Source: an optimization exercise on an open RTL-to-GDS flow (aim: small area). Production flows keep margins and buffers that such runs may drop.
At most, simulation tests tie the RTL to the original design; equivalence was not proved.
Not every run is shown, and edits may drop behaviour that the tests do not exercise.
Function not checked in runs 2, 3, 6, 7, 11 and 12: the RTL went through the layout flow alone.

--- design/flow/design.v ---
module full_adder(
    input a, b, cin,
    output reg s, cout
    );
    reg [2-1:0] _cout;
    reg _s;
    always @ (*) begin
        _s          = a ^ b;
        _cout[0] = a & b;
        s            = _s ^ cin;
        _cout[1] = _s & cin;
        cout       = _cout[0] | _cout[1];
    end
endmodule
module fourbit_adder_subtractor(
    input   [4-1:0] a, b,
    input   M,	 
    output [4-1:0] s,
    output cout, v
    );
    wire [4-1:0] _xb;
    wire [3-1:0] _cout;
    xor (_xb[0], b[0], M);
    xor (_xb[1], b[1], M);
    xor (_xb[2], b[2], M);
    xor (_xb[3], b[3], M);
    full_adder fa0( a[0], _xb[0],        M,    s[0], _cout[0]);
    full_adder fa1( a[1], _xb[1], _cout[0], s[1], _cout[1]);
    full_adder fa2( a[2], _xb[2], _cout[1], s[2], _cout[2]);
    full_adder fa3( a[3], _xb[3], _cout[2], s[3],       cout);
    xor (v, cout, _cout[2]);
endmodule
module fourbit_multiplier(
    input [4-1:0] a, b,
    output [8-1:0] out
    );
    wire [16-1:0] _and_temp;
    wire [8-1:0]   _add_temp;
    wire [3-1:0]   _dump_v;
    and (      out[0],  a[0], b[0]);
    and (_and_temp[1],  a[0], b[1]);
    and (_and_temp[2],  a[0], b[2]);
    and (_and_temp[3],  a[0], b[3]);
    and (_and_temp[4],  a[1], b[0]);
    and (_and_temp[5],  a[1], b[1]);
    and (_and_temp[6],  a[1], b[2]);
    and (_and_temp[7],  a[1], b[3]);
    and ( _and_temp[8], a[2], b[0]);
    and ( _and_temp[9], a[2], b[1]);
    and (_and_temp[10], a[2], b[2]);
    and (_and_temp[11], a[2], b[3]);
    and (_and_temp[12], a[3], b[0]);
    and (_and_temp[13], a[3], b[1]);
    and (_and_temp[14], a[3], b[2]);
    and (_and_temp[15], a[3], b[3]);
    fourbit_adder_subtractor ffa0(
        {1'b0, _and_temp[3:1]}, _and_temp[7:4], 1'b0, 
        {_add_temp[2:0], out[1]}, _add_temp[3], _dump_v[0]);
    fourbit_adder_subtractor ffa1( 
        _add_temp[3:0], _and_temp[11:8], 1'b0, 
        {_add_temp[6:4], out[2]}, _add_temp[7], _dump_v[1]);
    fourbit_adder_subtractor ffa2(
        _add_temp[7:4], _and_temp[15:12], 1'b0, 
        out[6:3], out[7], _dump_v[2]);
endmodule
module adder8_fa(
    input  [7:0] a,
    input  [7:0] b,
    output [7:0] sum,
    output       cout
);
    wire [7:0] c;
    full_adder fa0(a[0], b[0], 1'b0,   sum[0], c[0]);
    full_adder fa1(a[1], b[1], c[0],   sum[1], c[1]);
    full_adder fa2(a[2], b[2], c[1],   sum[2], c[2]);
    full_adder fa3(a[3], b[3], c[2],   sum[3], c[3]);
    full_adder fa4(a[4], b[4], c[3],   sum[4], c[4]);
    full_adder fa5(a[5], b[5], c[4],   sum[5], c[5]);
    full_adder fa6(a[6], b[6], c[5],   sum[6], c[6]);
    full_adder fa7(a[7], b[7], c[6],   sum[7], cout);
endmodule
module adder16_fa(
    input  [15:0] a,
    input  [15:0] b,
    output [15:0] sum,
    output        cout
);
    wire [15:0] c;
    full_adder fa0 (a[0],  b[0],  1'b0,   sum[0],  c[0]);
    full_adder fa1 (a[1],  b[1],  c[0],   sum[1],  c[1]);
    full_adder fa2 (a[2],  b[2],  c[1],   sum[2],  c[2]);
    full_adder fa3 (a[3],  b[3],  c[2],   sum[3],  c[3]);
    full_adder fa4 (a[4],  b[4],  c[3],   sum[4],  c[4]);
    full_adder fa5 (a[5],  b[5],  c[4],   sum[5],  c[5]);
    full_adder fa6 (a[6],  b[6],  c[5],   sum[6],  c[6]);
    full_adder fa7 (a[7],  b[7],  c[6],   sum[7],  c[7]);
    full_adder fa8 (a[8],  b[8],  c[7],   sum[8],  c[8]);
    full_adder fa9 (a[9],  b[9],  c[8],   sum[9],  c[9]);
    full_adder fa10(a[10], b[10], c[9],   sum[10], c[10]);
    full_adder fa11(a[11], b[11], c[10],  sum[11], c[11]);
    full_adder fa12(a[12], b[12], c[11],  sum[12], c[12]);
    full_adder fa13(a[13], b[13], c[12],  sum[13], c[13]);
    full_adder fa14(a[14], b[14], c[13],  sum[14], c[14]);
    full_adder fa15(a[15], b[15], c[14],  sum[15], cout);
endmodule
module mult8x8_struct(
    input  [7:0] a,
    input  [7:0] b,
    output [15:0] p
);
    wire [3:0] al = a[3:0];
    wire [3:0] ah = a[7:4];
    wire [3:0] bl = b[3:0];
    wire [3:0] bh = b[7:4];
    wire [7:0] p0, p1, p2, p3;
    fourbit_multiplier m0(.a(al), .b(bl), .out(p0));
    fourbit_multiplier m1(.a(al), .b(bh), .out(p1));
    fourbit_multiplier m2(.a(ah), .b(bl), .out(p2));
    fourbit_multiplier m3(.a(ah), .b(bh), .out(p3));
    wire [7:0] s1;
    wire       c1;
    adder8_fa add8_0(
        .a   (p1),
        .b   (p2),
        .sum (s1),
        .cout(c1)
    );
    wire [15:0] term0 = {8'd0, p0};
    wire [15:0] term1 = {4'd0, s1, 4'd0};
    wire [15:0] term2 = {p3, 8'd0};
    wire [15:0] temp;
    wire        ctemp, c2;
    adder16_fa add16_0(.a(term0), .b(term1), .sum(temp), .cout(ctemp));
    adder16_fa add16_1(.a(temp),  .b(term2), .sum(p),    .cout(c2));
endmodule
module bcd_to_7seg (
    input  [3:0] bcd,
    output reg [7:0] seg    
);
    always @(*) begin
        case (bcd)
            4'd0: seg = 8'b11111100;  
            4'd1: seg = 8'b01100000;  
            4'd2: seg = 8'b11011010;  
            4'd3: seg = 8'b11110010;  
            4'd4: seg = 8'b01100110;  
            4'd5: seg = 8'b10110110;  
            4'd6: seg = 8'b10111110;  
            4'd7: seg = 8'b11100000;  
            4'd8: seg = 8'b11111110;  
            4'd9: seg = 8'b11110110;  
            default: seg = 8'b00000000;  
        endcase
    end
endmodule
module MEM16x8(
    input        CLK,
    input        WR,
    input  [3:0] ADDR,
    input  [7:0] DATA_IN,
    output reg [7:0] DATA_OUT
);
    reg [7:0] mem [15:0];
    always @(posedge CLK) begin
        if (WR) begin
            mem[ADDR] <= DATA_IN;
        end else begin
            DATA_OUT <= mem[ADDR];
        end
    end
endmodule
module input_unit(
    input       clk,
    input       rst,
    input       enable,
    input       btn_zero,
    input       btn_one,
    input       btn_next,
    output reg [7:0] value,
    output reg       value_ready,
    output [7:0]     cur_value
);
    reg [3:0] bit_cnt;
    reg btn_zero_d, btn_one_d, btn_next_d;
    wire zero_rise = btn_zero & ~btn_zero_d;
    wire one_rise  = btn_one  & ~btn_one_d;
    wire next_rise = btn_next & ~btn_next_d;
    always @(posedge clk or posedge rst) begin
        if (rst) begin
            btn_zero_d <= 1'b0;
            btn_one_d  <= 1'b0;
            btn_next_d <= 1'b0;
        end else begin
            btn_zero_d <= btn_zero;
            btn_one_d  <= btn_one;
            btn_next_d <= btn_next;
        end
    end
    always @(posedge clk or posedge rst) begin
        if (rst) begin
            value       <= 8'd0;
            bit_cnt     <= 4'd0;
            value_ready <= 1'b0;
        end else begin
            value_ready <= 1'b0;
            if (enable) begin
                if (zero_rise && bit_cnt < 4'd8) begin
                    value   <= {value[6:0], 1'b0};
                    bit_cnt <= bit_cnt + 4'd1;
                end
                else if (one_rise && bit_cnt < 4'd8) begin
                    value   <= {value[6:0], 1'b1};
                    bit_cnt <= bit_cnt + 4'd1;
                end
                if (next_rise && bit_cnt == 4'd8) begin
                    value_ready <= 1'b1;
                    bit_cnt     <= 4'd0;
                end
            end else begin
                bit_cnt <= 4'd0;
                value   <= 8'd0;
            end
        end
    end
    assign cur_value=value;
endmodule
module controller(
    input        clk,
    input        rst,
    input  [7:0] input_value,
    input        input_value_ready,
    output reg   input_enable,
    output reg [3:0] ctrl_mem_addr,
    output reg       ctrl_mem_wr,
    output reg       mode_compute,
    output reg       comp_start,
    input            comp_done,
    input      [7:0] comp_result,
    output reg       display_enable,
    output reg [7:0] display_value
);
    localparam S_INPUT_A = 2'd0;
    localparam S_INPUT_B = 2'd1;
    localparam S_COMPUTE = 2'd2;
    localparam S_DISPLAY = 2'd3;
    reg [1:0] state;
    reg [2:0] elem_idx;
    always @(posedge clk or posedge rst) begin
        if (rst) begin
            state          <= S_INPUT_A;
            elem_idx       <= 3'd0;
            input_enable   <= 1'b1;
            ctrl_mem_addr  <= 4'd0;
            ctrl_mem_wr    <= 1'b0;
            mode_compute   <= 1'b0;
            comp_start     <= 1'b0;
            display_enable <= 1'b0;
            display_value  <= 8'd0;
        end else begin
            ctrl_mem_wr    <= 1'b0;
            comp_start     <= 1'b0;
            display_enable <= 1'b0;
            case (state)
                S_INPUT_A: begin
                    input_enable <= 1'b1;
                    mode_compute <= 1'b0;
                    if (input_value_ready) begin
                        ctrl_mem_addr <= {1'b0, elem_idx};
                        ctrl_mem_wr   <= 1'b1;
                        if (elem_idx == 3'd7) begin
                            elem_idx <= 3'd0;
                            state    <= S_INPUT_B;
                        end else begin
                            elem_idx <= elem_idx + 3'd1;
                        end
                    end
                end
                S_INPUT_B: begin
                    input_enable <= 1'b1;
                    mode_compute <= 1'b0;
                    if (input_value_ready) begin
                        ctrl_mem_addr <= 4'd8 + {1'b0, elem_idx};
                        ctrl_mem_wr   <= 1'b1;
                        if (elem_idx == 3'd7) begin
                            elem_idx     <= 3'd0;
                            state        <= S_COMPUTE;
                            mode_compute <= 1'b1;
                            comp_start   <= 1'b1;
                        end else begin
                            elem_idx <= elem_idx + 3'd1;
                        end
                    end
                end
                S_COMPUTE: begin
                    input_enable <= 1'b0;
                    mode_compute <= 1'b1;
                    if (comp_done) begin
                        display_value <= comp_result;
                        state         <= S_DISPLAY;
                        mode_compute  <= 1'b0;
                    end
                end
                S_DISPLAY: begin
                    input_enable   <= 1'b0;
                    mode_compute   <= 1'b0;
                    display_enable <= 1'b1;
                end
            endcase
        end
    end
endmodule
module dot_product_computation(
    input        clk,
    input        rst,
    input        start,
    input  [7:0] mem_data_in,
    output reg [3:0] mem_addr,
    output reg       mem_wr,
    output reg       done,
    output reg [7:0] result
);
    localparam C_IDLE    =4'd0;
    localparam C_LOAD_A  = 4'd1;
    localparam C_WAIT_A1  = 4'd2;
    localparam C_WAIT_A2  = 4'd3;
    localparam C_LOAD_B  = 4'd4;
    localparam C_WAIT_B1  = 4'd5;
    localparam C_WAIT_B2  = 4'd6;
    localparam C_ACCUM   = 4'd7;
    localparam C_DONE    = 4'd8;
    reg [3:0] state;
    reg [2:0] index;
    reg [7:0] a_reg, b_reg;
    reg [15:0] sum;
    wire [15:0] prod;
    mult8x8_struct u_mult(.a(a_reg), .b(b_reg), .p(prod));
    wire [15:0] sum_next;
    wire        cout_sum;
    adder16_fa u_add(.a(sum), .b(prod), .sum(sum_next), .cout(cout_sum));
    always @(posedge clk or posedge rst) begin
        if (rst) begin
            state    <= C_IDLE;
            index    <= 3'd0;
            a_reg    <= 8'd0;
            b_reg    <= 8'd0;
            sum      <= 16'd0;
            mem_addr <= 4'd0;
            mem_wr   <= 1'b0;
            done     <= 1'b0;
            result   <= 8'd0;
        end else begin
            mem_wr <= 1'b0;
            done   <= 1'b0;
            case (state)
                C_IDLE: begin
                    if (start) begin
                        index <= 3'd0;
                        sum   <= 16'd0;
                        state <= C_LOAD_A;
                    end
                end
                C_LOAD_A: begin
                    mem_addr <= {1'b0, index};
                    state    <= C_WAIT_A1;
                end
                C_WAIT_A1: begin
                    state <= C_WAIT_A2;
                end
                C_WAIT_A2: begin
                    a_reg <= mem_data_in;
                    state <= C_LOAD_B;
                end
                C_LOAD_B: begin
                    mem_addr <= 4'd8 + {1'b0, index};
                    state    <= C_WAIT_B1;
                end
                C_WAIT_B1: begin
                    state <= C_WAIT_B2;
                end
                C_WAIT_B2: begin
                    b_reg <= mem_data_in;
                    state <= C_ACCUM;
                end
                C_ACCUM: begin
                    sum <= sum_next;
                    if (index == 3'd7) begin
                        result <= sum_next[7:0];
                        state  <= C_DONE;
                    end else begin
                        index <= index + 3'd1;
                        state <= C_LOAD_A;
                    end
                end
                C_DONE: begin
                    done  <= 1'b1;
                    state <= C_IDLE;
                end
            endcase
        end
    end
endmodule
module display_unit(
    input        clk,
    input        rst,
    input        enable,
    input  [7:0] value,
    output reg [7:0] seg_COM,
    output reg [7:0] seg_DATA
);
    reg [15:0] refresh_cnt;
    always @(posedge clk or posedge rst) begin
        if (rst) refresh_cnt <= 16'd0;
        else     refresh_cnt <= refresh_cnt + 16'd1;
    end
    wire [2:0] digit_sel = refresh_cnt[4:2];
    reg [3:0] hundreds, tens, ones;
    integer v;
    always @(*) begin
        v = value;
        if (v > 255) v = 255;
        hundreds = v / 100;
        tens     = (v % 100) / 10;
        ones     = v % 10;
    end
    wire [7:0] seg_h, seg_t, seg_o;
    bcd_to_7seg u_h(.bcd(hundreds), .seg(seg_h));
    bcd_to_7seg u_t(.bcd(tens),     .seg(seg_t));
    bcd_to_7seg u_o(.bcd(ones),     .seg(seg_o));
    reg [7:0] seg_COM_next, seg_DATA_next;
    always @(*) begin
        if (!enable) begin
            seg_COM_next  = 8'b11111111;
            seg_DATA_next = 8'b00000000;
        end else begin
            case (digit_sel)
                3'd0: begin
                    seg_COM_next  = 8'b11111110;
                    seg_DATA_next = seg_o;
                end
                3'd1: begin
                    seg_COM_next  = 8'b11111101;
                    seg_DATA_next = seg_t;
                end
                3'd2: begin
                    seg_COM_next  = 8'b11111011;
                    seg_DATA_next = seg_h;
                end
                default: begin
                    seg_COM_next  = 8'b11111111;
                    seg_DATA_next = 8'b00000000;
                end
            endcase
        end
    end
    always @(posedge clk or posedge rst) begin
        if (rst) begin
            seg_COM  <= 8'b11111111;
            seg_DATA <= 8'b00000000;
        end else begin
            seg_COM  <= seg_COM_next;
            seg_DATA <= seg_DATA_next;
        end
    end
endmodule
module term_project_top(
    input        CLK,           
    input  [7:0] btn_sw,        
    output [7:0] seg_COM,       
    output [7:0] seg_DATA,       
    output [7:0] led
);
    wire btn_a = btn_sw[0];    
    wire btn_b = btn_sw[1];    
    wire btn_c = btn_sw[2];    
    wire btn_d = btn_sw[3];    
    wire rst = btn_d;
    wire        input_enable;
    wire [7:0]  input_value;
    wire        input_value_ready;
    wire [3:0]  ctrl_mem_addr;
    wire        ctrl_mem_wr;
    wire [3:0]  comp_mem_addr;
    wire        comp_mem_wr;
    wire [3:0]  mem_addr_4;
    wire        mem_wr;
    wire [7:0]  mem_data_in;
    wire [7:0]  mem_data_out;
    wire        comp_start;
    wire        comp_done;
    wire [7:0]  comp_result;
    wire        display_enable;
    wire [7:0]  display_value;
    wire        mode_compute;
    wire [7:0]  cur_input_value;
    input_unit u_input(
        .clk         (CLK),
        .rst         (rst),
        .enable      (input_enable),
        .btn_zero    (btn_a),
        .btn_one     (btn_b),
        .btn_next    (btn_c),
        .value       (input_value),
        .value_ready (input_value_ready),
        .cur_value(cur_input_value)
    );
    assign led = cur_input_value;
    dot_product_computation u_comp(
        .clk        (CLK),
        .rst        (rst),
        .start      (comp_start),
        .mem_data_in(mem_data_out),
        .mem_addr   (comp_mem_addr),
        .mem_wr     (comp_mem_wr),
        .done       (comp_done),
        .result     (comp_result)
    );
    controller u_ctrl(
        .clk              (CLK),
        .rst              (rst),
        .input_value      (input_value),
        .input_value_ready(input_value_ready),
        .input_enable     (input_enable),
        .ctrl_mem_addr    (ctrl_mem_addr),
        .ctrl_mem_wr      (ctrl_mem_wr),
        .mode_compute     (mode_compute),
        .comp_start       (comp_start),
        .comp_done        (comp_done),
        .comp_result      (comp_result),
        .display_enable   (display_enable),
        .display_value    (display_value)
    );
    assign mem_addr_4 = (mode_compute && !ctrl_mem_wr) ? comp_mem_addr : ctrl_mem_addr;
    assign mem_wr = ctrl_mem_wr;
    assign mem_data_in = input_value;
    MEM16x8 u_mem(
        .CLK     (CLK),
        .WR      (mem_wr),
        .ADDR    (mem_addr_4),
        .DATA_IN (mem_data_in),
        .DATA_OUT(mem_data_out)
    );
    display_unit u_disp(
        .clk     (CLK),
        .rst     (rst),
        .enable  (display_enable),
        .value   (display_value),
        .seg_COM (seg_COM),
        .seg_DATA(seg_DATA)
    );
endmodule
--- design/flow/run.sh ---
#!/bin/bash
# synth_recipe.tcl (not shown) runs the flow's synth.tcl, then flattens the netlist and writes it again
# the make line also repeats each setting of config.mk as NAME=value (left out here)
make -C /OpenROAD-flow-scripts/flow DESIGN_CONFIG=/design/flow/config.mk WORK_HOME=/design/flow/orfs CLKGATE_MAP_FILE= SYNTH_SCRIPT=/design/flow/synth_recipe.tcl finish
--- design/flow/config.mk ---
export PLATFORM = sky130hd
export DESIGN_NAME = term_project_top
export DESIGN_NICKNAME = term_project_top
export VERILOG_FILES = /design/flow/design.v
export SDC_FILE = /design/flow/constraint.sdc
export NUM_CORES = 4
export LEC_CHECK = 0
export CAP_MARGIN = 20
export CORE_MARGIN = 2
export CORE_UTILIZATION = 40
export SLEW_MARGIN = 20
--- design/flow/constraint.sdc ---
create_clock -name core_clock -period 12.0 [get_ports {CLK}]
set_input_delay 2.4000 -clock core_clock [delete_from_list [all_inputs] [get_ports {CLK}]]
set_output_delay 2.4000 -clock core_clock [all_outputs]
set_load 0.01 [all_outputs]
### Hierarchy map of the flops, run 1

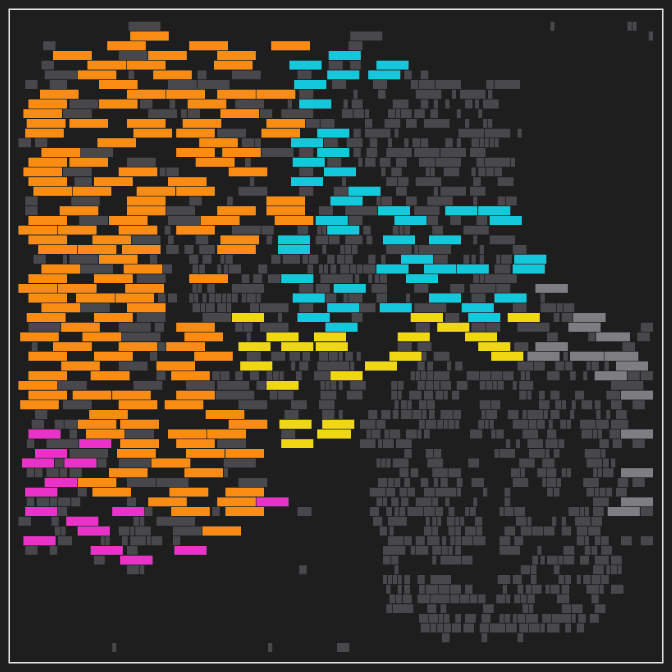
cyan -> u_comp  # placed flops 44
orange -> u_mem  # placed flops 136
yellow -> u_ctrl  # placed flops 22, where centre
magenta -> u_input  # placed flops 16, where lower left

### Gate-type map, run 1

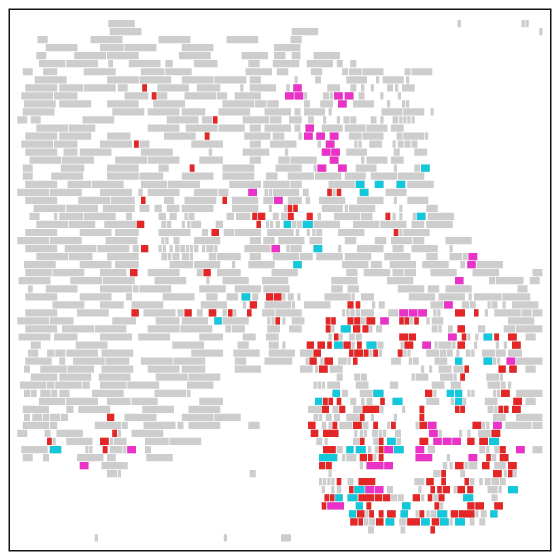
cyan -> non-inverting ao/oa cells  # cells 47, most used a22o_1
red -> aoi and oai cells  # cells 169, most used a21oi_1
magenta -> xor and xnor cells  # cells 48, most used xnor2_1
final std cells w/o fill: 1489
fraction of area in multi-input gates: 41.4%

==> summary.md, run 1 <==
| Metric | Value |
|---|---|
| Outcome | `no timing/DRC/antenna violations` |
| Synth area leaders | `edfxtp_1 32%, dfrtp_1 18%, mux4_2 5.6%` |
| Ys Warns | `7` |
| Die Wd | `183 um` |
| Post-CTS Resized | `0` |
| Seq/Total Area, Yosys | `51.0%` |
| Gpl congestion | `0.803` |
| Hold_sp | `u_disp.refresh_cnt[0]` |
| Grt ovf | `0` |
| CP Capture Type | `register` |
| Area growth, synth to finish | `12.4%` |
| Max Fclk | `131 MHz` |
| Hold Slack | `0.448 ns` |
| Multi-input logic area | `5940 um^2` |
| Number of routed nets with antenna violations | `0` |
| Most frequent CP cell | `ha_1` |
| DR WL/cell | `17.3 um` |
| Synth unique cells | `92` |
| H-tree Lvls | `1` |
| Clock Path Buffers | `3` |
| FF+latch area | `6520 um^2` |
| Filler cells | `2846` |
| CTS tree | `built` |
| Most frequent cells after synthesis | `136 x edfxtp_1, 93 x dfrtp_1, 86 x nand2_1, 58 x nor2_1, 48 x ha_1` |
| CTS Hold Buffers Added | `0` |
| Global Route Usage Sum | `16.0%` |
| EDFF count, synth | `136` |
| HP Class | `reg2reg` |
| Avg Inst Size Synth | `12.2 um^2` |
| Most frequent cell after synthesis | `edfxtp_1` |
| Port-buffer cells | `22` |
| Post-synth top flop | `edfxtp_1` |
| Max FFs per register | `128` |
| Die footprint | `33400 um^2` |
| Final #Nets | `1146` |
| Final setup vio count | `0` |
| Unrepaired setup endpoints after global routing | `false` |
| DRC Markers | `0` |
| Fin crit period | `7.65 ns` |
| Slowest stage delay, CP | `0.68 ns` |
| Setup repair bufs after CTS | `0` |
| Detailed Route WL | `25.7 mm` |
| Register with the most flip-flops | `u_mem.mem` |
| Row count | `65` |
### Cell density map, run 1

Bar = 50 um. 18 x 18 tiles, from dark purple (low) to yellow (high), 0 to 100% covered.
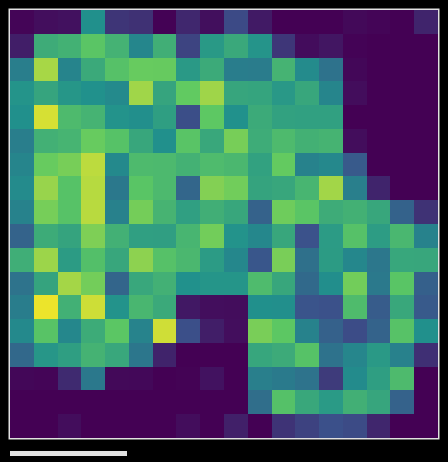
nearly empty tiles = 19%
fullest tile = 97%
mean over tiles = 42%
emptiest ninth of the die = upper right
tiles over 75% full = 11%
Core Area: 31500 um^2
initial core utilization: 40.6%
Final Util: 45.6%

run 1: layer usage:
layer	GRT usage, %	vias to the layer above	part of all wire [%]
li1	-	3907	-
met1	21.8	4062	44
met2	27.7	171	50
met3	2.03	28	3.9
met4	2.81	0	1.4
met5	0	-	0
run 1: stage by stage:
step | worst slack (ns) | instance area, um^2 | util, %
after global routing | 3.67 | 14400 | 45.6
final | 4.35 | 14400 | 45.6
after detailed placement | 4.39 | 13500 | 42.8
after global placement | 4.41 | 13500 | 42.8
after floorplan | 5.55 | 12800 | -
after CTS | 4.37 | 14400 | 45.6
run 1: layout make-up:
type | instances | area share [%]
clock buffers | 34 | 4.87
inverters | 46 | 1.22
well taps | 402 | 3.50
multi-input cells | 724 | 41.4
repair buffers | 39 | 2.45
flip-flops and latches | 233 | 45.4
clock inverters | 11 | 1.22
run 1: worst min-delay path by stage:
stage | endpoint | cells after the start
global placement | u_disp.refresh_cnt[0] | 1
finish | u_disp.refresh_cnt[0] | 1
CTS | u_disp.refresh_cnt[0] | 1
global route | u_disp.refresh_cnt[0] | 1
detailed placement | u_disp.refresh_cnt[0] | 1
floorplan | u_disp.seg_COM[2] | 1
run 1: cells in the final DEF, fill, tap and decap left out, drive strengths merged, types with 10 or more instances in the layout:
cell | synthesis | final
edfxtp | 136 | 136
dfrtp | 93 | 93
nand2 | 86 | 86
nor2 | 60 | 60
ha | 48 | 48
inv | 46 | 48
a21oi | 43 | 43
o21ai | 43 | 43
mux2 | 39 | 39
xnor2 | 39 | 39
and2 | 36 | 36
clkbuf | 26 | 34
mux4 | 32 | 32
mux2i | 25 | 25
clkdlybuf4s50 | 0 | 22
nor2b | 21 | 21
nor3 | 21 | 21
fa | 20 | 20
a211oi | 19 | 19
buf | 19 | 17
nand3 | 14 | 14
nand2b | 11 | 11
a22o | 11 | 11
o31ai | 10 | 10
or2 | 10 | 10
run 1: cells by family after synthesis:
logic type	after synthesis	share of synthesized area, %
buffers and inverters	91	3.04
adders and majority gates	72	8.16
and+or+nand+nor	286	11.1
AOI/OAI and AO/OA	216	12.2
muxes	96	11.0
xor gates and xnor gates	48	3.47
other	2	0.0588
DFF	233	51.0
## Run 2: files that changed since run 1, shown whole
==> design/flow/design.v <==
module term_project_top(
    input        CLK,
    input  [7:0] btn_sw,
    output [7:0] seg_COM,
    output [7:0] seg_DATA,
    output [7:0] led
);
    wire rst = btn_sw[3];
    reg  [2:0] bd;           
    reg  [7:0] value;        
    reg  [3:0] cnt;          
    reg        vr;           
    reg  [3:0] idx;          
    reg        done;         
    reg  [4:0] rc;           
    reg  [7:0] acc;          
    reg  [7:0] P;            
    reg  [7:0] S0, S1, S2, S3, S4, S5, S6, S7;
    wire zr = btn_sw[0] & ~bd[0];
    wire orr = btn_sw[1] & ~bd[1];
    wire nr = btn_sw[2] & ~bd[2];
    wire off   = done & idx[0];         
    wire shift = (zr | orr) & ~cnt[3];
    wire bitv  = ~zr;
    wire [7:0] value_n = off ? 8'd0 : shift ? {value[6:0], bitv} : value;
    wire cap  = vr & ~done;             
    wire last = cap & (idx == 4'd15);
    wire [7:0] P_h = shift ? ({P[6:0], 1'b0} + ({8{bitv}} & S7)) : P;
    wire ge10 = (|acc[7:4]) | (acc[3] & (acc[2] | acc[1]));
    wire step = off & ge10;
    wire [7:0] addend = done ? 8'hF6 : P_h;
    wire [7:0] acc_sum = acc + addend;
    wire [3:0] t1 = (P[3:0] == 4'd9) ? 4'd0 : P[3:0] + 4'd1;
    wire [1:0] h1 = (P[3:0] == 4'd9) ? P[5:4] + 2'd1 : P[5:4];
    always @(posedge CLK or posedge rst) begin
        if (rst) begin
            bd    <= 3'd0;
            value <= 8'd0;
            cnt   <= 4'd0;
            vr    <= 1'b0;
            idx   <= 4'd0;
            done  <= 1'b0;
            rc    <= 5'd31;
            acc   <= 8'd0;
        end else begin
            bd    <= btn_sw[2:0];
            value <= value_n;
            rc    <= rc + 5'd1;
            vr    <= ~off & nr & cnt[3];
            if (off || (nr && cnt[3]))
                cnt <= 4'd0;
            else if (shift)
                cnt <= cnt + 4'd1;
            if (cap || (done && !idx[0]))
                idx <= idx + 4'd1;
            if (last)
                done <= 1'b1;
            if ((cap && idx[3]) || step)
                acc <= acc_sum;
        end
    end
    always @(posedge CLK) begin
        if (cap) begin
            S0 <= value_n; S1 <= S0; S2 <= S1; S3 <= S2;
            S4 <= S3; S5 <= S4; S6 <= S5; S7 <= S6;
        end
        if (done) begin
            if (!off)
                P <= 8'd0;
            else if (ge10)
                P <= {2'b00, h1, t1};
        end else if (cap)
            P <= {7'd0, S6[0] & value_n[0]};
        else
            P <= P_h;
    end
    wire       den = off & ~ge10;
    wire [1:0] s   = rc[3:2];
    wire       on  = den & ~rc[4] & ~(rc[3] & rc[2]);
    reg  [3:0] dig;
    always @(*) begin
        case (s)
            2'd0:    dig = acc[3:0];
            2'd1:    dig = P[3:0];
            default: dig = {2'b00, P[5:4]};
        endcase
    end
    reg [6:0] seg;
    always @(*) begin
        case (dig)
            4'd0: seg = 7'b1111110;
            4'd1: seg = 7'b0110000;
            4'd2: seg = 7'b1101101;
            4'd3: seg = 7'b1111001;
            4'd4: seg = 7'b0110011;
            4'd5: seg = 7'b1011011;
            4'd6: seg = 7'b1011111;
            4'd7: seg = 7'b1110000;
            4'd8: seg = 7'b1111111;
            default: seg = 7'b1111011;
        endcase
    end
    assign seg_DATA = {seg & {7{on}}, 1'b0};
    assign seg_COM  = {5'b11111, ~(on & (s == 2'd2)), ~(on & (s == 2'd1)),
                       ~(on & (s == 2'd0))};
    assign led = value;
endmodule
### Wires at chosen ports, followed through buffers, run 2

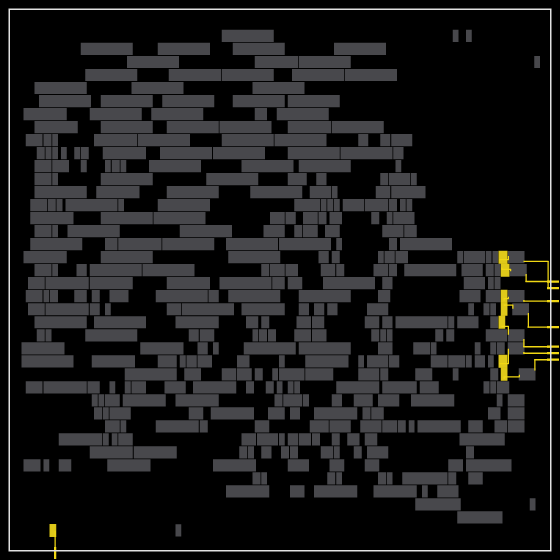
yellow -> seg_DATA  # direction output, edge 7 right, 1 bottom, end cells 8, buffers 7, wire 72.1 um

### Gate-type map, run 2

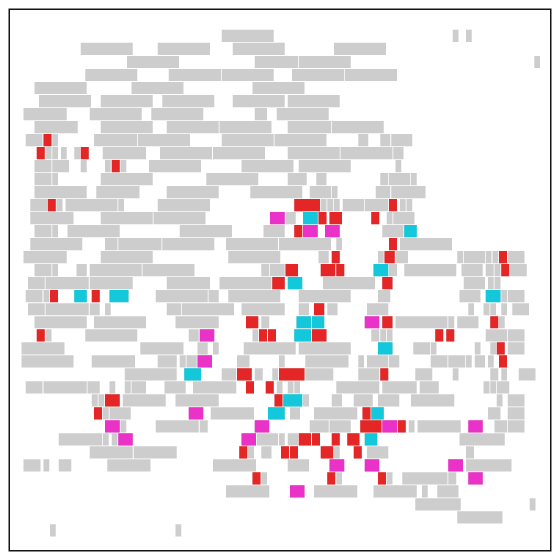
magenta -> xor and xnor cells  # cells 18, most used xnor2_1
cyan -> non-inverting ao/oa cells  # cells 16, most used a21o_1
red -> aoi and oai cells  # cells 58, most used a21oi_1

==> run 2 against run 1 <==
Effect of this change:
- sequential cell count down 127
- area after synthesis shrank 63%
- synthesized cell count fell by 65%
- cell area down 63%
- via count fell by 66%
- first-iteration DRC count down 72%
- clock skew shrank 0.020 ns
- non-clock buffer count decreased by 14
- highest routed layer unchanged
- worst setup slack better by 1.6 ns
- still clean on timing, DRC and antenna
- die area decreased by 62%
==> summary.md, run 2 <==
| Metric | Value |
|---|---|
| Grt ovf | `0` |
| Initial core utilization | `41.2%` |
| FF+latch area | `3020 um^2` |
| Final WS setup | `5.92 ns` |
| CTS Hold Buffers Added | `0` |
| Outcome | `no timing/DRC/antenna violations` |
| Number of routed nets with antenna violations | `0` |
| Setup repair bufs after CTS | `0` |
| Global Route Usage Sum | `13.2%` |
| Final std cells w/o fill | `540` |
| DRC Markers | `0` |
| Seq/Total Area, Yosys | `63.7%` |
| HP Class | `reg2reg` |
| Hold_sp | `S4[1]` |
| Post-CTS Resized | `0` |
| Ys Warns | `1` |
| Synth area leaders | `edfxtp_1 46%, dfrtp_1 15%, ha_1 6.3%` |
| H-tree Lvls | `3` |
| Gpl congestion | `0.803` |
| CP Capture Type | `register` |
| Max Fclk | `164 MHz` |
| Synth unique cells | `51` |
| DR WL/cell | `14.3 um` |
| Hold Slack | `0.416 ns` |
| CTS tree | `built` |
| Post-synth top flop | `edfxtp_1` |
| Most frequent cell after synthesis | `edfxtp_1` |
| Commonest non-fill, non-tap cells in the layout | `72 x edfxtp_1, 40 x nand2_1, 29 x a21oi_1, 29 x nor2_1, 29 x dfrtp_1` |
| Core Area | `11500 um^2` |
| TritonCTS Buffers | `9` |
| Port-buffer cells | `22` |
| Avg Inst Size Synth | `12.8 um^2` |
| Detailed Route WL | `7.70 mm` |
| Clock Path Buffers | `2` |
| Multi-input logic area | `1620 um^2` |
| Fin crit period | `6.08 ns` |
| Fin Clk Skew | `0.00542 ns` |
| Area growth, synth to finish | `13.6%` |
| Die footprint | `12700 um^2` |
| Final setup vio count | `0` |
| Most common cell after layout, fill and taps aside | `edfxtp_1` |
| EDFF count, synth | `72` |
| Worst R2R Path Depth | `18` |
| Most frequent cells after synthesis | `72 x edfxtp_1, 40 x nand2_1, 30 x a21oi_1, 29 x dfrtp_1, 29 x nor2_1` |
| Final #Nets | `427` |
| Hold Path End | `S5[1]` |
| Unrepaired setup endpoints after global routing | `false` |
| Worst slack, placed | `5.54 ns` |
| DP HPWL | `5.14 mm` |
run 2: cell types whose count changed after synthesis, sizes merged, moves of 31 or more:
cell and change:
dfrtp -64, edfxtp -64, inv -37, mux2 -36, mux4 -32, nand2 -46, nor2 -31, o21ai -32
run 2: cells by family (layout without fill, tap and decap cells):
group                    count (synthesis)  after routing  synth area share [%]
AND/OR/NAND/NOR                        110            110                  11.1
flip-flops                             106            106                  63.7
AO/OA/AOI/OAI                           74             74                  10.4
buffers and inverters                   27             50                  2.61
adder cells (fa/ha/maj)                 26             26                  7.18
XOR/XNOR                                18             18                  3.33
multiplexers                             7              7                  1.56
other                                    2              6                 0.158
run 2: worst max path at each step:
stage	from	end	slack, ns	cells after the start
final	btn_sw[0]	acc[7]	5.92	19
after global routing	btn_sw[0]	acc[7]	5.61	18
after CTS	btn_sw[0]	acc[7]	5.89	19
after detailed placement	btn_sw[0]	acc[7]	5.54	19
after global placement	btn_sw[0]	acc[7]	5.58	19
after floorplan	btn_sw[0]	acc[7]	6.35	19
run 2: per-layer routing:
layer	global-route usage [%]	routed length [um]
met5	0	0
met4	6.59	189
met3	3.48	368
met2	20.8	3590
met1	17.0	3550
run 2: final cells by class:
type	instances	share of cell area (%)
Multi-Input combinational cell	241	30.0
Sequential cell	106	56.1
Clock inverter	7	1.25
Clock buffer	9	4.18
Inverter	9	0.627
Tap cell	143	3.32
Timing Repair Buffer	25	4.51
run 2: critical path: stages:
cell and delay (ns):
clkdlybuf4s50_1 0.42, nand2b_1 0.34, and2_1 0.20, ha_1 0.16, inv_1 0.05, fa_1 0.41
nor2b_4 0.16, nor2_1 0.05, nor2_1 0.08, nor2_1 0.06, xnor2_1 0.15, a211o_1 0.33
ha_1 0.32, o21ai_1 0.13, nand2b_1 0.09, and3_1 0.17, a41o_1 0.22, a2111oi_2 0.39
xor2_1 0.18
run 2: metrics by stage:
step	util, %	cell area [um^2]
after global routing	46.8	5380
after global placement	44.2	5090
after CTS	46.7	5380
after detailed placement	44.2	5090
after floorplan	-	4760
final	46.8	5380
--- run 3 (diff from run 2) ---
--- a/design/flow/design.v
+++ b/design/flow/design.v
@@ -9,27 +9,28 @@
     reg  [2:0] bd;           
     reg  [7:0] value;        
     reg  [3:0] cnt;          
-    reg        vr;           
-    reg  [3:0] idx;          
-    reg        done;         
+    reg  [4:0] idx;          
     reg  [4:0] rc;           
-    reg  [7:0] acc;          
     reg  [7:0] P;            
     reg  [7:0] S0, S1, S2, S3, S4, S5, S6, S7;
-    wire zr = btn_sw[0] & ~bd[0];
+    wire zr  = btn_sw[0] & ~bd[0];
     wire orr = btn_sw[1] & ~bd[1];
-    wire nr = btn_sw[2] & ~bd[2];
-    wire off   = done & idx[0];         
-    wire shift = (zr | orr) & ~cnt[3];
+    wire nr  = btn_sw[2] & ~bd[2];
+    wire done = idx[4];                 
+    wire off  = done & idx[0];          
+    wire acc9 = cnt[3] & cnt[0];        
+    wire full = cnt[3] & ~cnt[0];       
+    wire shift = (zr | orr) & ~full;
     wire bitv  = ~zr;
     wire [7:0] value_n = off ? 8'd0 : shift ? {value[6:0], bitv} : value;
-    wire cap  = vr & ~done;             
-    wire last = cap & (idx == 4'd15);
+    wire cap  = acc9 & ~done;           
+    wire bph  = idx[3];                 
+    wire first = (idx[3:0] == 4'd8);    
     wire [7:0] P_h = shift ? ({P[6:0], 1'b0} + ({8{bitv}} & S7)) : P;
-    wire ge10 = (|acc[7:4]) | (acc[3] & (acc[2] | acc[1]));
+    wire ge10 = (|S0[7:4]) | (S0[3] & (S0[2] | S0[1]));
     wire step = off & ge10;
-    wire [7:0] addend = done ? 8'hF6 : P_h;
-    wire [7:0] acc_sum = acc + addend;
+    wire [7:0] addend  = done ? 8'hF6 : P_h;
+    wire [7:0] acc_sum = (first ? 8'd0 : S0) + addend;
     wire [3:0] t1 = (P[3:0] == 4'd9) ? 4'd0 : P[3:0] + 4'd1;
     wire [1:0] h1 = (P[3:0] == 4'd9) ? P[5:4] + 2'd1 : P[5:4];
     always @(posedge CLK or posedge rst) begin
@@ -37,31 +38,28 @@
             bd    <= 3'd0;
             value <= 8'd0;
             cnt   <= 4'd0;
-            vr    <= 1'b0;
-            idx   <= 4'd0;
-            done  <= 1'b0;
+            idx   <= 5'd0;
             rc    <= 5'd31;
-            acc   <= 8'd0;
         end else begin
             bd    <= btn_sw[2:0];
             value <= value_n;
             rc    <= rc + 5'd1;
-            vr    <= ~off & nr & cnt[3];
-            if (off || (nr && cnt[3]))
+            if (off)
                 cnt <= 4'd0;
-            else if (shift)
-                cnt <= cnt + 4'd1;
+            else if (nr && full)
+                cnt <= 4'd9;
+            else
+                cnt <= (cnt & {~acc9, 2'b11, ~acc9}) + {3'd0, shift};
             if (cap || (done && !idx[0]))
-                idx <= idx + 4'd1;
-            if (last)
-                done <= 1'b1;
-            if ((cap && idx[3]) || step)
-                acc <= acc_sum;
+                idx <= idx + 5'd1;
         end
     end
     always @(posedge CLK) begin
+        if (cap || step) begin
+            S0 <= (bph || done) ? acc_sum : value_n;
+        end
         if (cap) begin
-            S0 <= value_n; S1 <= S0; S2 <= S1; S3 <= S2;
+            S1 <= S0; S2 <= S1; S3 <= S2;
             S4 <= S3; S5 <= S4; S6 <= S5; S7 <= S6;
         end
         if (done) begin
@@ -80,7 +78,7 @@
     reg  [3:0] dig;
     always @(*) begin
         case (s)
-            2'd0:    dig = acc[3:0];
+            2'd0:    dig = S0[3:0];
             2'd1:    dig = P[3:0];
             default: dig = {2'b00, P[5:4]};
         endcase
--- a/design/flow/config.mk
+++ b/design/flow/config.mk
@@ -8,4 +8,5 @@
 export CAP_MARGIN = 20
 export CORE_MARGIN = 2
 export CORE_UTILIZATION = 40
+export CTS_BUF_LIST = sky130_fd_sc_hd__clkbuf_8
 export SLEW_MARGIN = 20
### Cell sizes after repair, run 3

Bar = 20 um.
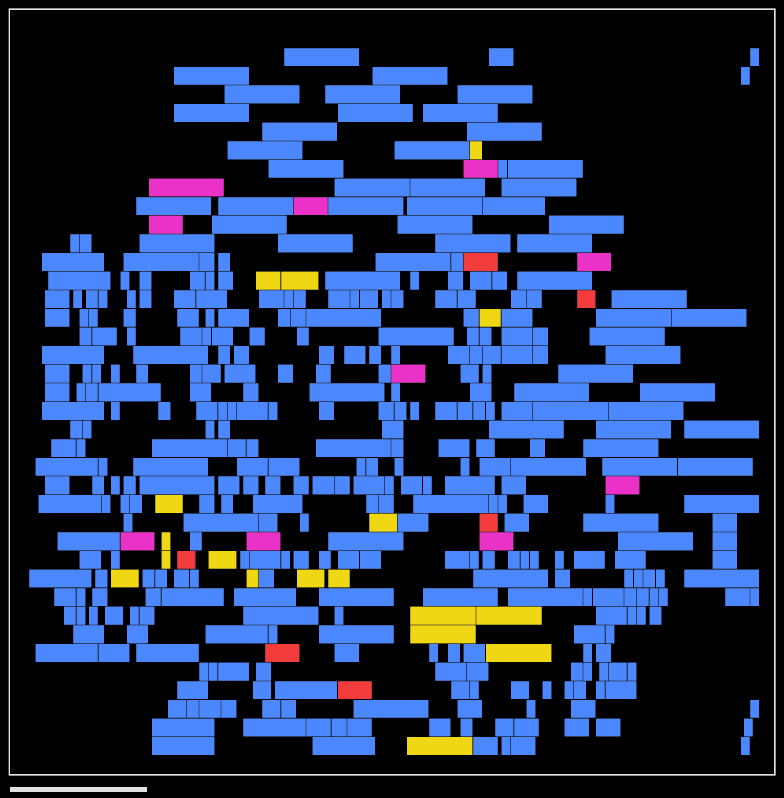
blue -> _0 and _1 cells  # cells 367, share 92%, most used edfxtp_1
red -> _3 and _4 cells  # cells 6, share 1.5%
magenta -> _6 and larger  # cells 10, share 2.5%, most used clkbuf_8
yellow -> _2 cells  # cells 18, share 4.5%, most used dfstp_2

### Cell placement, run 3

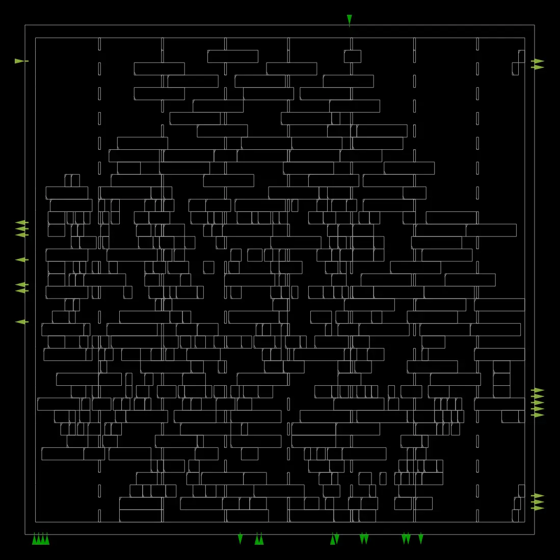
Final Util: 45.0%
Tap Cells: 143

==> run 3 against run 2 <==
Effect of this change:
- cell area shrank 4.9%
- sequential share of layout area shrank 1.5 points
- first-iteration DRC count grew 38%
- via count shrank 0.22%
- critical path depth shrank 5
- sequential cell count shrank 9
- core utilization shrank 1.7 points
- fmax grew 7.8%
- hold slack gained 0.0039 ns
- critical path type unchanged
- final cell count grew 0.74%
==> summary.md, run 3 <==
| Metric | Value |
|---|---|
| Clock Path Buffers | `2` |
| Core Area | `11400 um^2` |
| Area growth, synth to finish | `10.5%` |
| Setup repair bufs after CTS | `0` |
| Post-synth top flop | `edfxtp_1` |
| Most frequent cell after synthesis | `edfxtp_1` |
| Outcome | `no timing/DRC/antenna violations` |
| Synth unique cells | `57` |
| Filler cells | `1052` |
| Number of routed nets with antenna violations | `0` |
| Final setup vio count | `0` |
| Worst R2R Path Depth | `13` |
| Synth area leaders | `edfxtp_1 47%, dfrtp_1 11%, ha_1 7.0%` |
| Seq/Total Area, Yosys | `60.3%` |
| Row count | `39` |
| DRC Markers | `0` |
| Avg Inst Size Synth | `12.3 um^2` |
| Most common cell after layout, fill and taps aside | `edfxtp_1` |
| Ys Warns | `1` |
| DP HPWL | `5.55 mm` |
run 3: cell count changes in the layout (fill, tap and decap cells not counted), moves of 3 or more:
cell,delta
inv_1,+3
clkbuf_16,-9
o21ai_1,+5
and2_1,+7
clkbuf_8,+9
dfrtp_1,-9
a31oi_1,+3
nand2b_1,+3
a21oi_1,-3
run 3: through the flow:
step	setup WS [ns]	hold slack (ns)	util [%]	instance area, um^2
4_1_cts	6.31	0.425	45.0	5120
6_report	6.35	0.420	45.0	5120
3_3_place_gp	5.95	0.401	43.4	4930
2_1_floorplan	6.90	0.400	-	4650
3_5_place_dp	5.98	0.405	43.4	4930
5_1_grt	6.08	0.429	45.0	5120
run 3: kinds of logic (layout without fill, tap and decap cells):
logic type               after synthesis  after routing  share of synthesized area, %
adder cells (fa/ha/maj)               28             28                          7.89
multiplexers                           6              6                          1.35
AO/OA/AOI/OAI                         71             71                          9.72
XOR/XNOR                              19             19                          3.59
AND/OR/NAND/NOR                      121            121                          13.2
buffers and inverters                 32             53                          3.73
flip-flops                            97             97                          60.3
other                                  2              6                         0.162
run 3: worst max-delay path, stage by stage:
cell and delay (ns):
clkdlybuf4s50_1 0.46, nand2b_1 0.28, and2_1 0.19, ha_1 0.16
inv_1 0.05, fa_1 0.51, nor2_1 0.06, a211o_1 0.29
ha_1 0.34, a21oi_1 0.22, o21ai_0 0.17, o41ai_1 0.33
xor2_1 0.20, o21ai_1 0.07
run 3: routing by layer:
metal | up-vias | wire [um] | GRT usage (%)
met3 | 12 | 336 | 4.90
met1 | 1322 | 4000 | 19.3
met2 | 55 | 3730 | 21.3
met5 | - | 0 | 0
li1 | 1371 | - | -
met4 | 0 | 142 | 4.86
run 3: worst max-delay path by stage:
stage	from	to	cells past startpoint
floorplan	btn_sw[0]	S0[7]	14
global placement	btn_sw[0]	S0[7]	14
detailed placement	btn_sw[0]	S0[7]	19
CTS	idx[4]	seg_DATA[7]	6
global route	idx[4]	seg_DATA[7]	6
finish	btn_sw[0]	S0[7]	14
run 3: layout make-up:
class | instances | share of cell area [%]
inverter | 14 | 1.03
tap | 143 | 3.49
clock inverter | 7 | 1.22
sequential | 97 | 54.6
clock buffer | 9 | 2.42
multi-input combinational | 251 | 32.8
timing repair buffer | 23 | 4.45
--- run 4 (diff from run 3) ---
--- a/design/flow/design.v
+++ b/design/flow/design.v
@@ -26,13 +26,25 @@
     wire cap  = acc9 & ~done;           
     wire bph  = idx[3];                 
     wire first = (idx[3:0] == 4'd8);    
-    wire [7:0] P_h = shift ? ({P[6:0], 1'b0} + ({8{bitv}} & S7)) : P;
+    wire [7:0] hsum;
+    rca8 u_h(.a({P[6:0], 1'b0}), .b({8{bitv}} & S7), .s(hsum));
+    wire [7:0] P_h = shift ? hsum : P;
     wire ge10 = (|S0[7:4]) | (S0[3] & (S0[2] | S0[1]));
     wire step = off & ge10;
     wire [7:0] addend  = done ? 8'hF6 : P_h;
-    wire [7:0] acc_sum = (first ? 8'd0 : S0) + addend;
-    wire [3:0] t1 = (P[3:0] == 4'd9) ? 4'd0 : P[3:0] + 4'd1;
-    wire [1:0] h1 = (P[3:0] == 4'd9) ? P[5:4] + 2'd1 : P[5:4];
+    wire [7:0] acc_sum;
+    rca8 u_a(.a(first ? 8'd0 : S0), .b(addend), .s(acc_sum));
+    wire       t9 = P[3] & P[0];
+    wire [3:0] tinc;
+    inc #(4) u_t(.a(P[3:0]), .ci(1'b1), .s(tinc));
+    wire [3:0] t1 = t9 ? 4'd0 : tinc;
+    wire [1:0] h1;
+    inc #(2) u_hh(.a(P[5:4]), .ci(t9), .s(h1));
+    wire [4:0] rc_n, idx_n;
+    wire [3:0] cnt_i;
+    inc #(5) u_rc(.a(rc), .ci(1'b1), .s(rc_n));
+    inc #(5) u_ix(.a(idx), .ci(1'b1), .s(idx_n));
+    inc #(4) u_cn(.a(cnt & {~acc9, 2'b11, ~acc9}), .ci(shift), .s(cnt_i));
     always @(posedge CLK or posedge rst) begin
         if (rst) begin
             bd    <= 3'd0;
@@ -43,15 +55,15 @@
         end else begin
             bd    <= btn_sw[2:0];
             value <= value_n;
-            rc    <= rc + 5'd1;
+            rc    <= rc_n;
             if (off)
                 cnt <= 4'd0;
             else if (nr && full)
                 cnt <= 4'd9;
             else
-                cnt <= (cnt & {~acc9, 2'b11, ~acc9}) + {3'd0, shift};
+                cnt <= cnt_i;
             if (cap || (done && !idx[0]))
-                idx <= idx + 5'd1;
+                idx <= idx_n;
         end
     end
     always @(posedge CLK) begin
@@ -103,3 +115,33 @@
                        ~(on & (s == 2'd0))};
     assign led = value;
 endmodule
+module rca8(
+    input  [7:0] a,
+    input  [7:0] b,
+    output [7:0] s
+);
+    wire [8:0] c;
+    assign c[0] = 1'b0;
+    genvar i;
+    generate
+        for (i = 0; i < 8; i = i + 1) begin : g
+            assign s[i]   = a[i] ^ b[i] ^ c[i];
+            assign c[i+1] = (a[i] & b[i]) | (a[i] & c[i]) | (b[i] & c[i]);
+        end
+    endgenerate
+endmodule
+module inc #(parameter W = 4) (
+    input  [W-1:0] a,
+    input          ci,
+    output [W-1:0] s
+);
+    wire [W:0] c;
+    assign c[0] = ci;
+    genvar i;
+    generate
+        for (i = 0; i < W; i = i + 1) begin : g
+            assign s[i]   = a[i] ^ c[i];
+            assign c[i+1] = a[i] & c[i];
+        end
+    endgenerate
+endmodule
--- a/design/flow/config.mk
+++ b/design/flow/config.mk
@@ -7,6 +7,6 @@
 export LEC_CHECK = 0
 export CAP_MARGIN = 20
 export CORE_MARGIN = 2
-export CORE_UTILIZATION = 40
+export CORE_UTILIZATION = 70
 export CTS_BUF_LIST = sky130_fd_sc_hd__clkbuf_8
 export SLEW_MARGIN = 20
### Cell placement, run 4

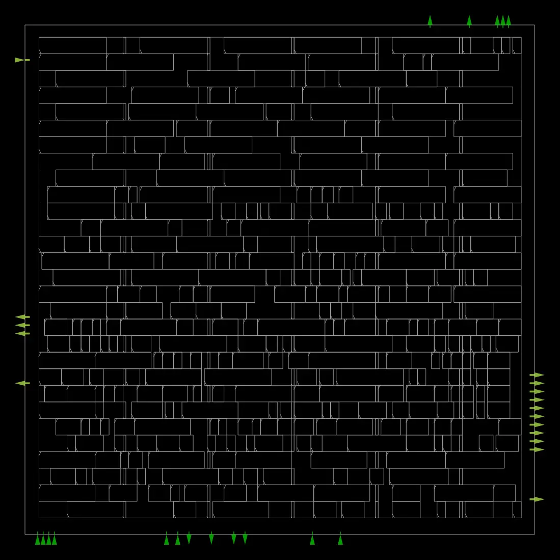
FF+latch count: 97
Tap Cells: 77
Core Area: 6240 um^2
row count: 29

### Wires at chosen ports, followed through buffers, run 4

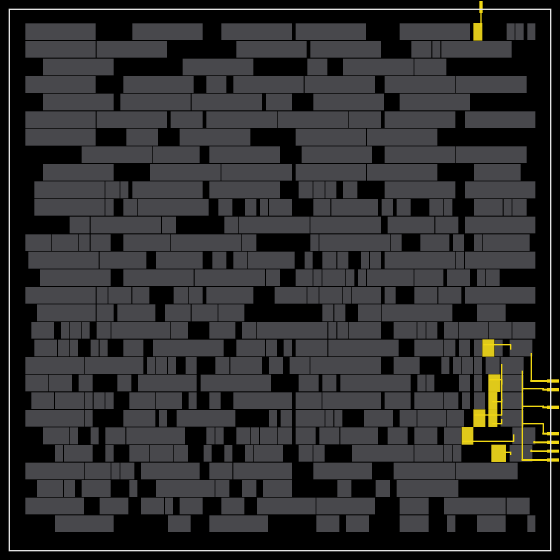
yellow -> seg_DATA  # direction output, edge 7 right, 1 top, end cells 8, buffers 7, wire 78.4 um

==> run 4 against run 3 <==
Effect of this change:
- still clean
- area after synthesis decreased by 4.2%
- register-to-register slack worse by 1.5 ns
- critical path depth up 4
- critical path type unchanged
- critical endpoint unchanged
- largest cell class unchanged
- highest routed layer unchanged
==> summary.md, run 4 <==
| Metric | Value |
|---|---|
| Outcome | `no timing/DRC/antenna violations` |
| Global Route Usage Sum | `23.7%` |
| Most frequent CP cell | `fa_1` |
| Area post-placement | `4690 um^2` |
| Synth unique cells | `53` |
| Port-buffer cells | `22` |
| Most common cell after layout, fill and taps aside | `edfxtp_1` |
| DP HPWL | `5.53 mm` |
| Detailed Route WL | `7.72 mm` |
| Post-CTS Resized | `0` |
| Commonest non-fill, non-tap cells in the layout | `72 x edfxtp_1, 32 x nand2_1, 22 x clkdlybuf4s50_1` |
| Cell Chain, Critical Path | `clkdlybuf4s50_1, nand2b_1, and2_1, ha_1, fa_1, inv_1, fa_1, inv_1, fa_1, fa_1, fa_1, mux2i_1, nor2b_1, fa_1, a21boi_0, or2_1, o41ai_2, a211o_1` |
| Met3 wire len | `503 um` |
| EDFF count, synth | `72` |
| Number of routed nets with antenna violations | `0` |
| Die footprint | `6990 um^2` |
| Fin area | `4890 um^2` |
| M1 wire length | `3.15 mm` |
| H-tree Lvls | `3` |
| DRC Markers | `0` |
[run 4: cell families after synthesis]
logic type / after synthesis
adders and majority gates: 32
xor gates and xnor gates: 3
DFF: 97
muxes: 18
and+or+nand+nor: 97
buffers and inverters: 27
AOI/OAI and AO/OA: 47
other: 2
[run 4: layer usage]
layer | GRT usage [%] | vias up
li1 | - | 1185
met1 | 33.6 | 1273
met2 | 36.4 | 102
met3 | 6.03 | 20
met4 | 8.06 | 0
met5 | 0 | -
[run 4: final cells by class]
cell class              instances  area (um^2)  area share (%)
flip-flops and latches         97         2790            57.1
multi-input cells             203         1530            31.3
repair buffers                 23          228            4.65
clock buffers                   9          124            2.53
well taps                      77         96.3            1.97
clock inverters                 7         76.3            1.56
inverters                      12         45.0           0.920
[run 4: how the worst max path moves through the flow]
stage,slack [ns],cells after the start,end
after global routing,4.69,18,S0[7]
after CTS,4.94,18,S0[7]
after global placement,4.71,18,S0[7]
after floorplan,5.49,18,S0[7]
after detailed placement,4.54,17,S0[7]
final,4.86,18,S0[7]
[run 4: metrics by stage]
step                hold slack [ns]  instances
floorplan                     0.400        327
global placement              0.401        412
detailed placement            0.405        412
CTS                           0.429        428
global route                  0.436        428
finish                        0.424        428
--- run 5 (diff from run 4) ---
--- a/design/flow/config.mk
+++ b/design/flow/config.mk
@@ -7,6 +7,6 @@
 export LEC_CHECK = 0
 export CAP_MARGIN = 20
 export CORE_MARGIN = 2
-export CORE_UTILIZATION = 70
+export CORE_UTILIZATION = 40
 export CTS_BUF_LIST = sky130_fd_sc_hd__clkbuf_8
 export SLEW_MARGIN = 20
### Gate-type map, run 5

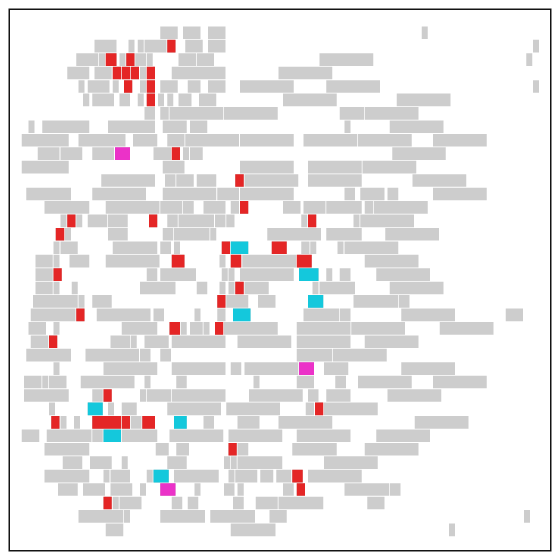
magenta -> xor and xnor cells  # cells 3, most used xor2_1
red -> aoi and oai cells  # cells 39, most used a21oi_1
cyan -> non-inverting ao/oa cells  # cells 8, most used o211a_1

### Wires at chosen ports, followed through buffers, run 5

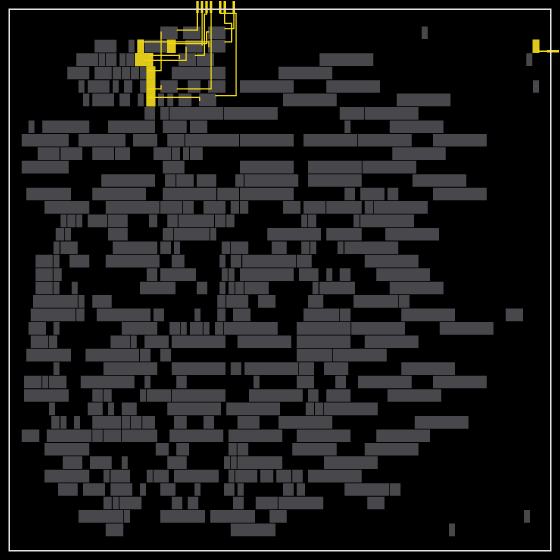
yellow -> seg_DATA  # direction output, edge 7 top, 1 right, end cells 8, buffers 7, wire 160 um
Ports: 33
Port-buffer cells: 22

==> run 5 against run 4 <==
Effect of this change:
- still clean
- core utilization down 32 points
- first-iteration DRC count decreased by 58%
- final cell count grew 15%
- register-to-register slack better by 0.13 ns
- area after synthesis unchanged
- critical path type unchanged
- critical endpoint unchanged
- largest cell class unchanged
==> summary.md, run 5 <==
| Metric | Value |
|---|---|
| Outcome | `no timing/DRC/antenna violations` |
| CTS tree | `built` |
| Max Fclk | `143 MHz` |
| Initial DRT Pass Iterations | `4` |
| Final #Nets | `387` |
| CP delay by family, top | `adder cells` |
| Most frequent cells after synthesis | `72 x edfxtp_1, 32 x nand2_1, 21 x ha_1, 20 x dfrtp_1` |
| Most frequent CP cell | `fa_1` |
| GR Util met1 | `19.8%` |
| Met3 wire len | `278 um` |
| Global Route Usage Sum | `13.6%` |
| HP Class | `reg2reg` |
| DRC Markers | `0` |
| Ys Warns | `1` |
| Row count | `38` |
| Met3 usage | `3.44%` |
| Final setup vio count | `0` |
| Unrepaired setup endpoints after global routing | `false` |
| Top routing layer in use | `met4` |
| Seq/Total Area, Yosys | `63.0%` |
| Wire length on met2 | `3.38 mm` |
| Area growth, synth to finish | `12.3%` |
| TritonCTS Buffers | `9` |
| Clock Path Buffers | `2` |
| Number of routed nets with antenna violations | `0` |
| Most frequent cell after synthesis | `edfxtp_1` |
| Busiest grt layer | `met2` |
| Met2 Use GR | `19.8%` |
| Initial core utilization | `40.9%` |
| Grt ovf | `0` |
| Post-CTS Resized | `0` |
| Crit-path slowest cell | `clkdlybuf4s50_1` |
| Die footprint | `12000 um^2` |
| Most common cell after layout, fill and taps aside | `edfxtp_1` |
| Hold Slack | `0.423 ns` |
| Die Wd | `109 um` |
| Final Util | `45.9%` |
| Fin crit period | `7.00 ns` |
| CTS Hold Buffers Added | `0` |
| Commonest non-fill, non-tap cells in the layout | `72 x edfxtp_1, 32 x nand2_1, 22 x clkdlybuf4s50_1` |
| Post-synth top flop | `edfxtp_1` |
| M1 wire length | `3.77 mm` |
| DP HPWL | `5.21 mm` |
| Fin Clk Skew | `0.00604 ns` |
| Gpl congestion | `0.853` |
| Synth unique cells | `53` |
| Avg Inst Size Synth | `13.7 um^2` |
==> run 5: changes by cell type in the layout (fill, tap and decap cells not counted) <==
| cell | before | now |
|---|---|---|
| clkinv_2 | 0 | 2 |
| inv_8 | 3 | 0 |
| inv_1 | 11 | 10 |
| clkinvlp_4 | 0 | 1 |
| inv_6 | 3 | 0 |
| clkinv_8 | 1 | 0 |
| bufinv_16 | 0 | 2 |
| clkinv_1 | 0 | 3 |
==> run 5: area by class of cell <==
| class | instances | area [um^2] |
|---|---|---|
| inverter | 12 | 45.0 |
| clock buffer | 9 | 124 |
| multi-input combinational | 203 | 1530 |
| tap | 140 | 175 |
| fill | 1000 | 5860 |
| sequential | 97 | 2790 |
| clock inverter | 7 | 85.1 |
| timing repair buffer | 23 | 228 |
==> run 5: final timing paths <==
path / start / end / slack [ns] / depth (start not counted)
setup / recovery: btn_sw[0] / S0[7] / 5.00 / 17
hold / removal: S1[2] / S2[2] / 0.42 / 0
setup reg to reg: bd[0] / S0[7] / 7.09 / 16
hold reg to reg: S1[2] / S2[2] / 0.42 / 0
max in group asynchronous: btn_sw[3] / value[3] / 9.15 / 2
min in group asynchronous: btn_sw[3] / idx[1] / 2.43 / 2
==> run 5: cell families (layout without fill, tap and decap cells) <==
| kind of cell | count (synthesis) | after routing | synth area share (%) |
|---|---|---|---|
| flops | 97 | 97 | 63.0 |
| simple gates | 97 | 97 | 11.3 |
| compound gates | 47 | 47 | 6.74 |
| fa+ha+maj | 32 | 32 | 10.9 |
| buf+inv | 27 | 51 | 3.05 |
| mux | 18 | 18 | 4.31 |
| xor+xnor | 3 | 3 | 0.592 |
| other cells | 2 | 6 | 0.169 |
==> run 5: through the flow <==
stage / worst slack [ns] / instances / cell area, um^2
global route: 4.76 / 491 / 4980
CTS: 5.02 / 491 / 4980
finish: 5.00 / 491 / 4980
floorplan: 5.49 / 327 / 4450
detailed placement: 4.60 / 475 / 4770
global placement: 4.68 / 475 / 4770
--- run 6 (diff from run 5) ---
--- a/design/flow/design.v
+++ b/design/flow/design.v
@@ -56,9 +56,7 @@
             bd    <= btn_sw[2:0];
             value <= value_n;
             rc    <= rc_n;
-            if (off)
-                cnt <= 4'd0;
-            else if (nr && full)
+            if (nr && full)
                 cnt <= 4'd9;
             else
                 cnt <= cnt_i;
==> design/flow/flow/run.sh (new file) <==
#!/bin/bash
# Layout flow: the standard ORFS flow (standard.sh), with three changes
# that only affect cell area:
#  - Yosys's abc maps the logic with an area-oriented script (flow/abc_area.script)
#    instead of ORFS's delay-oriented one; flip-flops are mapped by dfflibmap before
#    abc exactly as in the standard synthesis, so the registers are unchanged;
#  - the port buffers are sky130_fd_sc_hd__buf_1 (every port still gets one);
#  - clock tree synthesis inserts no dummy loads.
# Each tool's output goes to the ORFS logs under orfs/logs; make's own output
# goes to flow_make.log here.
set -euo pipefail
W=$PWD
F=$W/flow
{
  cat <<TCL
proc abc {args} {
  set i [lsearch \$args -script]
  if {\$i >= 0} { lset args [expr {\$i + 1}] $F/abc_area.script }
  yosys abc {*}\$args
}
TCL
  cat "$W/synth_recipe.tcl"
} > "$W/area_synth.tcl"
bash "$W/standard.sh" \
  SYNTH_SCRIPT="$W/area_synth.tcl" \
  BUFFER_PORTS_ARGS="-buffer_cell sky130_fd_sc_hd__buf_1" \
  CTS_ARGS="-sink_clustering_enable -repair_clock_nets -dont_use_dummy_load -buf_list sky130_fd_sc_hd__clkbuf_8 -sink_clustering_size 20 -sink_clustering_max_diameter 200" \
  finish > "$W/flow_make.log" 2>&1
==> design/flow/flow/abc_area.script (new file) <==
strash
dch -f
amap
topo
==> design/flow/standard.sh (new file) <==
#!/bin/bash
# synth_recipe.tcl (not shown) runs the flow's synth.tcl, then flattens the netlist and writes it again
# the make line also repeats each setting of config.mk as NAME=value (left out here)
make -C /OpenROAD-flow-scripts/flow DESIGN_CONFIG=/design/flow/config.mk WORK_HOME=/design/flow/orfs CLKGATE_MAP_FILE= SYNTH_SCRIPT=/design/flow/synth_recipe.tcl "${@:-finish}"
removed: design/flow/run.sh
### Cell density map, run 6

Bar = 20 um. 11 x 11 tiles, from dark purple (low) to yellow (high), 0 to 100% covered.
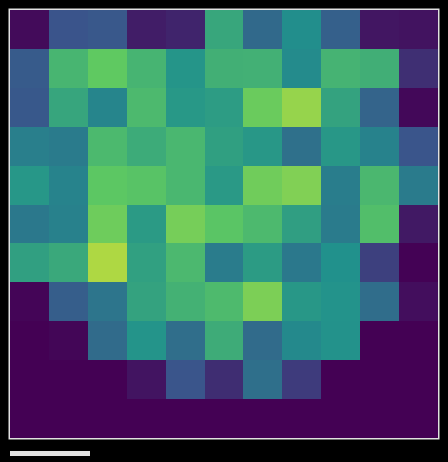
tiles over 75% full = 7.4%
densest ninth of the die = centre
emptiest ninth of the die = lower left
fullest tile = 88%

### Cell placement, run 6

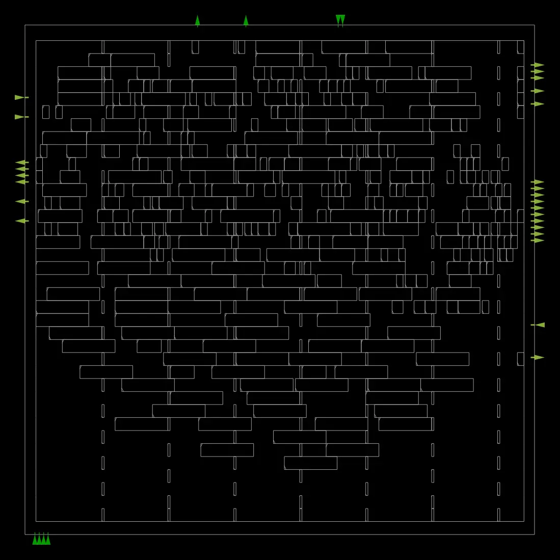
sequential cell area share: 61.0%
Core Area: 10300 um^2
Filler cells: 934
row count: 37
Tap Cells: 136

==> run 6 against run 5 <==
Effect of this change:
- still clean on timing, DRC and antenna
- register-to-register slack got worse by 0.16 ns
- hold slack got worse by 0.016 ns
- sequential share of layout area is 4.9 points higher
- synthesized cell count is 5.0% lower
- final cell count is 3.5% lower
- sequential cell count unchanged
- via count down 1.8%
- core utilization is 1.4 points lower
- cell area decreased by 8.1%
- clock skew increased by 0.018 ns
==> summary.md, run 6 <==
| Metric | Value |
|---|---|
| Outcome | `no timing/DRC/antenna violations` |
| Setup repair bufs after CTS | `0` |
| Initial DRT Pass Iterations | `4` |
| Fin Clk Skew | `0.0239 ns` |
| Die Wd | `107 um` |
| Synth area leaders | `edfxtp_1 51%, dfrtp_1 12%, ha_1 6.2%` |
| Final WS setup | `5.26 ns` |
| Reg2Reg Launch Point | `cnt[3]` |
| Detailed Route WL | `7.25 mm` |
| Hold_sp | `S3[6]` |
| Post-synth top flop | `edfxtp_1` |
| Worst Hold Depth | `0` |
| Synth unique cells | `25` |
| Hold Slack | `0.407 ns` |
| Fin area | `4580 um^2` |
| DP Cell Count | `465` |
| Unrepaired setup endpoints after global routing | `false` |
| Most frequent cell after synthesis | `edfxtp_1` |
| Worst R2R Path Depth | `17` |
| Final Util | `44.6%` |
| Final std cells w/o fill | `474` |
| Final #Nets | `381` |
==> run 6: cell types whose count changed after synthesis, sizes merged, moves of 11 or more <==
cell	delta
inv	-12
and2	-16
clkinv	+35
nor2	+19
nand2	-17
o22ai	+11
==> run 6: cells by family (layout without fill, tap and decap cells) <==
| kind of cell | count (synthesis) | in the layout | synth area share, % |
|---|---|---|---|
| flops | 97 | 97 | 66.3 |
| simple gates | 73 | 73 | 7.57 |
| compound gates | 61 | 61 | 10.1 |
| buf+inv | 41 | 68 | 4.19 |
| fa+ha+maj | 32 | 32 | 11.5 |
| other cells | 2 | 6 | 0.178 |
| xor+xnor | 1 | 1 | 0.208 |
==> run 6: cell type report <==
cell class | instances | area [um^2] | area share [%]
clock buffer | 9 | 124 | 2.70
tap | 136 | 170 | 3.72
inverter | 35 | 131 | 2.87
timing repair buffer | 24 | 97.6 | 2.13
multi-input combinational | 173 | 1260 | 27.6
sequential | 97 | 2790 | 61.0
==> run 6: worst max-delay path, stage by stage <==
cell      delay, ns
buf_1          0.08
nor2b_1        0.18
clkinv_1       0.14
nor2_1         0.08
a31oi_1        0.14
buf_4          0.26
clkinv_1       0.46
a32oi_1        0.40
nor2_1         0.07
ha_1           0.19
fa_1           0.37
fa_1           0.38
fa_1           0.39
fa_1           0.40
fa_1           0.37
clkinv_1       0.06
fa_1           0.41
a21oi_1        0.13
==> run 6: routing by layer <==
layer  vias up  share of wire [%]  GRT usage, %
li1       1157                  -             -
met1      1176                 48          20.0
met2        55                 46          20.8
met3         6                5.2          4.32
met4         0                1.0          3.90
met5         -                  0             0
==> run 6: how the worst max path moves through the flow <==
stage               endpoint      start  depth (start not counted)  slack, ns
floorplan              S0[6]  btn_sw[0]                         16       4.83
global placement       S0[6]  btn_sw[0]                         18       4.96
detailed placement     S0[7]  btn_sw[0]                         19       4.89
CTS                    S0[6]  btn_sw[0]                         18       5.29
global route           S0[6]  btn_sw[0]                         18       5.01
finish                 S0[6]  btn_sw[0]                         18       5.26
--- run 7 (diff from run 6) ---
--- a/design/flow/flow/run.sh
+++ b/design/flow/flow/run.sh
@@ -24,5 +24,5 @@
 bash "$W/standard.sh" \
   SYNTH_SCRIPT="$W/area_synth.tcl" \
   BUFFER_PORTS_ARGS="-buffer_cell sky130_fd_sc_hd__buf_1" \
-  CTS_ARGS="-sink_clustering_enable -repair_clock_nets -dont_use_dummy_load -buf_list sky130_fd_sc_hd__clkbuf_8 -sink_clustering_size 20 -sink_clustering_max_diameter 200" \
+  CTS_ARGS="-sink_clustering_enable -repair_clock_nets -dont_use_dummy_load -buf_list sky130_fd_sc_hd__clkbuf_8 -sink_clustering_size 30 -sink_clustering_max_diameter 200" \
   finish > "$W/flow_make.log" 2>&1
### Cell sizes after repair, run 7

Bar = 20 um.
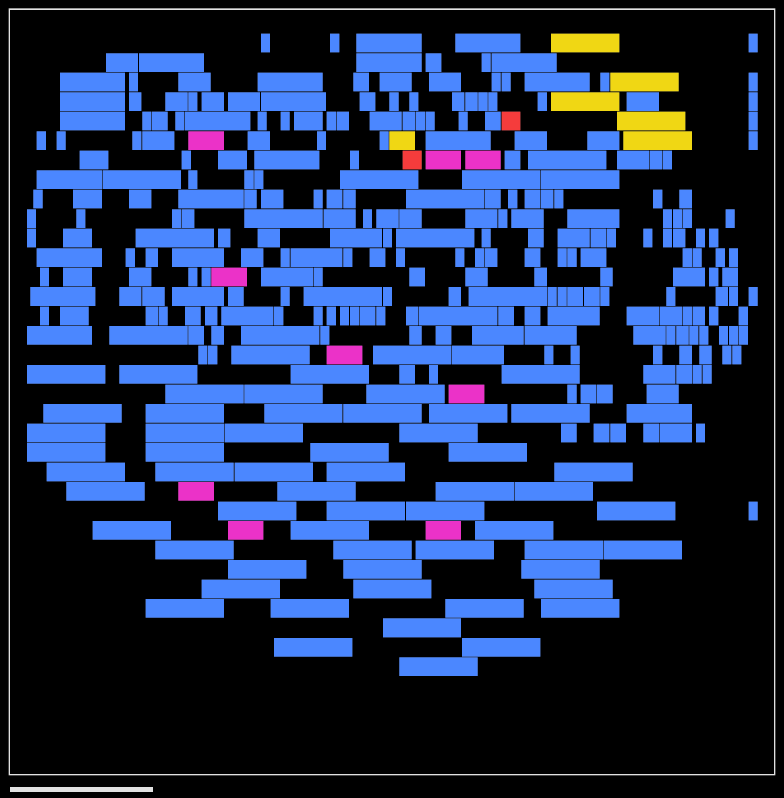
yellow -> _2 cells  # cells 6, share 1.8%, most used dfstp_2
red -> _3 and _4 cells  # cells 2, share 0.59%, most used buf_4
blue -> _0 and _1 cells  # cells 321, share 95%, most used edfxtp_1
magenta -> _6 and larger  # cells 9, share 2.7%, most used clkbuf_8

### Wires at chosen ports, followed through buffers, run 7

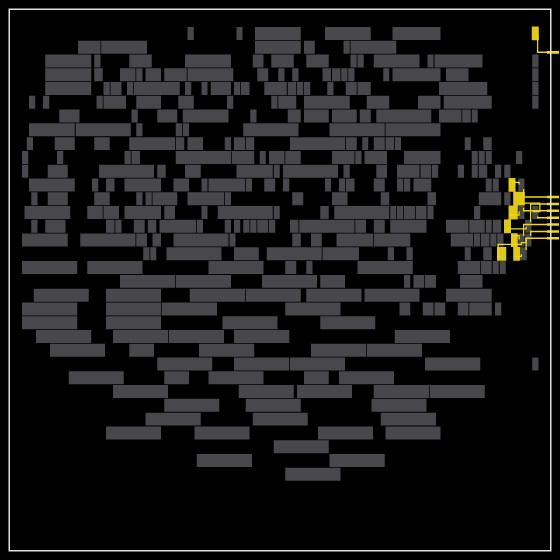
yellow -> seg_DATA  # direction output, edge right, end cells 8, buffers 7, wire 72.0 um

==> run 7 against run 6 <==
Effect of this change:
- still clean
- area after synthesis did not move
- global-route usage unchanged
- die area stayed put
- register-to-register slack about the same
- sequential share of layout area unchanged
- core utilization stayed put
- highest routed layer unchanged
==> summary.md, run 7 <==
| Metric | Value |
|---|---|
| Hold_sp | `S3[6]` |
| GR Util met1 | `20.0%` |
| Final setup vio count | `0` |
| Cell Chain, Critical Path | `buf_1, nor2b_1, clkinv_1, nor2_1, a31oi_1, buf_4, clkinv_1, a32oi_1, nor2_1, ha_1, fa_1, fa_1, fa_1, fa_1, fa_1, clkinv_1, fa_1, a21oi_1` |
| Avg Inst Size Synth | `13.7 um^2` |
| DP HPWL | `5.12 mm` |
| Most common cell after layout, fill and taps aside | `edfxtp_1` |
| Fin area | `4580 um^2` |
| Max Fclk | `148 MHz` |
| CTS tree | `built` |
| Busiest grt layer | `met2` |
| Die Wd | `107 um` |
| TritonCTS Buffers | `9` |
| Synth unique cells | `25` |
| Gpl congestion | `0.858` |
| Ports | `33` |
| CP delay by family, top | `adder cells` |
| EDFF count, synth | `72` |
| H-tree Lvls | `3` |
| Post-CTS Resized | `0` |
| Area post-placement | `4460 um^2` |
| Detailed Route WL | `7.25 mm` |
| Outcome | `no timing/DRC/antenna violations` |
| Initial DRT Pass Iterations | `4` |
| Final std cells w/o fill | `474` |
| Die footprint | `11400 um^2` |
| Worst Hold Depth | `0` |
| Core Area | `10300 um^2` |
| Worst r2r dst | `S0[6]` |
| CP Capture Type | `register` |
| Initial core utilization | `41.0%` |
| Crit-path slowest cell | `clkinv_1` |
| Grt ovf | `0` |
| R2R setup slack | `6.93 ns` |
| Most frequent cell after synthesis | `edfxtp_1` |
| Worst R2R Path Depth | `17` |
| Met3 usage | `4.32%` |
| Hold Path End | `S4[6]` |
| Row count | `37` |
| Final #Nets | `381` |
| Most frequent cells after synthesis | `72 x edfxtp_1, 37 x nor2_1, 35 x clkinv_1, 21 x ha_1, 20 x dfrtp_1` |
| DR WL/cell | `15.3 um` |
| Most frequent CP cell | `fa_1` |
| Bufs and invs on worst path | `5` |
| Port-buffer cells | `22` |
| Met2 Use GR | `20.8%` |
| Seq/Total Area, Yosys | `66.3%` |
| DRC Markers | `0` |
| Synth area leaders | `edfxtp_1 51%, dfrtp_1 12%, ha_1 6.2%` |
| Global Route Usage Sum | `14.0%` |
==> run 7: cell counts in the layout (fill, tap and decap cells not counted) <==
Identical to the previous run, type by type.
==> run 7: kinds of logic after synthesis <==
group	count (synthesis)	share of synthesized area, %
buffers and inverters	41	4.19
other	2	0.178
adder cells (fa/ha/maj)	32	11.5
AO/OA/AOI/OAI	61	10.1
flip-flops	97	66.3
AND/OR/NAND/NOR	73	7.57
XOR/XNOR	1	0.208
==> run 7: how the worst max path moves through the flow <==
stage,endpoint,start,cells past startpoint
2_1_floorplan,S0[6],btn_sw[0],16
3_3_place_gp,S0[6],btn_sw[0],18
3_5_place_dp,S0[7],btn_sw[0],19
4_1_cts,S0[6],btn_sw[0],18
5_1_grt,S0[6],btn_sw[0],18
6_report,S0[6],btn_sw[0],18
==> run 7: per-stage QoR <==
stage	util, %	hold WS (ns)
4_1_cts	44.6	0.411
5_1_grt	44.6	0.415
2_1_floorplan	-	0.400
3_3_place_gp	43.4	0.400
6_report	44.6	0.407
3_5_place_dp	43.4	0.405
==> run 7: layer usage <==
| metal | routed length [um] | part of all wire, % | up-vias |
|---|---|---|---|
| met5 | 0 | 0 | - |
| met4 | 74 | 1.0 | 0 |
| met3 | 379 | 5.2 | 6 |
| met2 | 3320 | 46 | 55 |
| met1 | 3480 | 48 | 1176 |
| li1 | - | - | 1157 |
==> run 7: area by class of cell <==
type / instances / area, um^2 / area share (%)
sequential: 97 / 2790 / 61.0
multi-input combinational: 173 / 1260 / 27.6
tap: 136 / 170 / 3.72
inverter: 35 / 131 / 2.87
clock buffer: 9 / 124 / 2.70
timing repair buffer: 24 / 97.6 / 2.13
--- run 8 (diff from run 7) ---
--- a/design/flow/design.v
+++ b/design/flow/design.v
@@ -56,7 +56,9 @@
             bd    <= btn_sw[2:0];
             value <= value_n;
             rc    <= rc_n;
-            if (nr && full)
+            if (off)
+                cnt <= 4'd0;
+            else if (nr && full)
                 cnt <= 4'd9;
             else
                 cnt <= cnt_i;
--- a/design/flow/flow/run.sh
+++ b/design/flow/flow/run.sh
@@ -24,5 +24,5 @@
 bash "$W/standard.sh" \
   SYNTH_SCRIPT="$W/area_synth.tcl" \
   BUFFER_PORTS_ARGS="-buffer_cell sky130_fd_sc_hd__buf_1" \
-  CTS_ARGS="-sink_clustering_enable -repair_clock_nets -dont_use_dummy_load -buf_list sky130_fd_sc_hd__clkbuf_8 -sink_clustering_size 30 -sink_clustering_max_diameter 200" \
+  CTS_ARGS="-sink_clustering_enable -repair_clock_nets -dont_use_dummy_load -buf_list sky130_fd_sc_hd__clkbuf_8" \
   finish > "$W/flow_make.log" 2>&1
### Cell sizes after repair, run 8

Bar = 20 um.
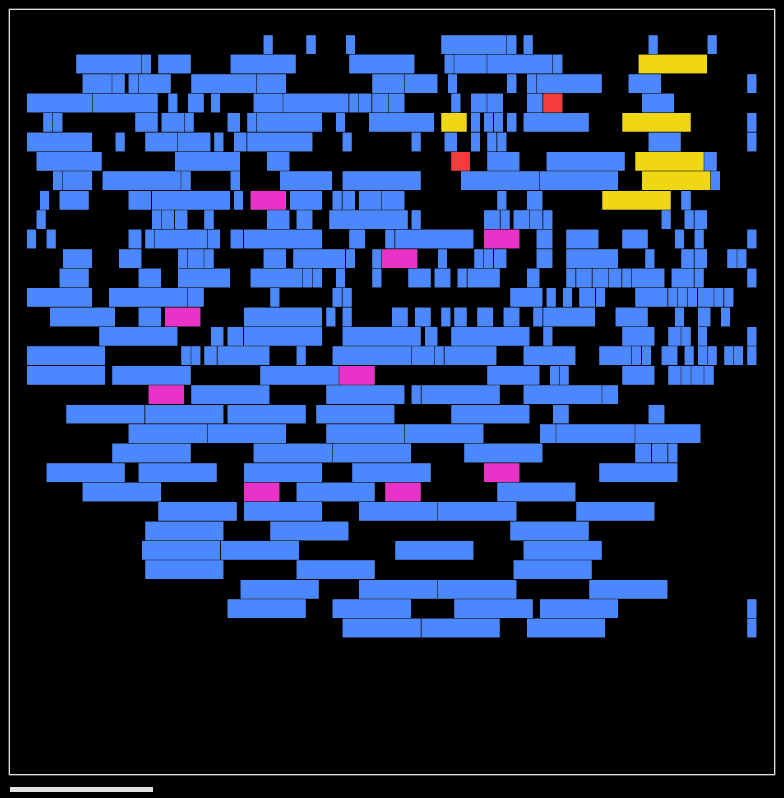
blue -> _0 and _1 cells  # cells 326, share 95%, most used edfxtp_1
red -> _3 and _4 cells  # cells 2, share 0.58%, most used buf_4
magenta -> _6 and larger  # cells 9, share 2.6%, most used clkbuf_8
yellow -> _2 cells  # cells 6, share 1.7%, most used dfstp_2

### Gate-type map, run 8

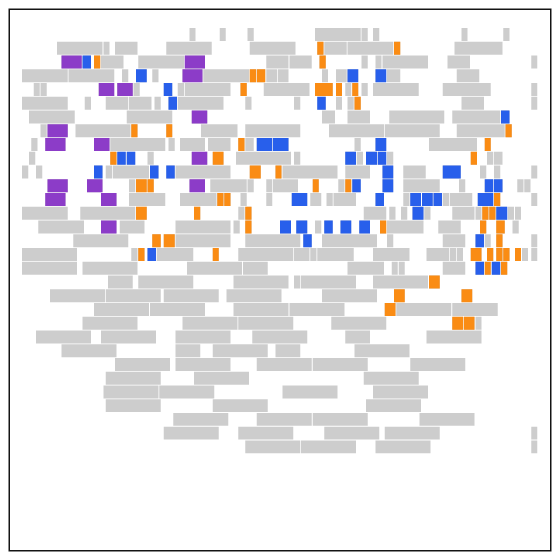
purple -> non-inverting ao/oa cells  # cells 16, most used o22a_1, where upper left
blue -> aoi and oai cells  # cells 43, most used o22ai_1
orange -> nor cells  # cells 55, most used nor2_1

==> run 8 against run 7 <==
Effect of this change:
- area after synthesis rose by 0.42%
- synthesized cell count rose by 1.6%
- die area rose by 0.40%
- still clean on timing, DRC and antenna
- highest routed layer unchanged
- first-iteration DRC count rose by 11%
==> summary.md, run 8 <==
| Metric | Value |
|---|---|
| Outcome | `no timing/DRC/antenna violations` |
| Ports | `33` |
| CP Capture Type | `register` |
| Grt ovf | `0` |
| Setup repair bufs after CTS | `0` |
| Final std cells w/o fill | `479` |
| EDFF count, synth | `72` |
| Number of routed nets with antenna violations | `0` |
| CTS tree | `built` |
| Final #Nets | `386` |
| Worst Hold Depth | `0` |
| Unrepaired setup endpoints after global routing | `false` |
| Most frequent cell after synthesis | `edfxtp_1` |
| Fin Clk Skew | `0.0276 ns` |
| Area growth, synth to finish | `8.67%` |
| HP Class | `reg2reg` |
| FF+latch area | `2790 um^2` |
| DP Cell Count | `470` |
| Ys Warns | `1` |
| Die footprint | `11400 um^2` |
| Initial DRT Pass Iterations | `4` |
| Gpl congestion | `0.855` |
| Cell Chain, Critical Path | `buf_1, nor2b_1, clkinv_1, nor2_1, a31oi_1, buf_4, clkinv_1, a32oi_1, nor2_1, ha_1, fa_1, fa_1, fa_1, fa_1, fa_1, clkinv_1, fa_1, a21oi_1` |
| Synth unique cells | `28` |
| Detailed Route WL | `7.26 mm` |
| H-tree Lvls | `3` |
| Max Fclk | `147 MHz` |
| Most frequent CP cell | `fa_1` |
## run 8: stage by stage
step / hold WS (ns) / util [%] / cell area (um^2)
6_report: 0.403 / 44.7 / 4600
5_1_grt: 0.403 / 44.7 / 4600
4_1_cts: 0.401 / 44.7 / 4600
3_5_place_dp: 0.405 / 43.5 / 4470
3_3_place_gp: 0.401 / 43.5 / 4470
2_1_floorplan: 0.400 / - / 4250
## run 8: path summary, 6_finish.rpt
path / from / endpoint / slack (ns)
worst max-delay path: btn_sw[0] / S0[6] / 5.20
min in group asynchronous: btn_sw[3] / bd[0] / 2.10
worst max register to register: cnt[3] / S0[6] / 6.91
worst min-delay path: S5[6] / S6[6] / 0.40
worst min register to register: S5[6] / S6[6] / 0.40
max in group asynchronous: btn_sw[3] / idx[4] / 9.45
## run 8: logic make-up after synthesis
group           share of synthesized area (%)
flops                                    66.0
simple gates                             8.13
compound gates                           9.76
buf+inv                                  4.26
fa+ha+maj                                11.4
other cells                             0.178
xor+xnor                                0.207
## run 8: worst max-delay path, delay by kind of cell
family	cells	cell delay, ns
AOI/OAI and AO/OA	3	0.68
adders and majority gates	7	2.54
buffers and inverters	5	1.00
and+or+nand+nor	3	0.35
## run 8: layout make-up
type                       instances  share of cell area, %
clock buffer                       9                   2.69
inverter                          36                   2.94
multi-input combinational        177                   27.8
sequential                        97                   60.8
tap                              136                   3.70
timing repair buffer              24                   2.12
## run 8: layer usage
metal / wire, um / vias up
met1: 3480 / 1186
li1: - / 1172
met4: 82 / 0
met5: 0 / -
met3: 372 / 8
met2: 3330 / 54
--- run 9 (diff from run 8) ---
--- a/design/flow/design.v
+++ b/design/flow/design.v
@@ -27,13 +27,14 @@
     wire bph  = idx[3];                 
     wire first = (idx[3:0] == 4'd8);    
     wire [7:0] hsum;
-    rca8 u_h(.a({P[6:0], 1'b0}), .b({8{bitv}} & S7), .s(hsum));
+    wire [7:0] mul = bph ? S7 : 8'd1;
+    rca8 u_h(.a({P[6:0], 1'b0}), .b({8{bitv}} & mul), .s(hsum));
     wire [7:0] P_h = shift ? hsum : P;
     wire ge10 = (|S0[7:4]) | (S0[3] & (S0[2] | S0[1]));
     wire step = off & ge10;
     wire [7:0] addend  = done ? 8'hF6 : P_h;
     wire [7:0] acc_sum;
-    rca8 u_a(.a(first ? 8'd0 : S0), .b(addend), .s(acc_sum));
+    rca8 u_a(.a((bph && !first) || done ? S0 : 8'd0), .b(addend), .s(acc_sum));
     wire       t9 = P[3] & P[0];
     wire [3:0] tinc;
     inc #(4) u_t(.a(P[3:0]), .ci(1'b1), .s(tinc));
@@ -56,9 +57,7 @@
             bd    <= btn_sw[2:0];
             value <= value_n;
             rc    <= rc_n;
-            if (off)
-                cnt <= 4'd0;
-            else if (nr && full)
+            if (nr && full)
                 cnt <= 4'd9;
             else
                 cnt <= cnt_i;
@@ -68,7 +67,7 @@
     end
     always @(posedge CLK) begin
         if (cap || step) begin
-            S0 <= (bph || done) ? acc_sum : value_n;
+            S0 <= acc_sum;
         end
         if (cap) begin
             S1 <= S0; S2 <= S1; S3 <= S2;
@@ -79,7 +78,7 @@
                 P <= 8'd0;
             else if (ge10)
                 P <= {2'b00, h1, t1};
-        end else if (cap)
+        end else if (cap && (bph || idx[2:0] == 3'd7))
             P <= {7'd0, S6[0] & value_n[0]};
         else
             P <= P_h;
### Cell placement, run 9

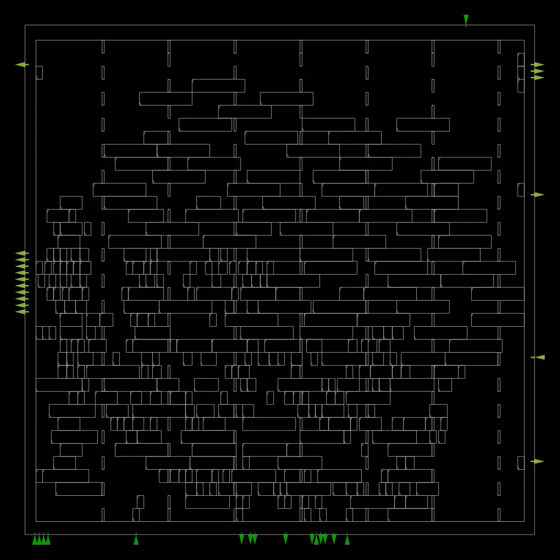
Final Util: 44.5%
sequential cell area share: 61.1%
final std cells w/o fill: 483
Filler cells: 961

### Wires at chosen ports, followed through buffers, run 9

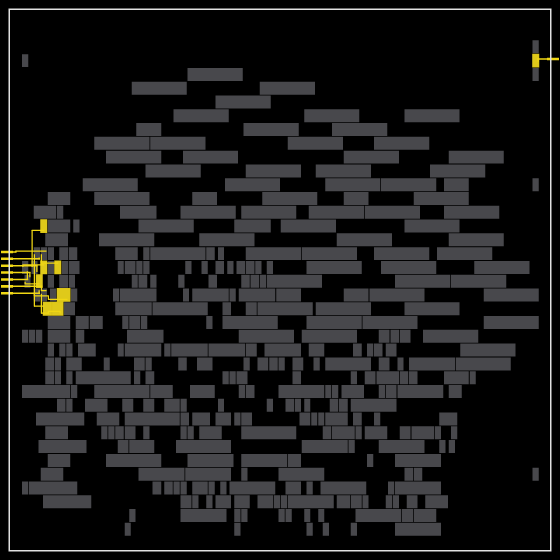
yellow -> seg_DATA  # direction output, edge 7 left, 1 right, end cells 8, buffers 7, wire 92.6 um

==> run 9 against run 8 <==
Effect of this change:
- via count down 0.29%
- area after synthesis fell by 0.56%
- worst setup slack improved by 0.55 ns
- routed wire length decreased by 2.5%
- cell area shrank 0.52%
- clock-buffer cell count stayed put
- critical endpoint is now seg_DATA[3]
- largest cell class unchanged
==> summary.md, run 9 <==
| Metric | Value |
|---|---|
| Fin Clk Skew | `0.0179 ns` |
| Max Fclk | `160 MHz` |
| Detailed Route WL | `7.08 mm` |
| CTS Hold Buffers Added | `0` |
| Reg2Reg Launch Point | `bd[0]` |
| Post-CTS Resized | `0` |
| Setup repair bufs after CTS | `0` |
| Outcome | `no timing/DRC/antenna violations` |
| HP Class | `reg2reg` |
| Most frequent cells after synthesis | `72 x edfxtp_1, 46 x clkinv_1, 38 x nor2_1, 22 x ha_1, 20 x dfrtp_1` |
| Initial core utilization | `40.9%` |
| R2R setup slack | `7.56 ns` |
| Synth unique cells | `29` |
| Final setup vio count | `0` |
| Unrepaired setup endpoints after global routing | `false` |
| Synth area leaders | `edfxtp_1 51%, dfrtp_1 12%, ha_1 6.5%` |
| Seq/Total Area, Yosys | `66.4%` |
| Clock Path Buffers | `2` |
| Die Wd | `107 um` |
| Final WS setup | `5.75 ns` |
| Fin crit period | `6.25 ns` |
| Hold Slack | `0.404 ns` |
| H-tree Lvls | `3` |
| Gpl congestion | `0.882` |
| Number of routed nets with antenna violations | `0` |
| CP Launch Point | `idx[4]` |
| TritonCTS Buffers | `9` |
| Most common cell after layout, fill and taps aside | `edfxtp_1` |
| DRC Markers | `0` |
| Hold_sp | `S2[4]` |
| Global Route Usage Sum | `13.5%` |
| Area growth, synth to finish | `8.72%` |
| Hold Path End | `S3[4]` |
| Final #Nets | `391` |
| Ys Warns | `1` |
| EDFF count, synth | `72` |
| Row count | `37` |
| Worst r2r dst | `S0[7]` |
-- run 9: cell count changes after synthesis, moves of 3 or more --
cell | before | now
clkinv_1 | 36 | 46
nor2b_1 | 12 | 7
and3_1 | 2 | 5
o32ai_1 | 1 | 6
o21ai_0 | 14 | 18
a21oi_1 | 8 | 15
o22a_1 | 9 | 1
nand2_1 | 18 | 11
o221a_1 | 7 | 0
-- run 9: worst max path at each step --
stage	to	slack, ns
after floorplan	seg_DATA[1]	3.20
after global placement	S0[7]	5.52
after detailed placement	S0[7]	5.50
after CTS	seg_DATA[3]	5.73
after global routing	seg_DATA[3]	5.32
final	seg_DATA[3]	5.75
-- run 9: layout make-up --
class / count / area (um^2) / share of cell area (%)
clock buffer: 9 / 124 / 2.71
inverter: 46 / 173 / 3.78
multi-input combinational: 171 / 1210 / 26.6
sequential: 97 / 2790 / 61.1
tap: 136 / 170 / 3.72
timing repair buffer: 24 / 97.6 / 2.13
-- run 9: metal layers --
layer,track usage (%),part of all wire (%),vias up
li1,-,-,1162
met5,0,0,-
met3,3.25,6.3,13
met4,7.70,2.4,0
met1,17.7,45,1160
met2,20.5,46,78
-- run 9: kinds of logic (layout without fill, tap and decap cells) --
kind of cell | count (synthesis) | count (layout) | synth area share (%)
AO/OA/AOI/OAI | 61 | 61 | 8.86
adder cells (fa/ha/maj) | 33 | 33 | 11.8
buffers and inverters | 52 | 79 | 5.18
flip-flops | 97 | 97 | 66.4
AND/OR/NAND/NOR | 69 | 69 | 7.17
other | 2 | 6 | 0.179
XOR/XNOR | 2 | 2 | 0.416
-- run 9: through the flow --
step | instances | instance area, um^2
5_1_grt | 483 | 4570
3_5_place_dp | 474 | 4450
6_report | 483 | 4570
4_1_cts | 483 | 4570
2_1_floorplan | 320 | 4220
3_3_place_gp | 474 | 4450
-- run 9: critical path, delay by kind of cell (launching register included) --
family	cells	cell delay, ns
and+or+nand+nor	4	1.36
buffers and inverters	3	0.71
DFF	1	0.66
AOI/OAI and AO/OA	3	0.75
--- run 10 (diff from run 9) ---
--- a/design/flow/design.v
+++ b/design/flow/design.v
@@ -28,13 +28,13 @@
     wire first = (idx[3:0] == 4'd8);    
     wire [7:0] hsum;
     wire [7:0] mul = bph ? S7 : 8'd1;
-    rca8 u_h(.a({P[6:0], 1'b0}), .b({8{bitv}} & mul), .s(hsum));
+    rca8 u_h(.a({P[6:0], 1'b0}), .b({8{bitv}} & mul), .s(hsum), .co());
     wire [7:0] P_h = shift ? hsum : P;
-    wire ge10 = (|S0[7:4]) | (S0[3] & (S0[2] | S0[1]));
+    wire ge10;
     wire step = off & ge10;
     wire [7:0] addend  = done ? 8'hF6 : P_h;
     wire [7:0] acc_sum;
-    rca8 u_a(.a((bph && !first) || done ? S0 : 8'd0), .b(addend), .s(acc_sum));
+    rca8 u_a(.a((bph && !first) || done ? S0 : 8'd0), .b(addend), .s(acc_sum), .co(ge10));
     wire       t9 = P[3] & P[0];
     wire [3:0] tinc;
     inc #(4) u_t(.a(P[3:0]), .ci(1'b1), .s(tinc));
@@ -117,9 +117,11 @@
 module rca8(
     input  [7:0] a,
     input  [7:0] b,
-    output [7:0] s
+    output [7:0] s,
+    output       co
 );
     wire [8:0] c;
+    assign co = c[8];
     assign c[0] = 1'b0;
     genvar i;
     generate
### Wires at chosen ports, followed through buffers, run 10

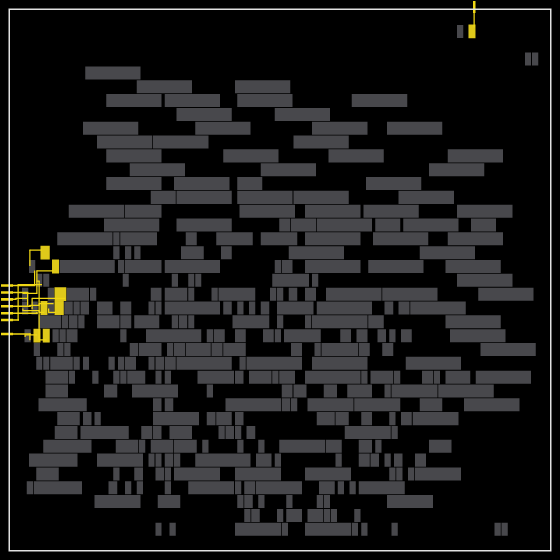
yellow -> seg_DATA  # direction output, edge 7 left, 1 top, end cells 8, buffers 7, wire 96.9 um

### Gate-type map, run 10

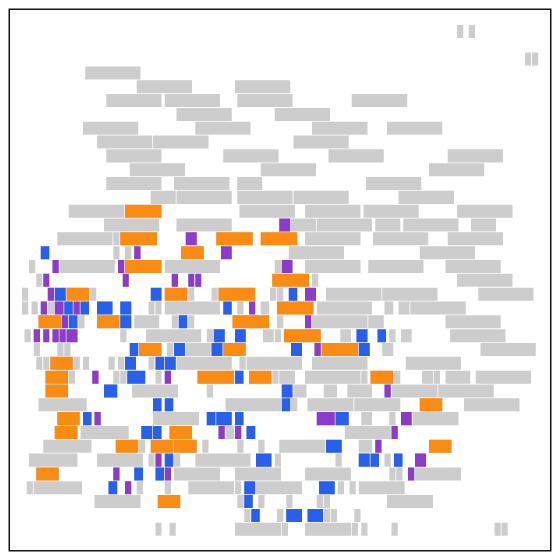
orange -> fa/ha/maj cells  # cells 34, most used ha_1
blue -> aoi and oai cells  # cells 54, most used o22ai_1
purple -> nor cells  # cells 42, most used nor2_1

==> run 10 against run 9 <==
Effect of this change:
- still clean on timing, DRC and antenna
- synthesized cell count down 2.2%
- routed wire length rose by 0.82%
- register-to-register slack worse by 0.85 ns
- area after synthesis shrank 0.65%
==> summary.md, run 10 <==
| Metric | Value |
|---|---|
| Bufs and invs on worst path | `7` |
| CTS Hold Buffers Added | `0` |
| Port-buffer cells | `22` |
| DP HPWL | `4.97 mm` |
| Fin crit period | `10.65 ns` |
| Global Route Usage Sum | `13.6%` |
| Outcome | `no timing/DRC/antenna violations` |
| Number of routed nets with antenna violations | `0` |
| TritonCTS Buffers | `9` |
| H-tree Lvls | `3` |
| Most frequent cell after synthesis | `edfxtp_1` |
| Most frequent cells after synthesis | `72 x edfxtp_1, 46 x clkinv_1, 32 x nor2_1, 22 x ha_1, 20 x dfrtp_1` |
| Filler cells | `925` |
| CP Capture Type | `output port` |
| Final setup vio count | `0` |
| Stages on the worst setup path | `24` |
| CTS clock-pin slew for the worst setup and hold paths | `0.09 ns` |
| Final std cells w/o fill | `477` |
| EDFF count, synth | `72` |
| Core Area | `10200 um^2` |
| Area growth, synth to finish | `8.95%` |
| DP Cell Count | `468` |
| Post-CTS Resized | `0` |
| Worst Hold Depth | `0` |
| DRC Markers | `0` |
| Setup repair bufs after CTS | `0` |
| Ports | `33` |
| Seq/Total Area, Yosys | `66.9%` |
| Grt ovf | `0` |
| Initial core utilization | `40.8%` |
| Avg Inst Size Synth | `13.5 um^2` |
| Die Wd | `106 um` |
| Most common cell after layout, fill and taps aside | `edfxtp_1` |
| #FFs+latches synth | `97` |
| Final #Nets | `386` |
| HP Class | `reg2reg` |
| CTS tree | `built` |
| Clock Path Buffers | `2` |
| Row count | `37` |
| Async SR Flop Fraction | `25.8%` |
| Detailed Route WL | `7.14 mm` |
| Commonest non-fill, non-tap cells in the layout | `72 x edfxtp_1, 46 x clkinv_1, 32 x nor2_1` |
| Die footprint | `11300 um^2` |
| CP delay by family, top | `adder cells` |
| Synth unique cells | `27` |
| Synth area leaders | `edfxtp_1 52%, dfrtp_1 12%, ha_1 6.6%` |
| Worst EP required | `9.60 ns` |
| Gpl congestion | `0.846` |
| Worst R2R Path Depth | `20` |
| Slowest stage delay, CP | `0.55 ns` |
| Cell Chain, Critical Path | `buf_1, nand2b_1, nor2_1, a31oi_1, buf_4, nor2_1, a21oi_1, nor2_1, ha_1, fa_1, fa_1, fa_1, fa_1, fa_1, clkinv_1, fa_1, clkinv_1, fa_1, clkinv_1, nand2_1, a211oi_1, clkinv_1, a31oi_1, buf_1` |
| Max Fclk | `93.9 MHz` |
| Ys Warns | `1` |
| DR WL/cell | `15.0 um` |
| Most frequent CP cell | `fa_1` |
| Fin Clk Skew | `0.0264 ns` |
| Post-synth top flop | `edfxtp_1` |
## run 10: path summary, 6_finish.rpt
check	startpoint	end	slack [ns]
worst max register to register	cnt[3]	P[3]	6.71
worst max-delay path	btn_sw[0]	seg_DATA[5]	1.35
worst min register to register	S4[3]	S5[3]	0.41
max in group asynchronous	btn_sw[3]	cnt[2]	9.46
min in group asynchronous	btn_sw[3]	value[3]	2.09
worst min-delay path	S4[3]	S5[3]	0.41
## run 10: through the flow
| stage | area (um^2) | setup WS (ns) | util [%] | hold slack (ns) |
|---|---|---|---|---|
| after CTS | 4550 | 1.36 | 44.5 | 0.422 |
| after global routing | 4550 | 0.843 | 44.5 | 0.429 |
| final | 4550 | 1.35 | 44.5 | 0.414 |
| after detailed placement | 4430 | 1.43 | 43.3 | 0.405 |
| after floorplan | 4190 | 1.61 | - | 0.400 |
| after global placement | 4430 | 1.51 | 43.3 | 0.402 |
## run 10: area by class of cell
| type | count | area [um^2] | area share (%) |
|---|---|---|---|
| Timing Repair Buffer | 25 | 105 | 2.31 |
| Sequential cell | 97 | 2790 | 61.4 |
| Inverter | 46 | 173 | 3.79 |
| Clock buffer | 9 | 124 | 2.72 |
| Multi-Input combinational cell | 164 | 1190 | 26.1 |
| Tap cell | 136 | 170 | 3.74 |
## run 10: kinds of logic after synthesis
logic type	after synthesis	share of synthesized area (%)
buffers and inverters	52	5.21
xor gates and xnor gates	2	0.419
DFF	97	66.9
AOI/OAI and AO/OA	54	7.84
adders and majority gates	34	12.3
other	2	0.180
and+or+nand+nor	68	7.16
## run 10: routing by layer
layer / GRT usage [%] / vias to the layer above / wire [um]
li1: - / 1128 / -
met1: 18.6 / 1195 / 3280
met2: 21.6 / 70 / 3380
met3: 4.05 / 6 / 420
met4: 3.10 / 0 / 54
met5: 0 / - / 0
--- run 11 (diff from run 10) ---
--- a/design/flow/design.v
+++ b/design/flow/design.v
@@ -35,16 +35,16 @@
     wire [7:0] addend  = done ? 8'hF6 : P_h;
     wire [7:0] acc_sum;
     rca8 u_a(.a((bph && !first) || done ? S0 : 8'd0), .b(addend), .s(acc_sum), .co(ge10));
-    wire       t9 = P[3] & P[0];
+    wire       t9 = P[3] & P[0] & ge10;
     wire [3:0] tinc;
-    inc #(4) u_t(.a(P[3:0]), .ci(1'b1), .s(tinc));
+    inc #(4) u_t(.a(P[3:0]), .ci(ge10), .s(tinc));
     wire [3:0] t1 = t9 ? 4'd0 : tinc;
     wire [1:0] h1;
     inc #(2) u_hh(.a(P[5:4]), .ci(t9), .s(h1));
     wire [4:0] rc_n, idx_n;
     wire [3:0] cnt_i;
     inc #(5) u_rc(.a(rc), .ci(1'b1), .s(rc_n));
-    inc #(5) u_ix(.a(idx), .ci(1'b1), .s(idx_n));
+    inc #(5) u_ix(.a(idx), .ci(cap | (done & ~idx[0])), .s(idx_n));
     inc #(4) u_cn(.a(cnt & {~acc9, 2'b11, ~acc9}), .ci(shift), .s(cnt_i));
     always @(posedge CLK or posedge rst) begin
         if (rst) begin
@@ -61,8 +61,7 @@
                 cnt <= 4'd9;
             else
                 cnt <= cnt_i;
-            if (cap || (done && !idx[0]))
-                idx <= idx_n;
+            idx   <= idx_n;
         end
     end
     always @(posedge CLK) begin
@@ -76,7 +75,7 @@
         if (done) begin
             if (!off)
                 P <= 8'd0;
-            else if (ge10)
+            else
                 P <= {2'b00, h1, t1};
         end else if (cap && (bph || idx[2:0] == 3'd7))
             P <= {7'd0, S6[0] & value_n[0]};
### Gate-type map, run 11

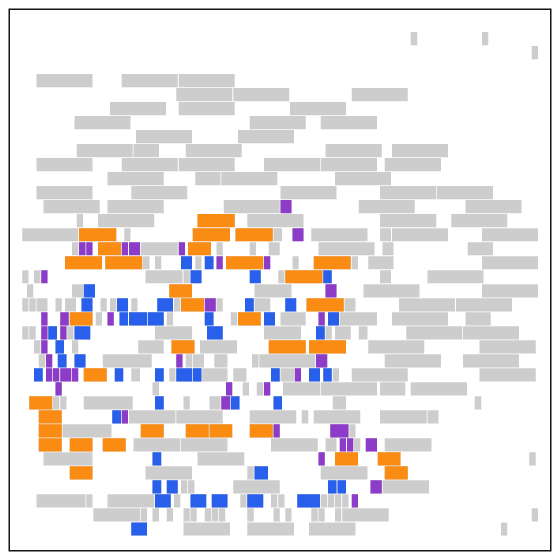
purple -> nor cells  # cells 40, most used nor2_1
orange -> fa/ha/maj cells  # cells 34, most used ha_1
blue -> aoi and oai cells  # cells 48, most used o21ai_0
most common cell after layout, fill and taps aside: edfxtp_1
fraction of area in multi-input gates: 26.8%

### Cell sizes after repair, run 11

Bar = 20 um.
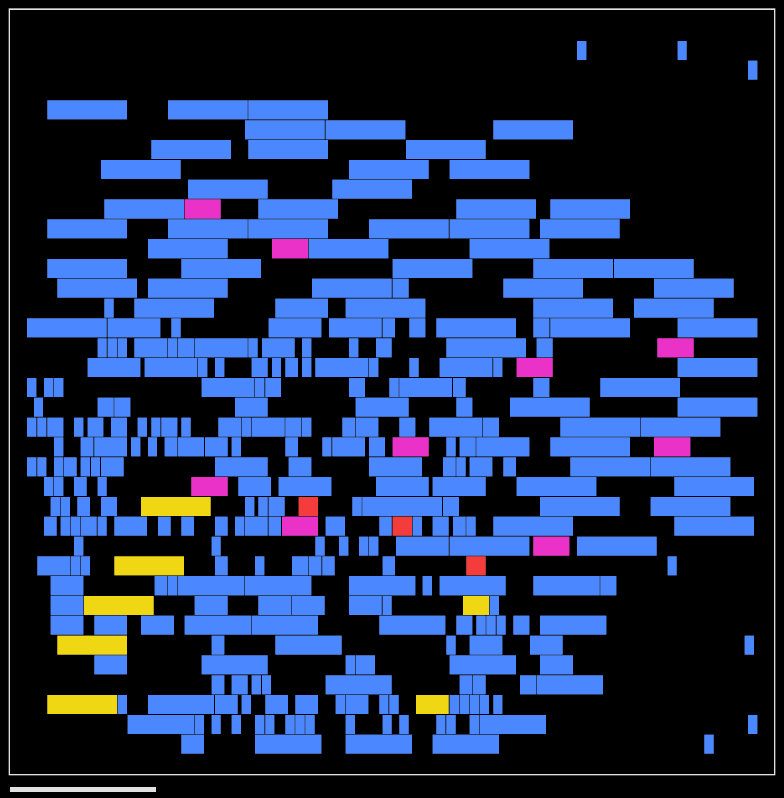
blue -> _0 and _1 cells  # cells 309, share 94%, most used edfxtp_1
yellow -> _2 cells  # cells 7, share 2.1%, most used dfstp_2
red -> _3 and _4 cells  # cells 3, share 0.91%, most used buf_4
magenta -> _6 and larger  # cells 9, share 2.7%, most used clkbuf_8

==> run 11 against run 10 <==
Effect of this change:
- cell area decreased by 2.4%
- clock-buffer cell count unchanged
- first-iteration DRC count decreased by 18%
- fmax increased by 3.1%
- sequential share of layout area decreased by 0.28 points
- die area decreased by 2.6%
- critical path depth decreased by 6
- register-to-register slack got worse by 0.99 ns
- largest cell class unchanged
- critical path type unchanged
- still clean
- routed wire length decreased by 5.6%
==> summary.md, run 11 <==
| Metric | Value |
|---|---|
| Outcome | `no timing/DRC/antenna violations` |
| Worst slack, placed | `1.24 ns` |
| Fin Clk Skew | `0.0236 ns` |
| Synth area leaders | `edfxtp_1 47%, dfrtp_1 12%, ha_1 6.8%` |
| Post-synth top flop | `edfxtp_1` |
| Avg Inst Size Synth | `13.7 um^2` |
| TritonCTS Buffers | `9` |
| Grt ovf | `0` |
| DRC Markers | `0` |
| Fin area | `4440 um^2` |
| Final WS setup | `1.67 ns` |
| Initial core utilization | `41.4%` |
| CTS clock-pin slew for the worst setup and hold paths | `0.08 ns` |
| Clock Path Buffers | `2` |
| Initial DRT Pass Iterations | `4` |
| CTS tree | `built` |
| #FFs+latches synth | `97` |
| Ys Warns | `1` |
| Most frequent cells after synthesis | `64 x edfxtp_1, 38 x clkinv_1, 28 x nor2_1, 22 x ha_1, 20 x dfrtp_1` |
| Area growth, synth to finish | `9.26%` |
| Detailed Route WL | `6.74 mm` |
| Number of routed nets with antenna violations | `0` |
| CP Capture Type | `output port` |
| Port-buffer cells | `22` |
| Final Util | `45.2%` |
| DR WL/cell | `14.6 um` |
run 11: cell families (layout without fill, tap and decap cells):
| family | Yosys count | after routing | share of synthesized area, % |
|---|---|---|---|
| DFF | 97 | 97 | 66.7 |
| and+or+nand+nor | 69 | 69 | 7.94 |
| AOI/OAI and AO/OA | 48 | 48 | 7.42 |
| buffers and inverters | 44 | 72 | 4.62 |
| adders and majority gates | 34 | 34 | 12.7 |
| other | 2 | 6 | 0.185 |
| xor gates and xnor gates | 2 | 2 | 0.431 |
run 11: cell type report:
cell class	instances	area, um^2	area share, %
Timing Repair Buffer	25	105	2.37
Sequential cell	97	2710	61.1
Clock buffer	9	124	2.79
Multi-Input combinational cell	159	1190	26.8
Inverter	38	143	3.21
Tap cell	133	166	3.75
run 11: path summary, 6_finish.rpt:
| kind | to | from | slack [ns] | cells past startpoint |
|---|---|---|---|---|
| max | seg_DATA[5] | btn_sw[0] | 1.67 | 18 |
| min | S5[4] | S4[4] | 0.42 | 0 |
| max reg2reg | P[2] | cnt[3] | 5.72 | 21 |
| min reg2reg | S5[4] | S4[4] | 0.42 | 0 |
| max in group asynchronous | value[5] | btn_sw[3] | 9.50 | 2 |
| min in group asynchronous | value[1] | btn_sw[3] | 2.08 | 2 |
run 11: worst max-delay path, cell delays in order:
cell and delay [ns]:
buf_1 0.09, nand2b_1 0.30, nor2_1 0.13, a31oi_2 0.59, clkinv_1 0.44, o22ai_1 0.29
nand2_1 0.11, fa_1 0.43, fa_1 0.46, fa_1 0.50, fa_1 0.49, fa_1 0.43
clkinv_1 0.07, fa_1 0.21, fa_1 0.26, nand3_1 0.27, a31oi_1 0.27, buf_1 0.17
run 11: per-layer routing:
metal | up-vias | wire length [um] | global-route usage [%]
met1 | 1106 | 3300 | 19.1
met4 | 0 | 112 | 5.43
li1 | 1089 | - | -
met2 | 46 | 2970 | 20.0
met5 | - | 0 | 0
met3 | 9 | 351 | 3.62
--- run 12 (diff from run 11) ---
--- a/design/flow/config.mk
+++ b/design/flow/config.mk
@@ -5,8 +5,8 @@
 export SDC_FILE = /design/flow/constraint.sdc
 export NUM_CORES = 4
 export LEC_CHECK = 0
-export CAP_MARGIN = 20
+export CAP_MARGIN = 0
 export CORE_MARGIN = 2
 export CORE_UTILIZATION = 40
 export CTS_BUF_LIST = sky130_fd_sc_hd__clkbuf_8
-export SLEW_MARGIN = 20
+export SLEW_MARGIN = 0
### Cell density map, run 12

Bar = 20 um. 10 x 10 tiles, from dark purple (low) to yellow (high), 0 to 100% covered.
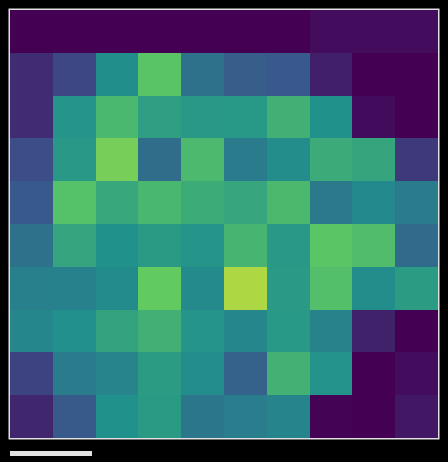
emptiest ninth of the die = upper right
fullest tile = 88%
densest ninth of the die = centre
Final Util: 45.2%
Core Area: 9820 um^2

### Cell sizes after repair, run 12

Bar = 20 um.
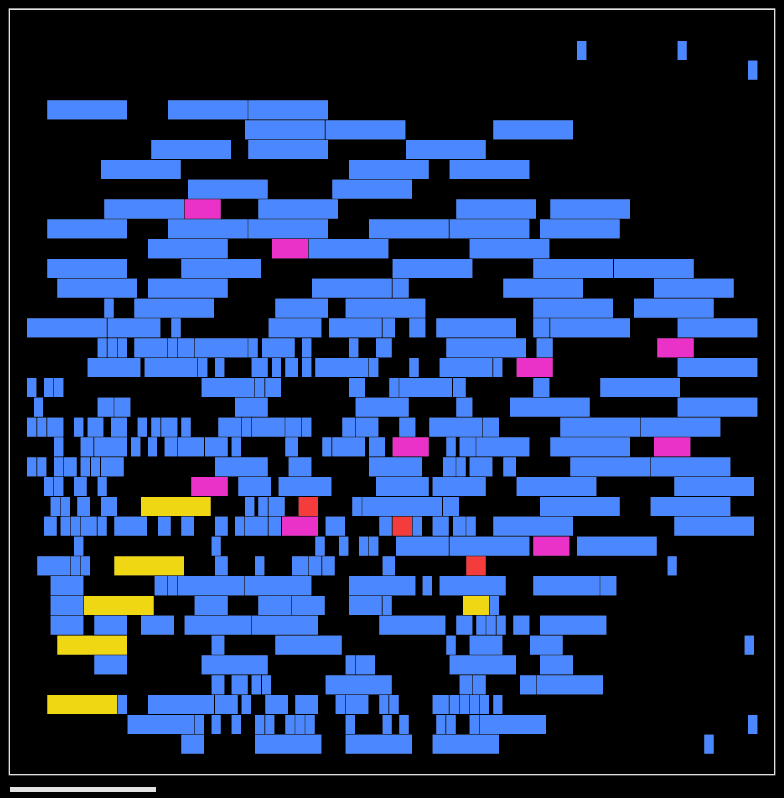
magenta -> _6 and larger  # cells 9, share 2.7%, most used clkbuf_8
red -> _3 and _4 cells  # cells 3, share 0.91%, most used buf_4
blue -> _0 and _1 cells  # cells 310, share 95%, most used edfxtp_1
yellow -> _2 cells  # cells 6, share 1.8%, most used dfstp_2

==> run 12 against run 11 <==
Effect of this change:
- area after synthesis is the same
- clock-buffer cell count is the same
- critical path depth is the same
- clock skew is essentially flat
- fmax shrank 4.3%
- core utilization shrank 0.064 points
- global-route usage is the same
==> summary.md, run 12 <==
| Metric | Value |
|---|---|
| Wire length on met2 | `2.96 mm` |
| Most frequent CP cell | `fa_1` |
| DP HPWL | `4.65 mm` |
| CTS tree | `built` |
| Seq/Total Area, Yosys | `66.7%` |
| Crit-path slowest cell | `a31oi_1` |
| Most frequent cell after synthesis | `edfxtp_1` |
| Area growth, synth to finish | `9.11%` |
| Worst Hold Depth | `0` |
| Filler cells | `948` |
| Synth unique cells | `29` |
| Final #Nets | `373` |
| Bufs and invs on worst path | `4` |
| DR WL/cell | `14.6 um` |
| Detailed Route WL | `6.73 mm` |
| Most frequent cells after synthesis | `64 x edfxtp_1, 38 x clkinv_1, 28 x nor2_1, 22 x ha_1, 20 x dfrtp_1` |
| Initial DRT Pass Iterations | `4` |
| Initial core utilization | `41.4%` |
| Post-CTS Resized | `0` |
| Die footprint | `11000 um^2` |
| Stages on the worst setup path | `18` |
| Outcome | `no timing/DRC/antenna violations` |
| Area post-placement | `4310 um^2` |
| Number of routed nets with antenna violations | `0` |
| CTS clock-pin slew for the worst setup and hold paths | `0.08 ns` |
| Avg Inst Size Synth | `13.7 um^2` |
| Row count | `36` |
| Most common cell after layout, fill and taps aside | `edfxtp_1` |
| Gpl congestion | `0.807` |
| Worst EP required | `9.60 ns` |
| Ys Warns | `1` |
| Worst R2R Path Depth | `21` |
| Slowest stage delay, CP | `0.91 ns` |
| Final setup vio count | `0` |
| #FFs+latches synth | `97` |
| Synth area leaders | `edfxtp_1 47%, dfrtp_1 12%, ha_1 6.8%` |
| EDFF count, synth | `64` |
| Port-buffer cells | `22` |
| Cell Chain, Critical Path | `buf_1, nand2b_1, nor2_1, a31oi_1, clkinv_1, o22ai_1, nand2_1, fa_1, fa_1, fa_1, fa_1, fa_1, clkinv_1, fa_1, fa_1, nand3_1, a31oi_1, buf_1` |
| CP Capture Type | `output port` |
| Top routing layer in use | `met4` |
| Grt ovf | `0` |
| Fin Clk Skew | `0.0238 ns` |
| Met3 wire len | `261 um` |
| Clock Path Buffers | `2` |
| Post-synth top flop | `edfxtp_1` |
| Fin area | `4440 um^2` |
run 12: cell counts after synthesis:
Identical to the previous run, type by type.
run 12: path summary, 6_finish.rpt:
path                            from           to  slack [ns]
max                        btn_sw[0]  seg_DATA[5]        1.21
max reg2reg                   cnt[3]         P[2]        5.27
max in group asynchronous  btn_sw[3]     value[5]        9.50
min in group asynchronous  btn_sw[3]     value[1]        2.08
min                            S4[4]        S5[4]        0.42
min reg2reg                    S4[4]        S5[4]        0.42
run 12: cell families after synthesis:
family / after synthesis / synth area share, %
AOI/OAI and AO/OA: 48 / 7.42
xor gates and xnor gates: 2 / 0.431
adders and majority gates: 34 / 12.7
buffers and inverters: 44 / 4.62
DFF: 97 / 66.7
other: 2 / 0.185
and+or+nand+nor: 69 / 7.94
run 12: metrics by stage:
stage	setup WS (ns)	instances	utilization [%]	hold slack [ns]
final	1.21	461	45.2	0.420
after global routing	0.695	461	45.2	0.424
after CTS	1.20	461	45.2	0.421
after detailed placement	1.24	452	43.9	0.405
after global placement	1.35	452	43.9	0.401
after floorplan	2.19	300	-	0.400
run 12: layout make-up:
cell class              count  area (um^2)  area share, %
flip-flops and latches     97         2710           61.2
inverters                  38          143           3.21
repair buffers             25          105           2.37
clock buffers               9          124           2.79
multi-input cells         159         1180           26.7
well taps                 133          166           3.75
run 12: layer usage:
metal  up-vias  track usage [%]
li1       1091                -
met1      1118             19.1
met2        37             20.0
met3         9             3.62
met4         0             5.43
met5         -                0

==> notes/layouts.md <==
Pictures saved along the way, in no particular order.

Cell sizes after repair.
Bar = 20 um.
(a)
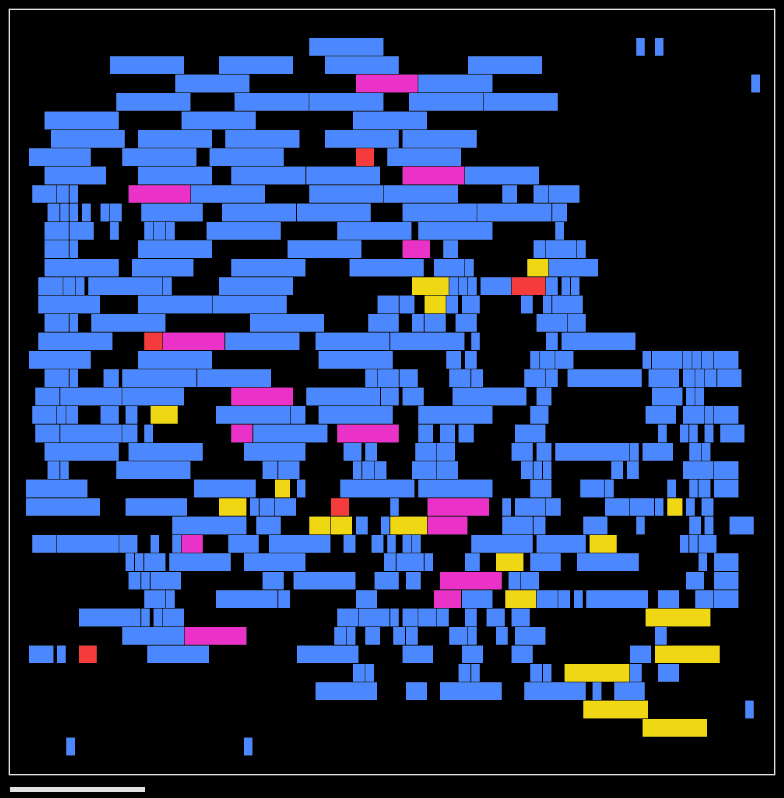
(b)
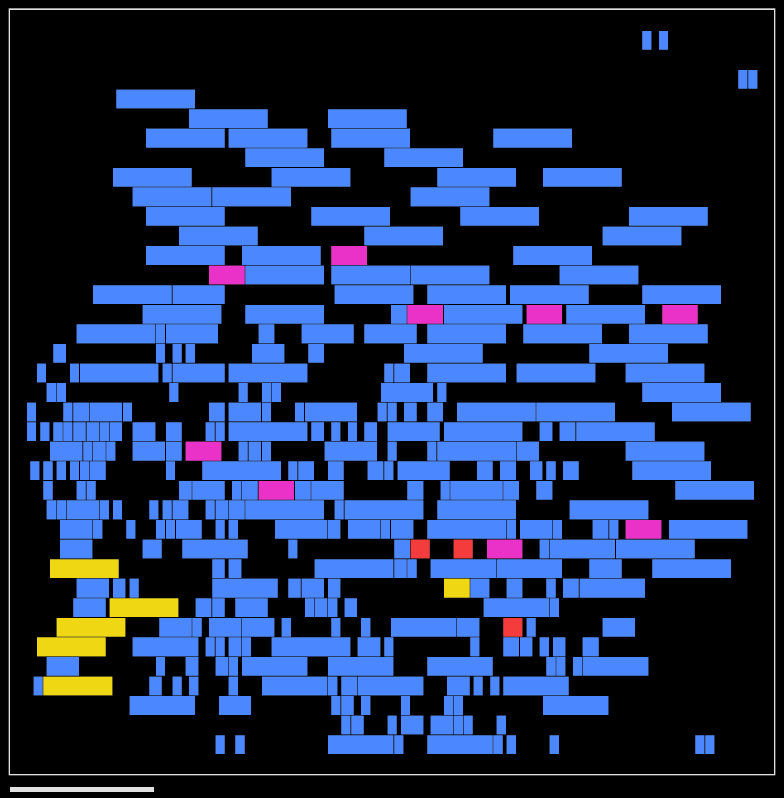
(c)
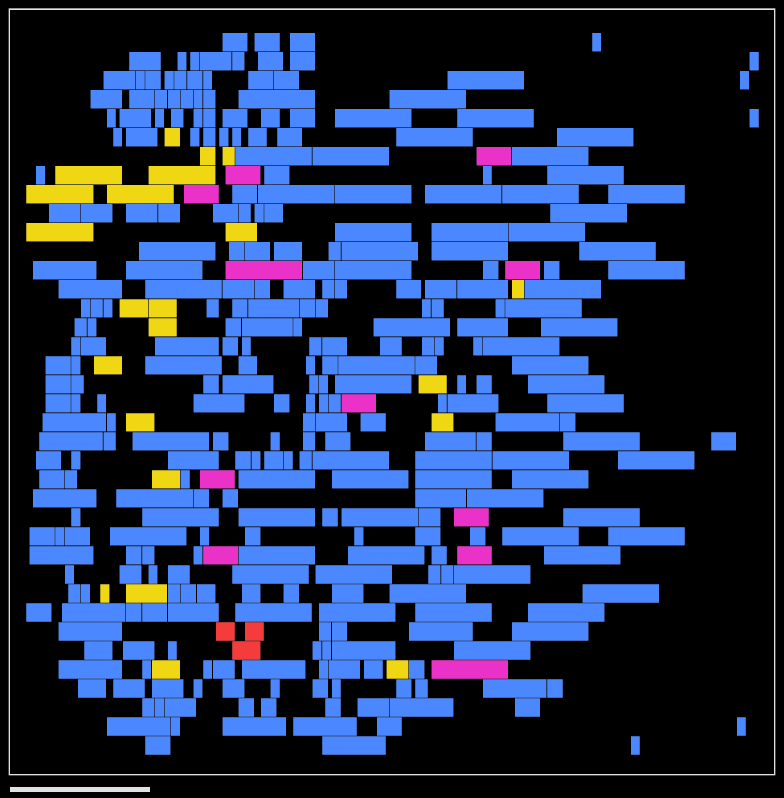
(d)
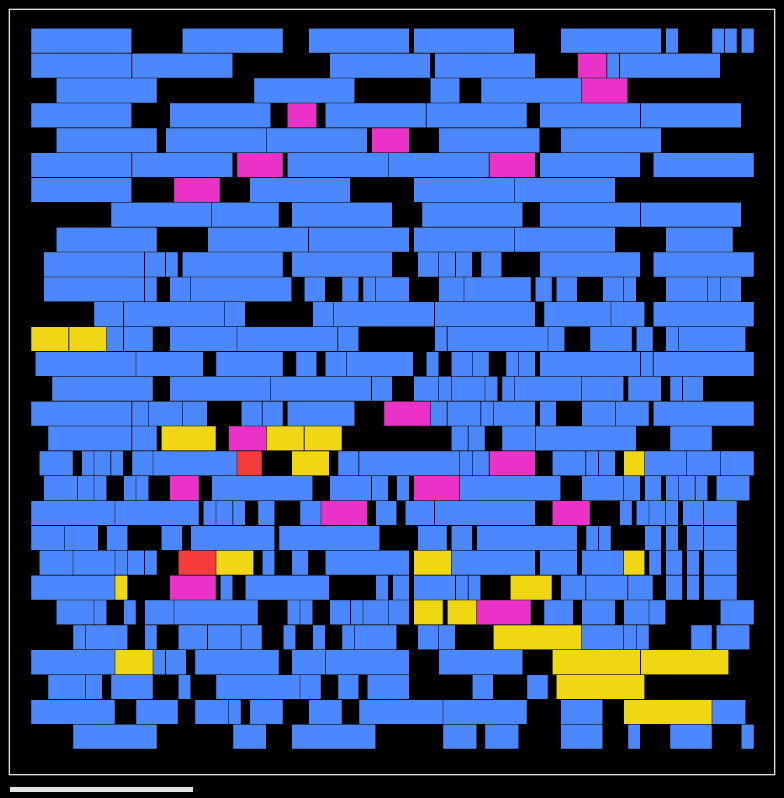
(e)
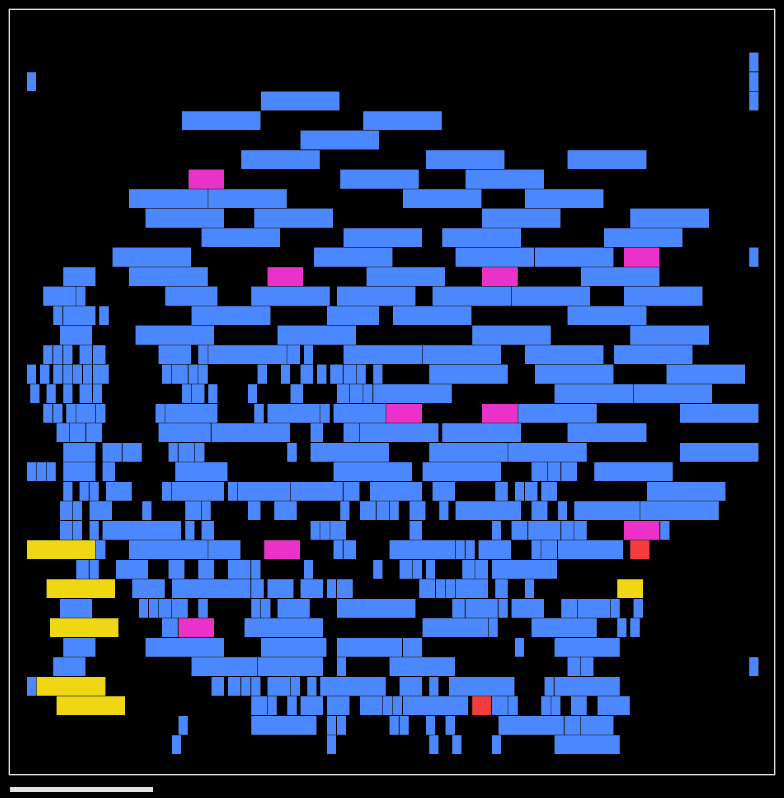
(a): run 2
(c): run 5
(b): run 10
(e): run 9
(d): run 4
The one with the smallest die is (d).

Key to (d):
red -> _3 and _4 cells  # cells 2, share 0.57%
yellow -> _2 cells  # cells 20, share 5.7%, most used mux2_2
magenta -> _6 and larger  # cells 16, share 4.6%, most used clkbuf_8
blue -> _0 and _1 cells  # cells 313, share 89%, most used edfxtp_1


==> screenshots <==
Wires at chosen ports, followed through buffers.
panel A
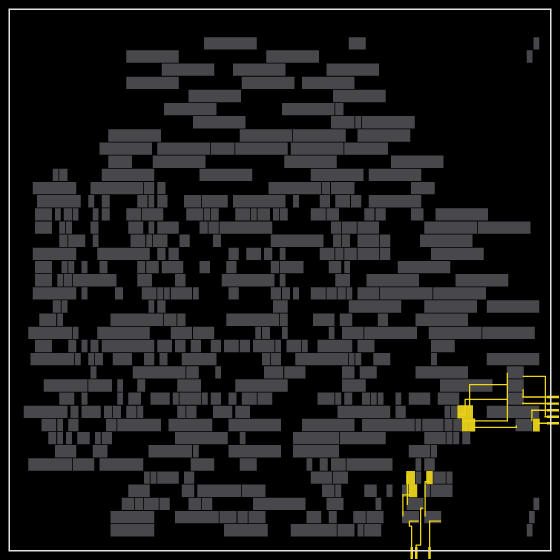
panel B
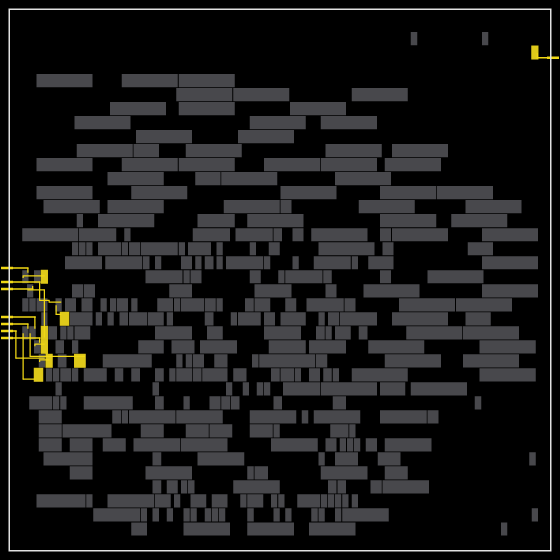
panel C
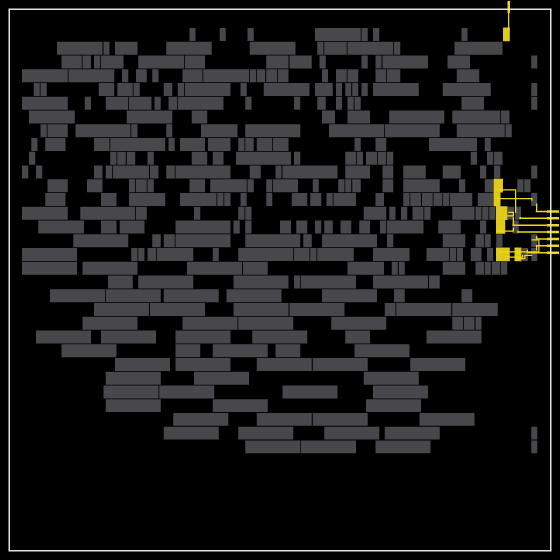
Run 3 is panel A.
Run 11 is panel B.
Run 8 is panel C.

Key to panel A:
yellow -> seg_DATA  # direction output, edge 5 right, 3 bottom, end cells 8, buffers 7, wire 131 um

-- static timing again, ports no longer ideal --
Ports are ideal in the flow. The routed layouts listed here were re-timed in OpenROAD. Step 1 assumes that a clkbuf_16 drives the clock port and a buf_2 every other input. Step 2, shift: input delay + t, output delay - t, t = (earliest + latest rising clock arrival at the registers) / 2. This alone moves slack from input paths to output paths. Three values: no drivers, after step 1, after step 2; two values: the first two.
run | shift t [ns] | setup slack, ns | worst setup path after step 2 | latest minus earliest clock arrival (ns) | cell pins on the clock port's net
run 1 | 0.574 | 4.354 / 4.354 / 4.354 | register to register | 0.031 / 0.030 | 1
run 2 | 0.382 | 5.916 / 5.933 / 5.551 | input to register | 0.007 / 0.007 | 1
run 3 | 0.395 | 6.354 / 6.340 / 5.971 | input to register | 0.010 / 0.010 | 1
run 4 | 0.387 | 4.862 / 4.871 / 4.484 | input to register | 0.012 / 0.012 | 1
run 5 | 0.383 | 4.998 / 5.004 / 4.621 | input to register | 0.007 / 0.006 | 1
run 6 | 0.377 | 5.261 / 5.265 / 4.888 | input to register | 0.024 / 0.024 | 1
run 7 | 0.377 | 5.261 / 5.265 / 4.888 | input to register | 0.024 / 0.024 | 1
run 8 | 0.370 | 5.197 / 5.202 / 4.831 | input to register | 0.028 / 0.027 | 1
run 9 | 0.383 | 5.747 / 5.716 / 5.451 | input to register | 0.019 / 0.019 | 1
run 10 | 0.372 | 1.354 / 1.321 / 1.321 | input to output | 0.027 / 0.026 | 1
run 11 | 0.380 | 1.674 / 1.647 / 1.647 | input to output | 0.023 / 0.023 | 1
run 12 | 0.380 | 1.209 / 1.182 / 1.182 | input to output | 0.024 / 0.024 | 1
After both steps every run listed still meets setup and hold. For run 3, which loses most, drivers alone change the setup slack by -0.014 ns; drivers and shift together by -0.383 ns.
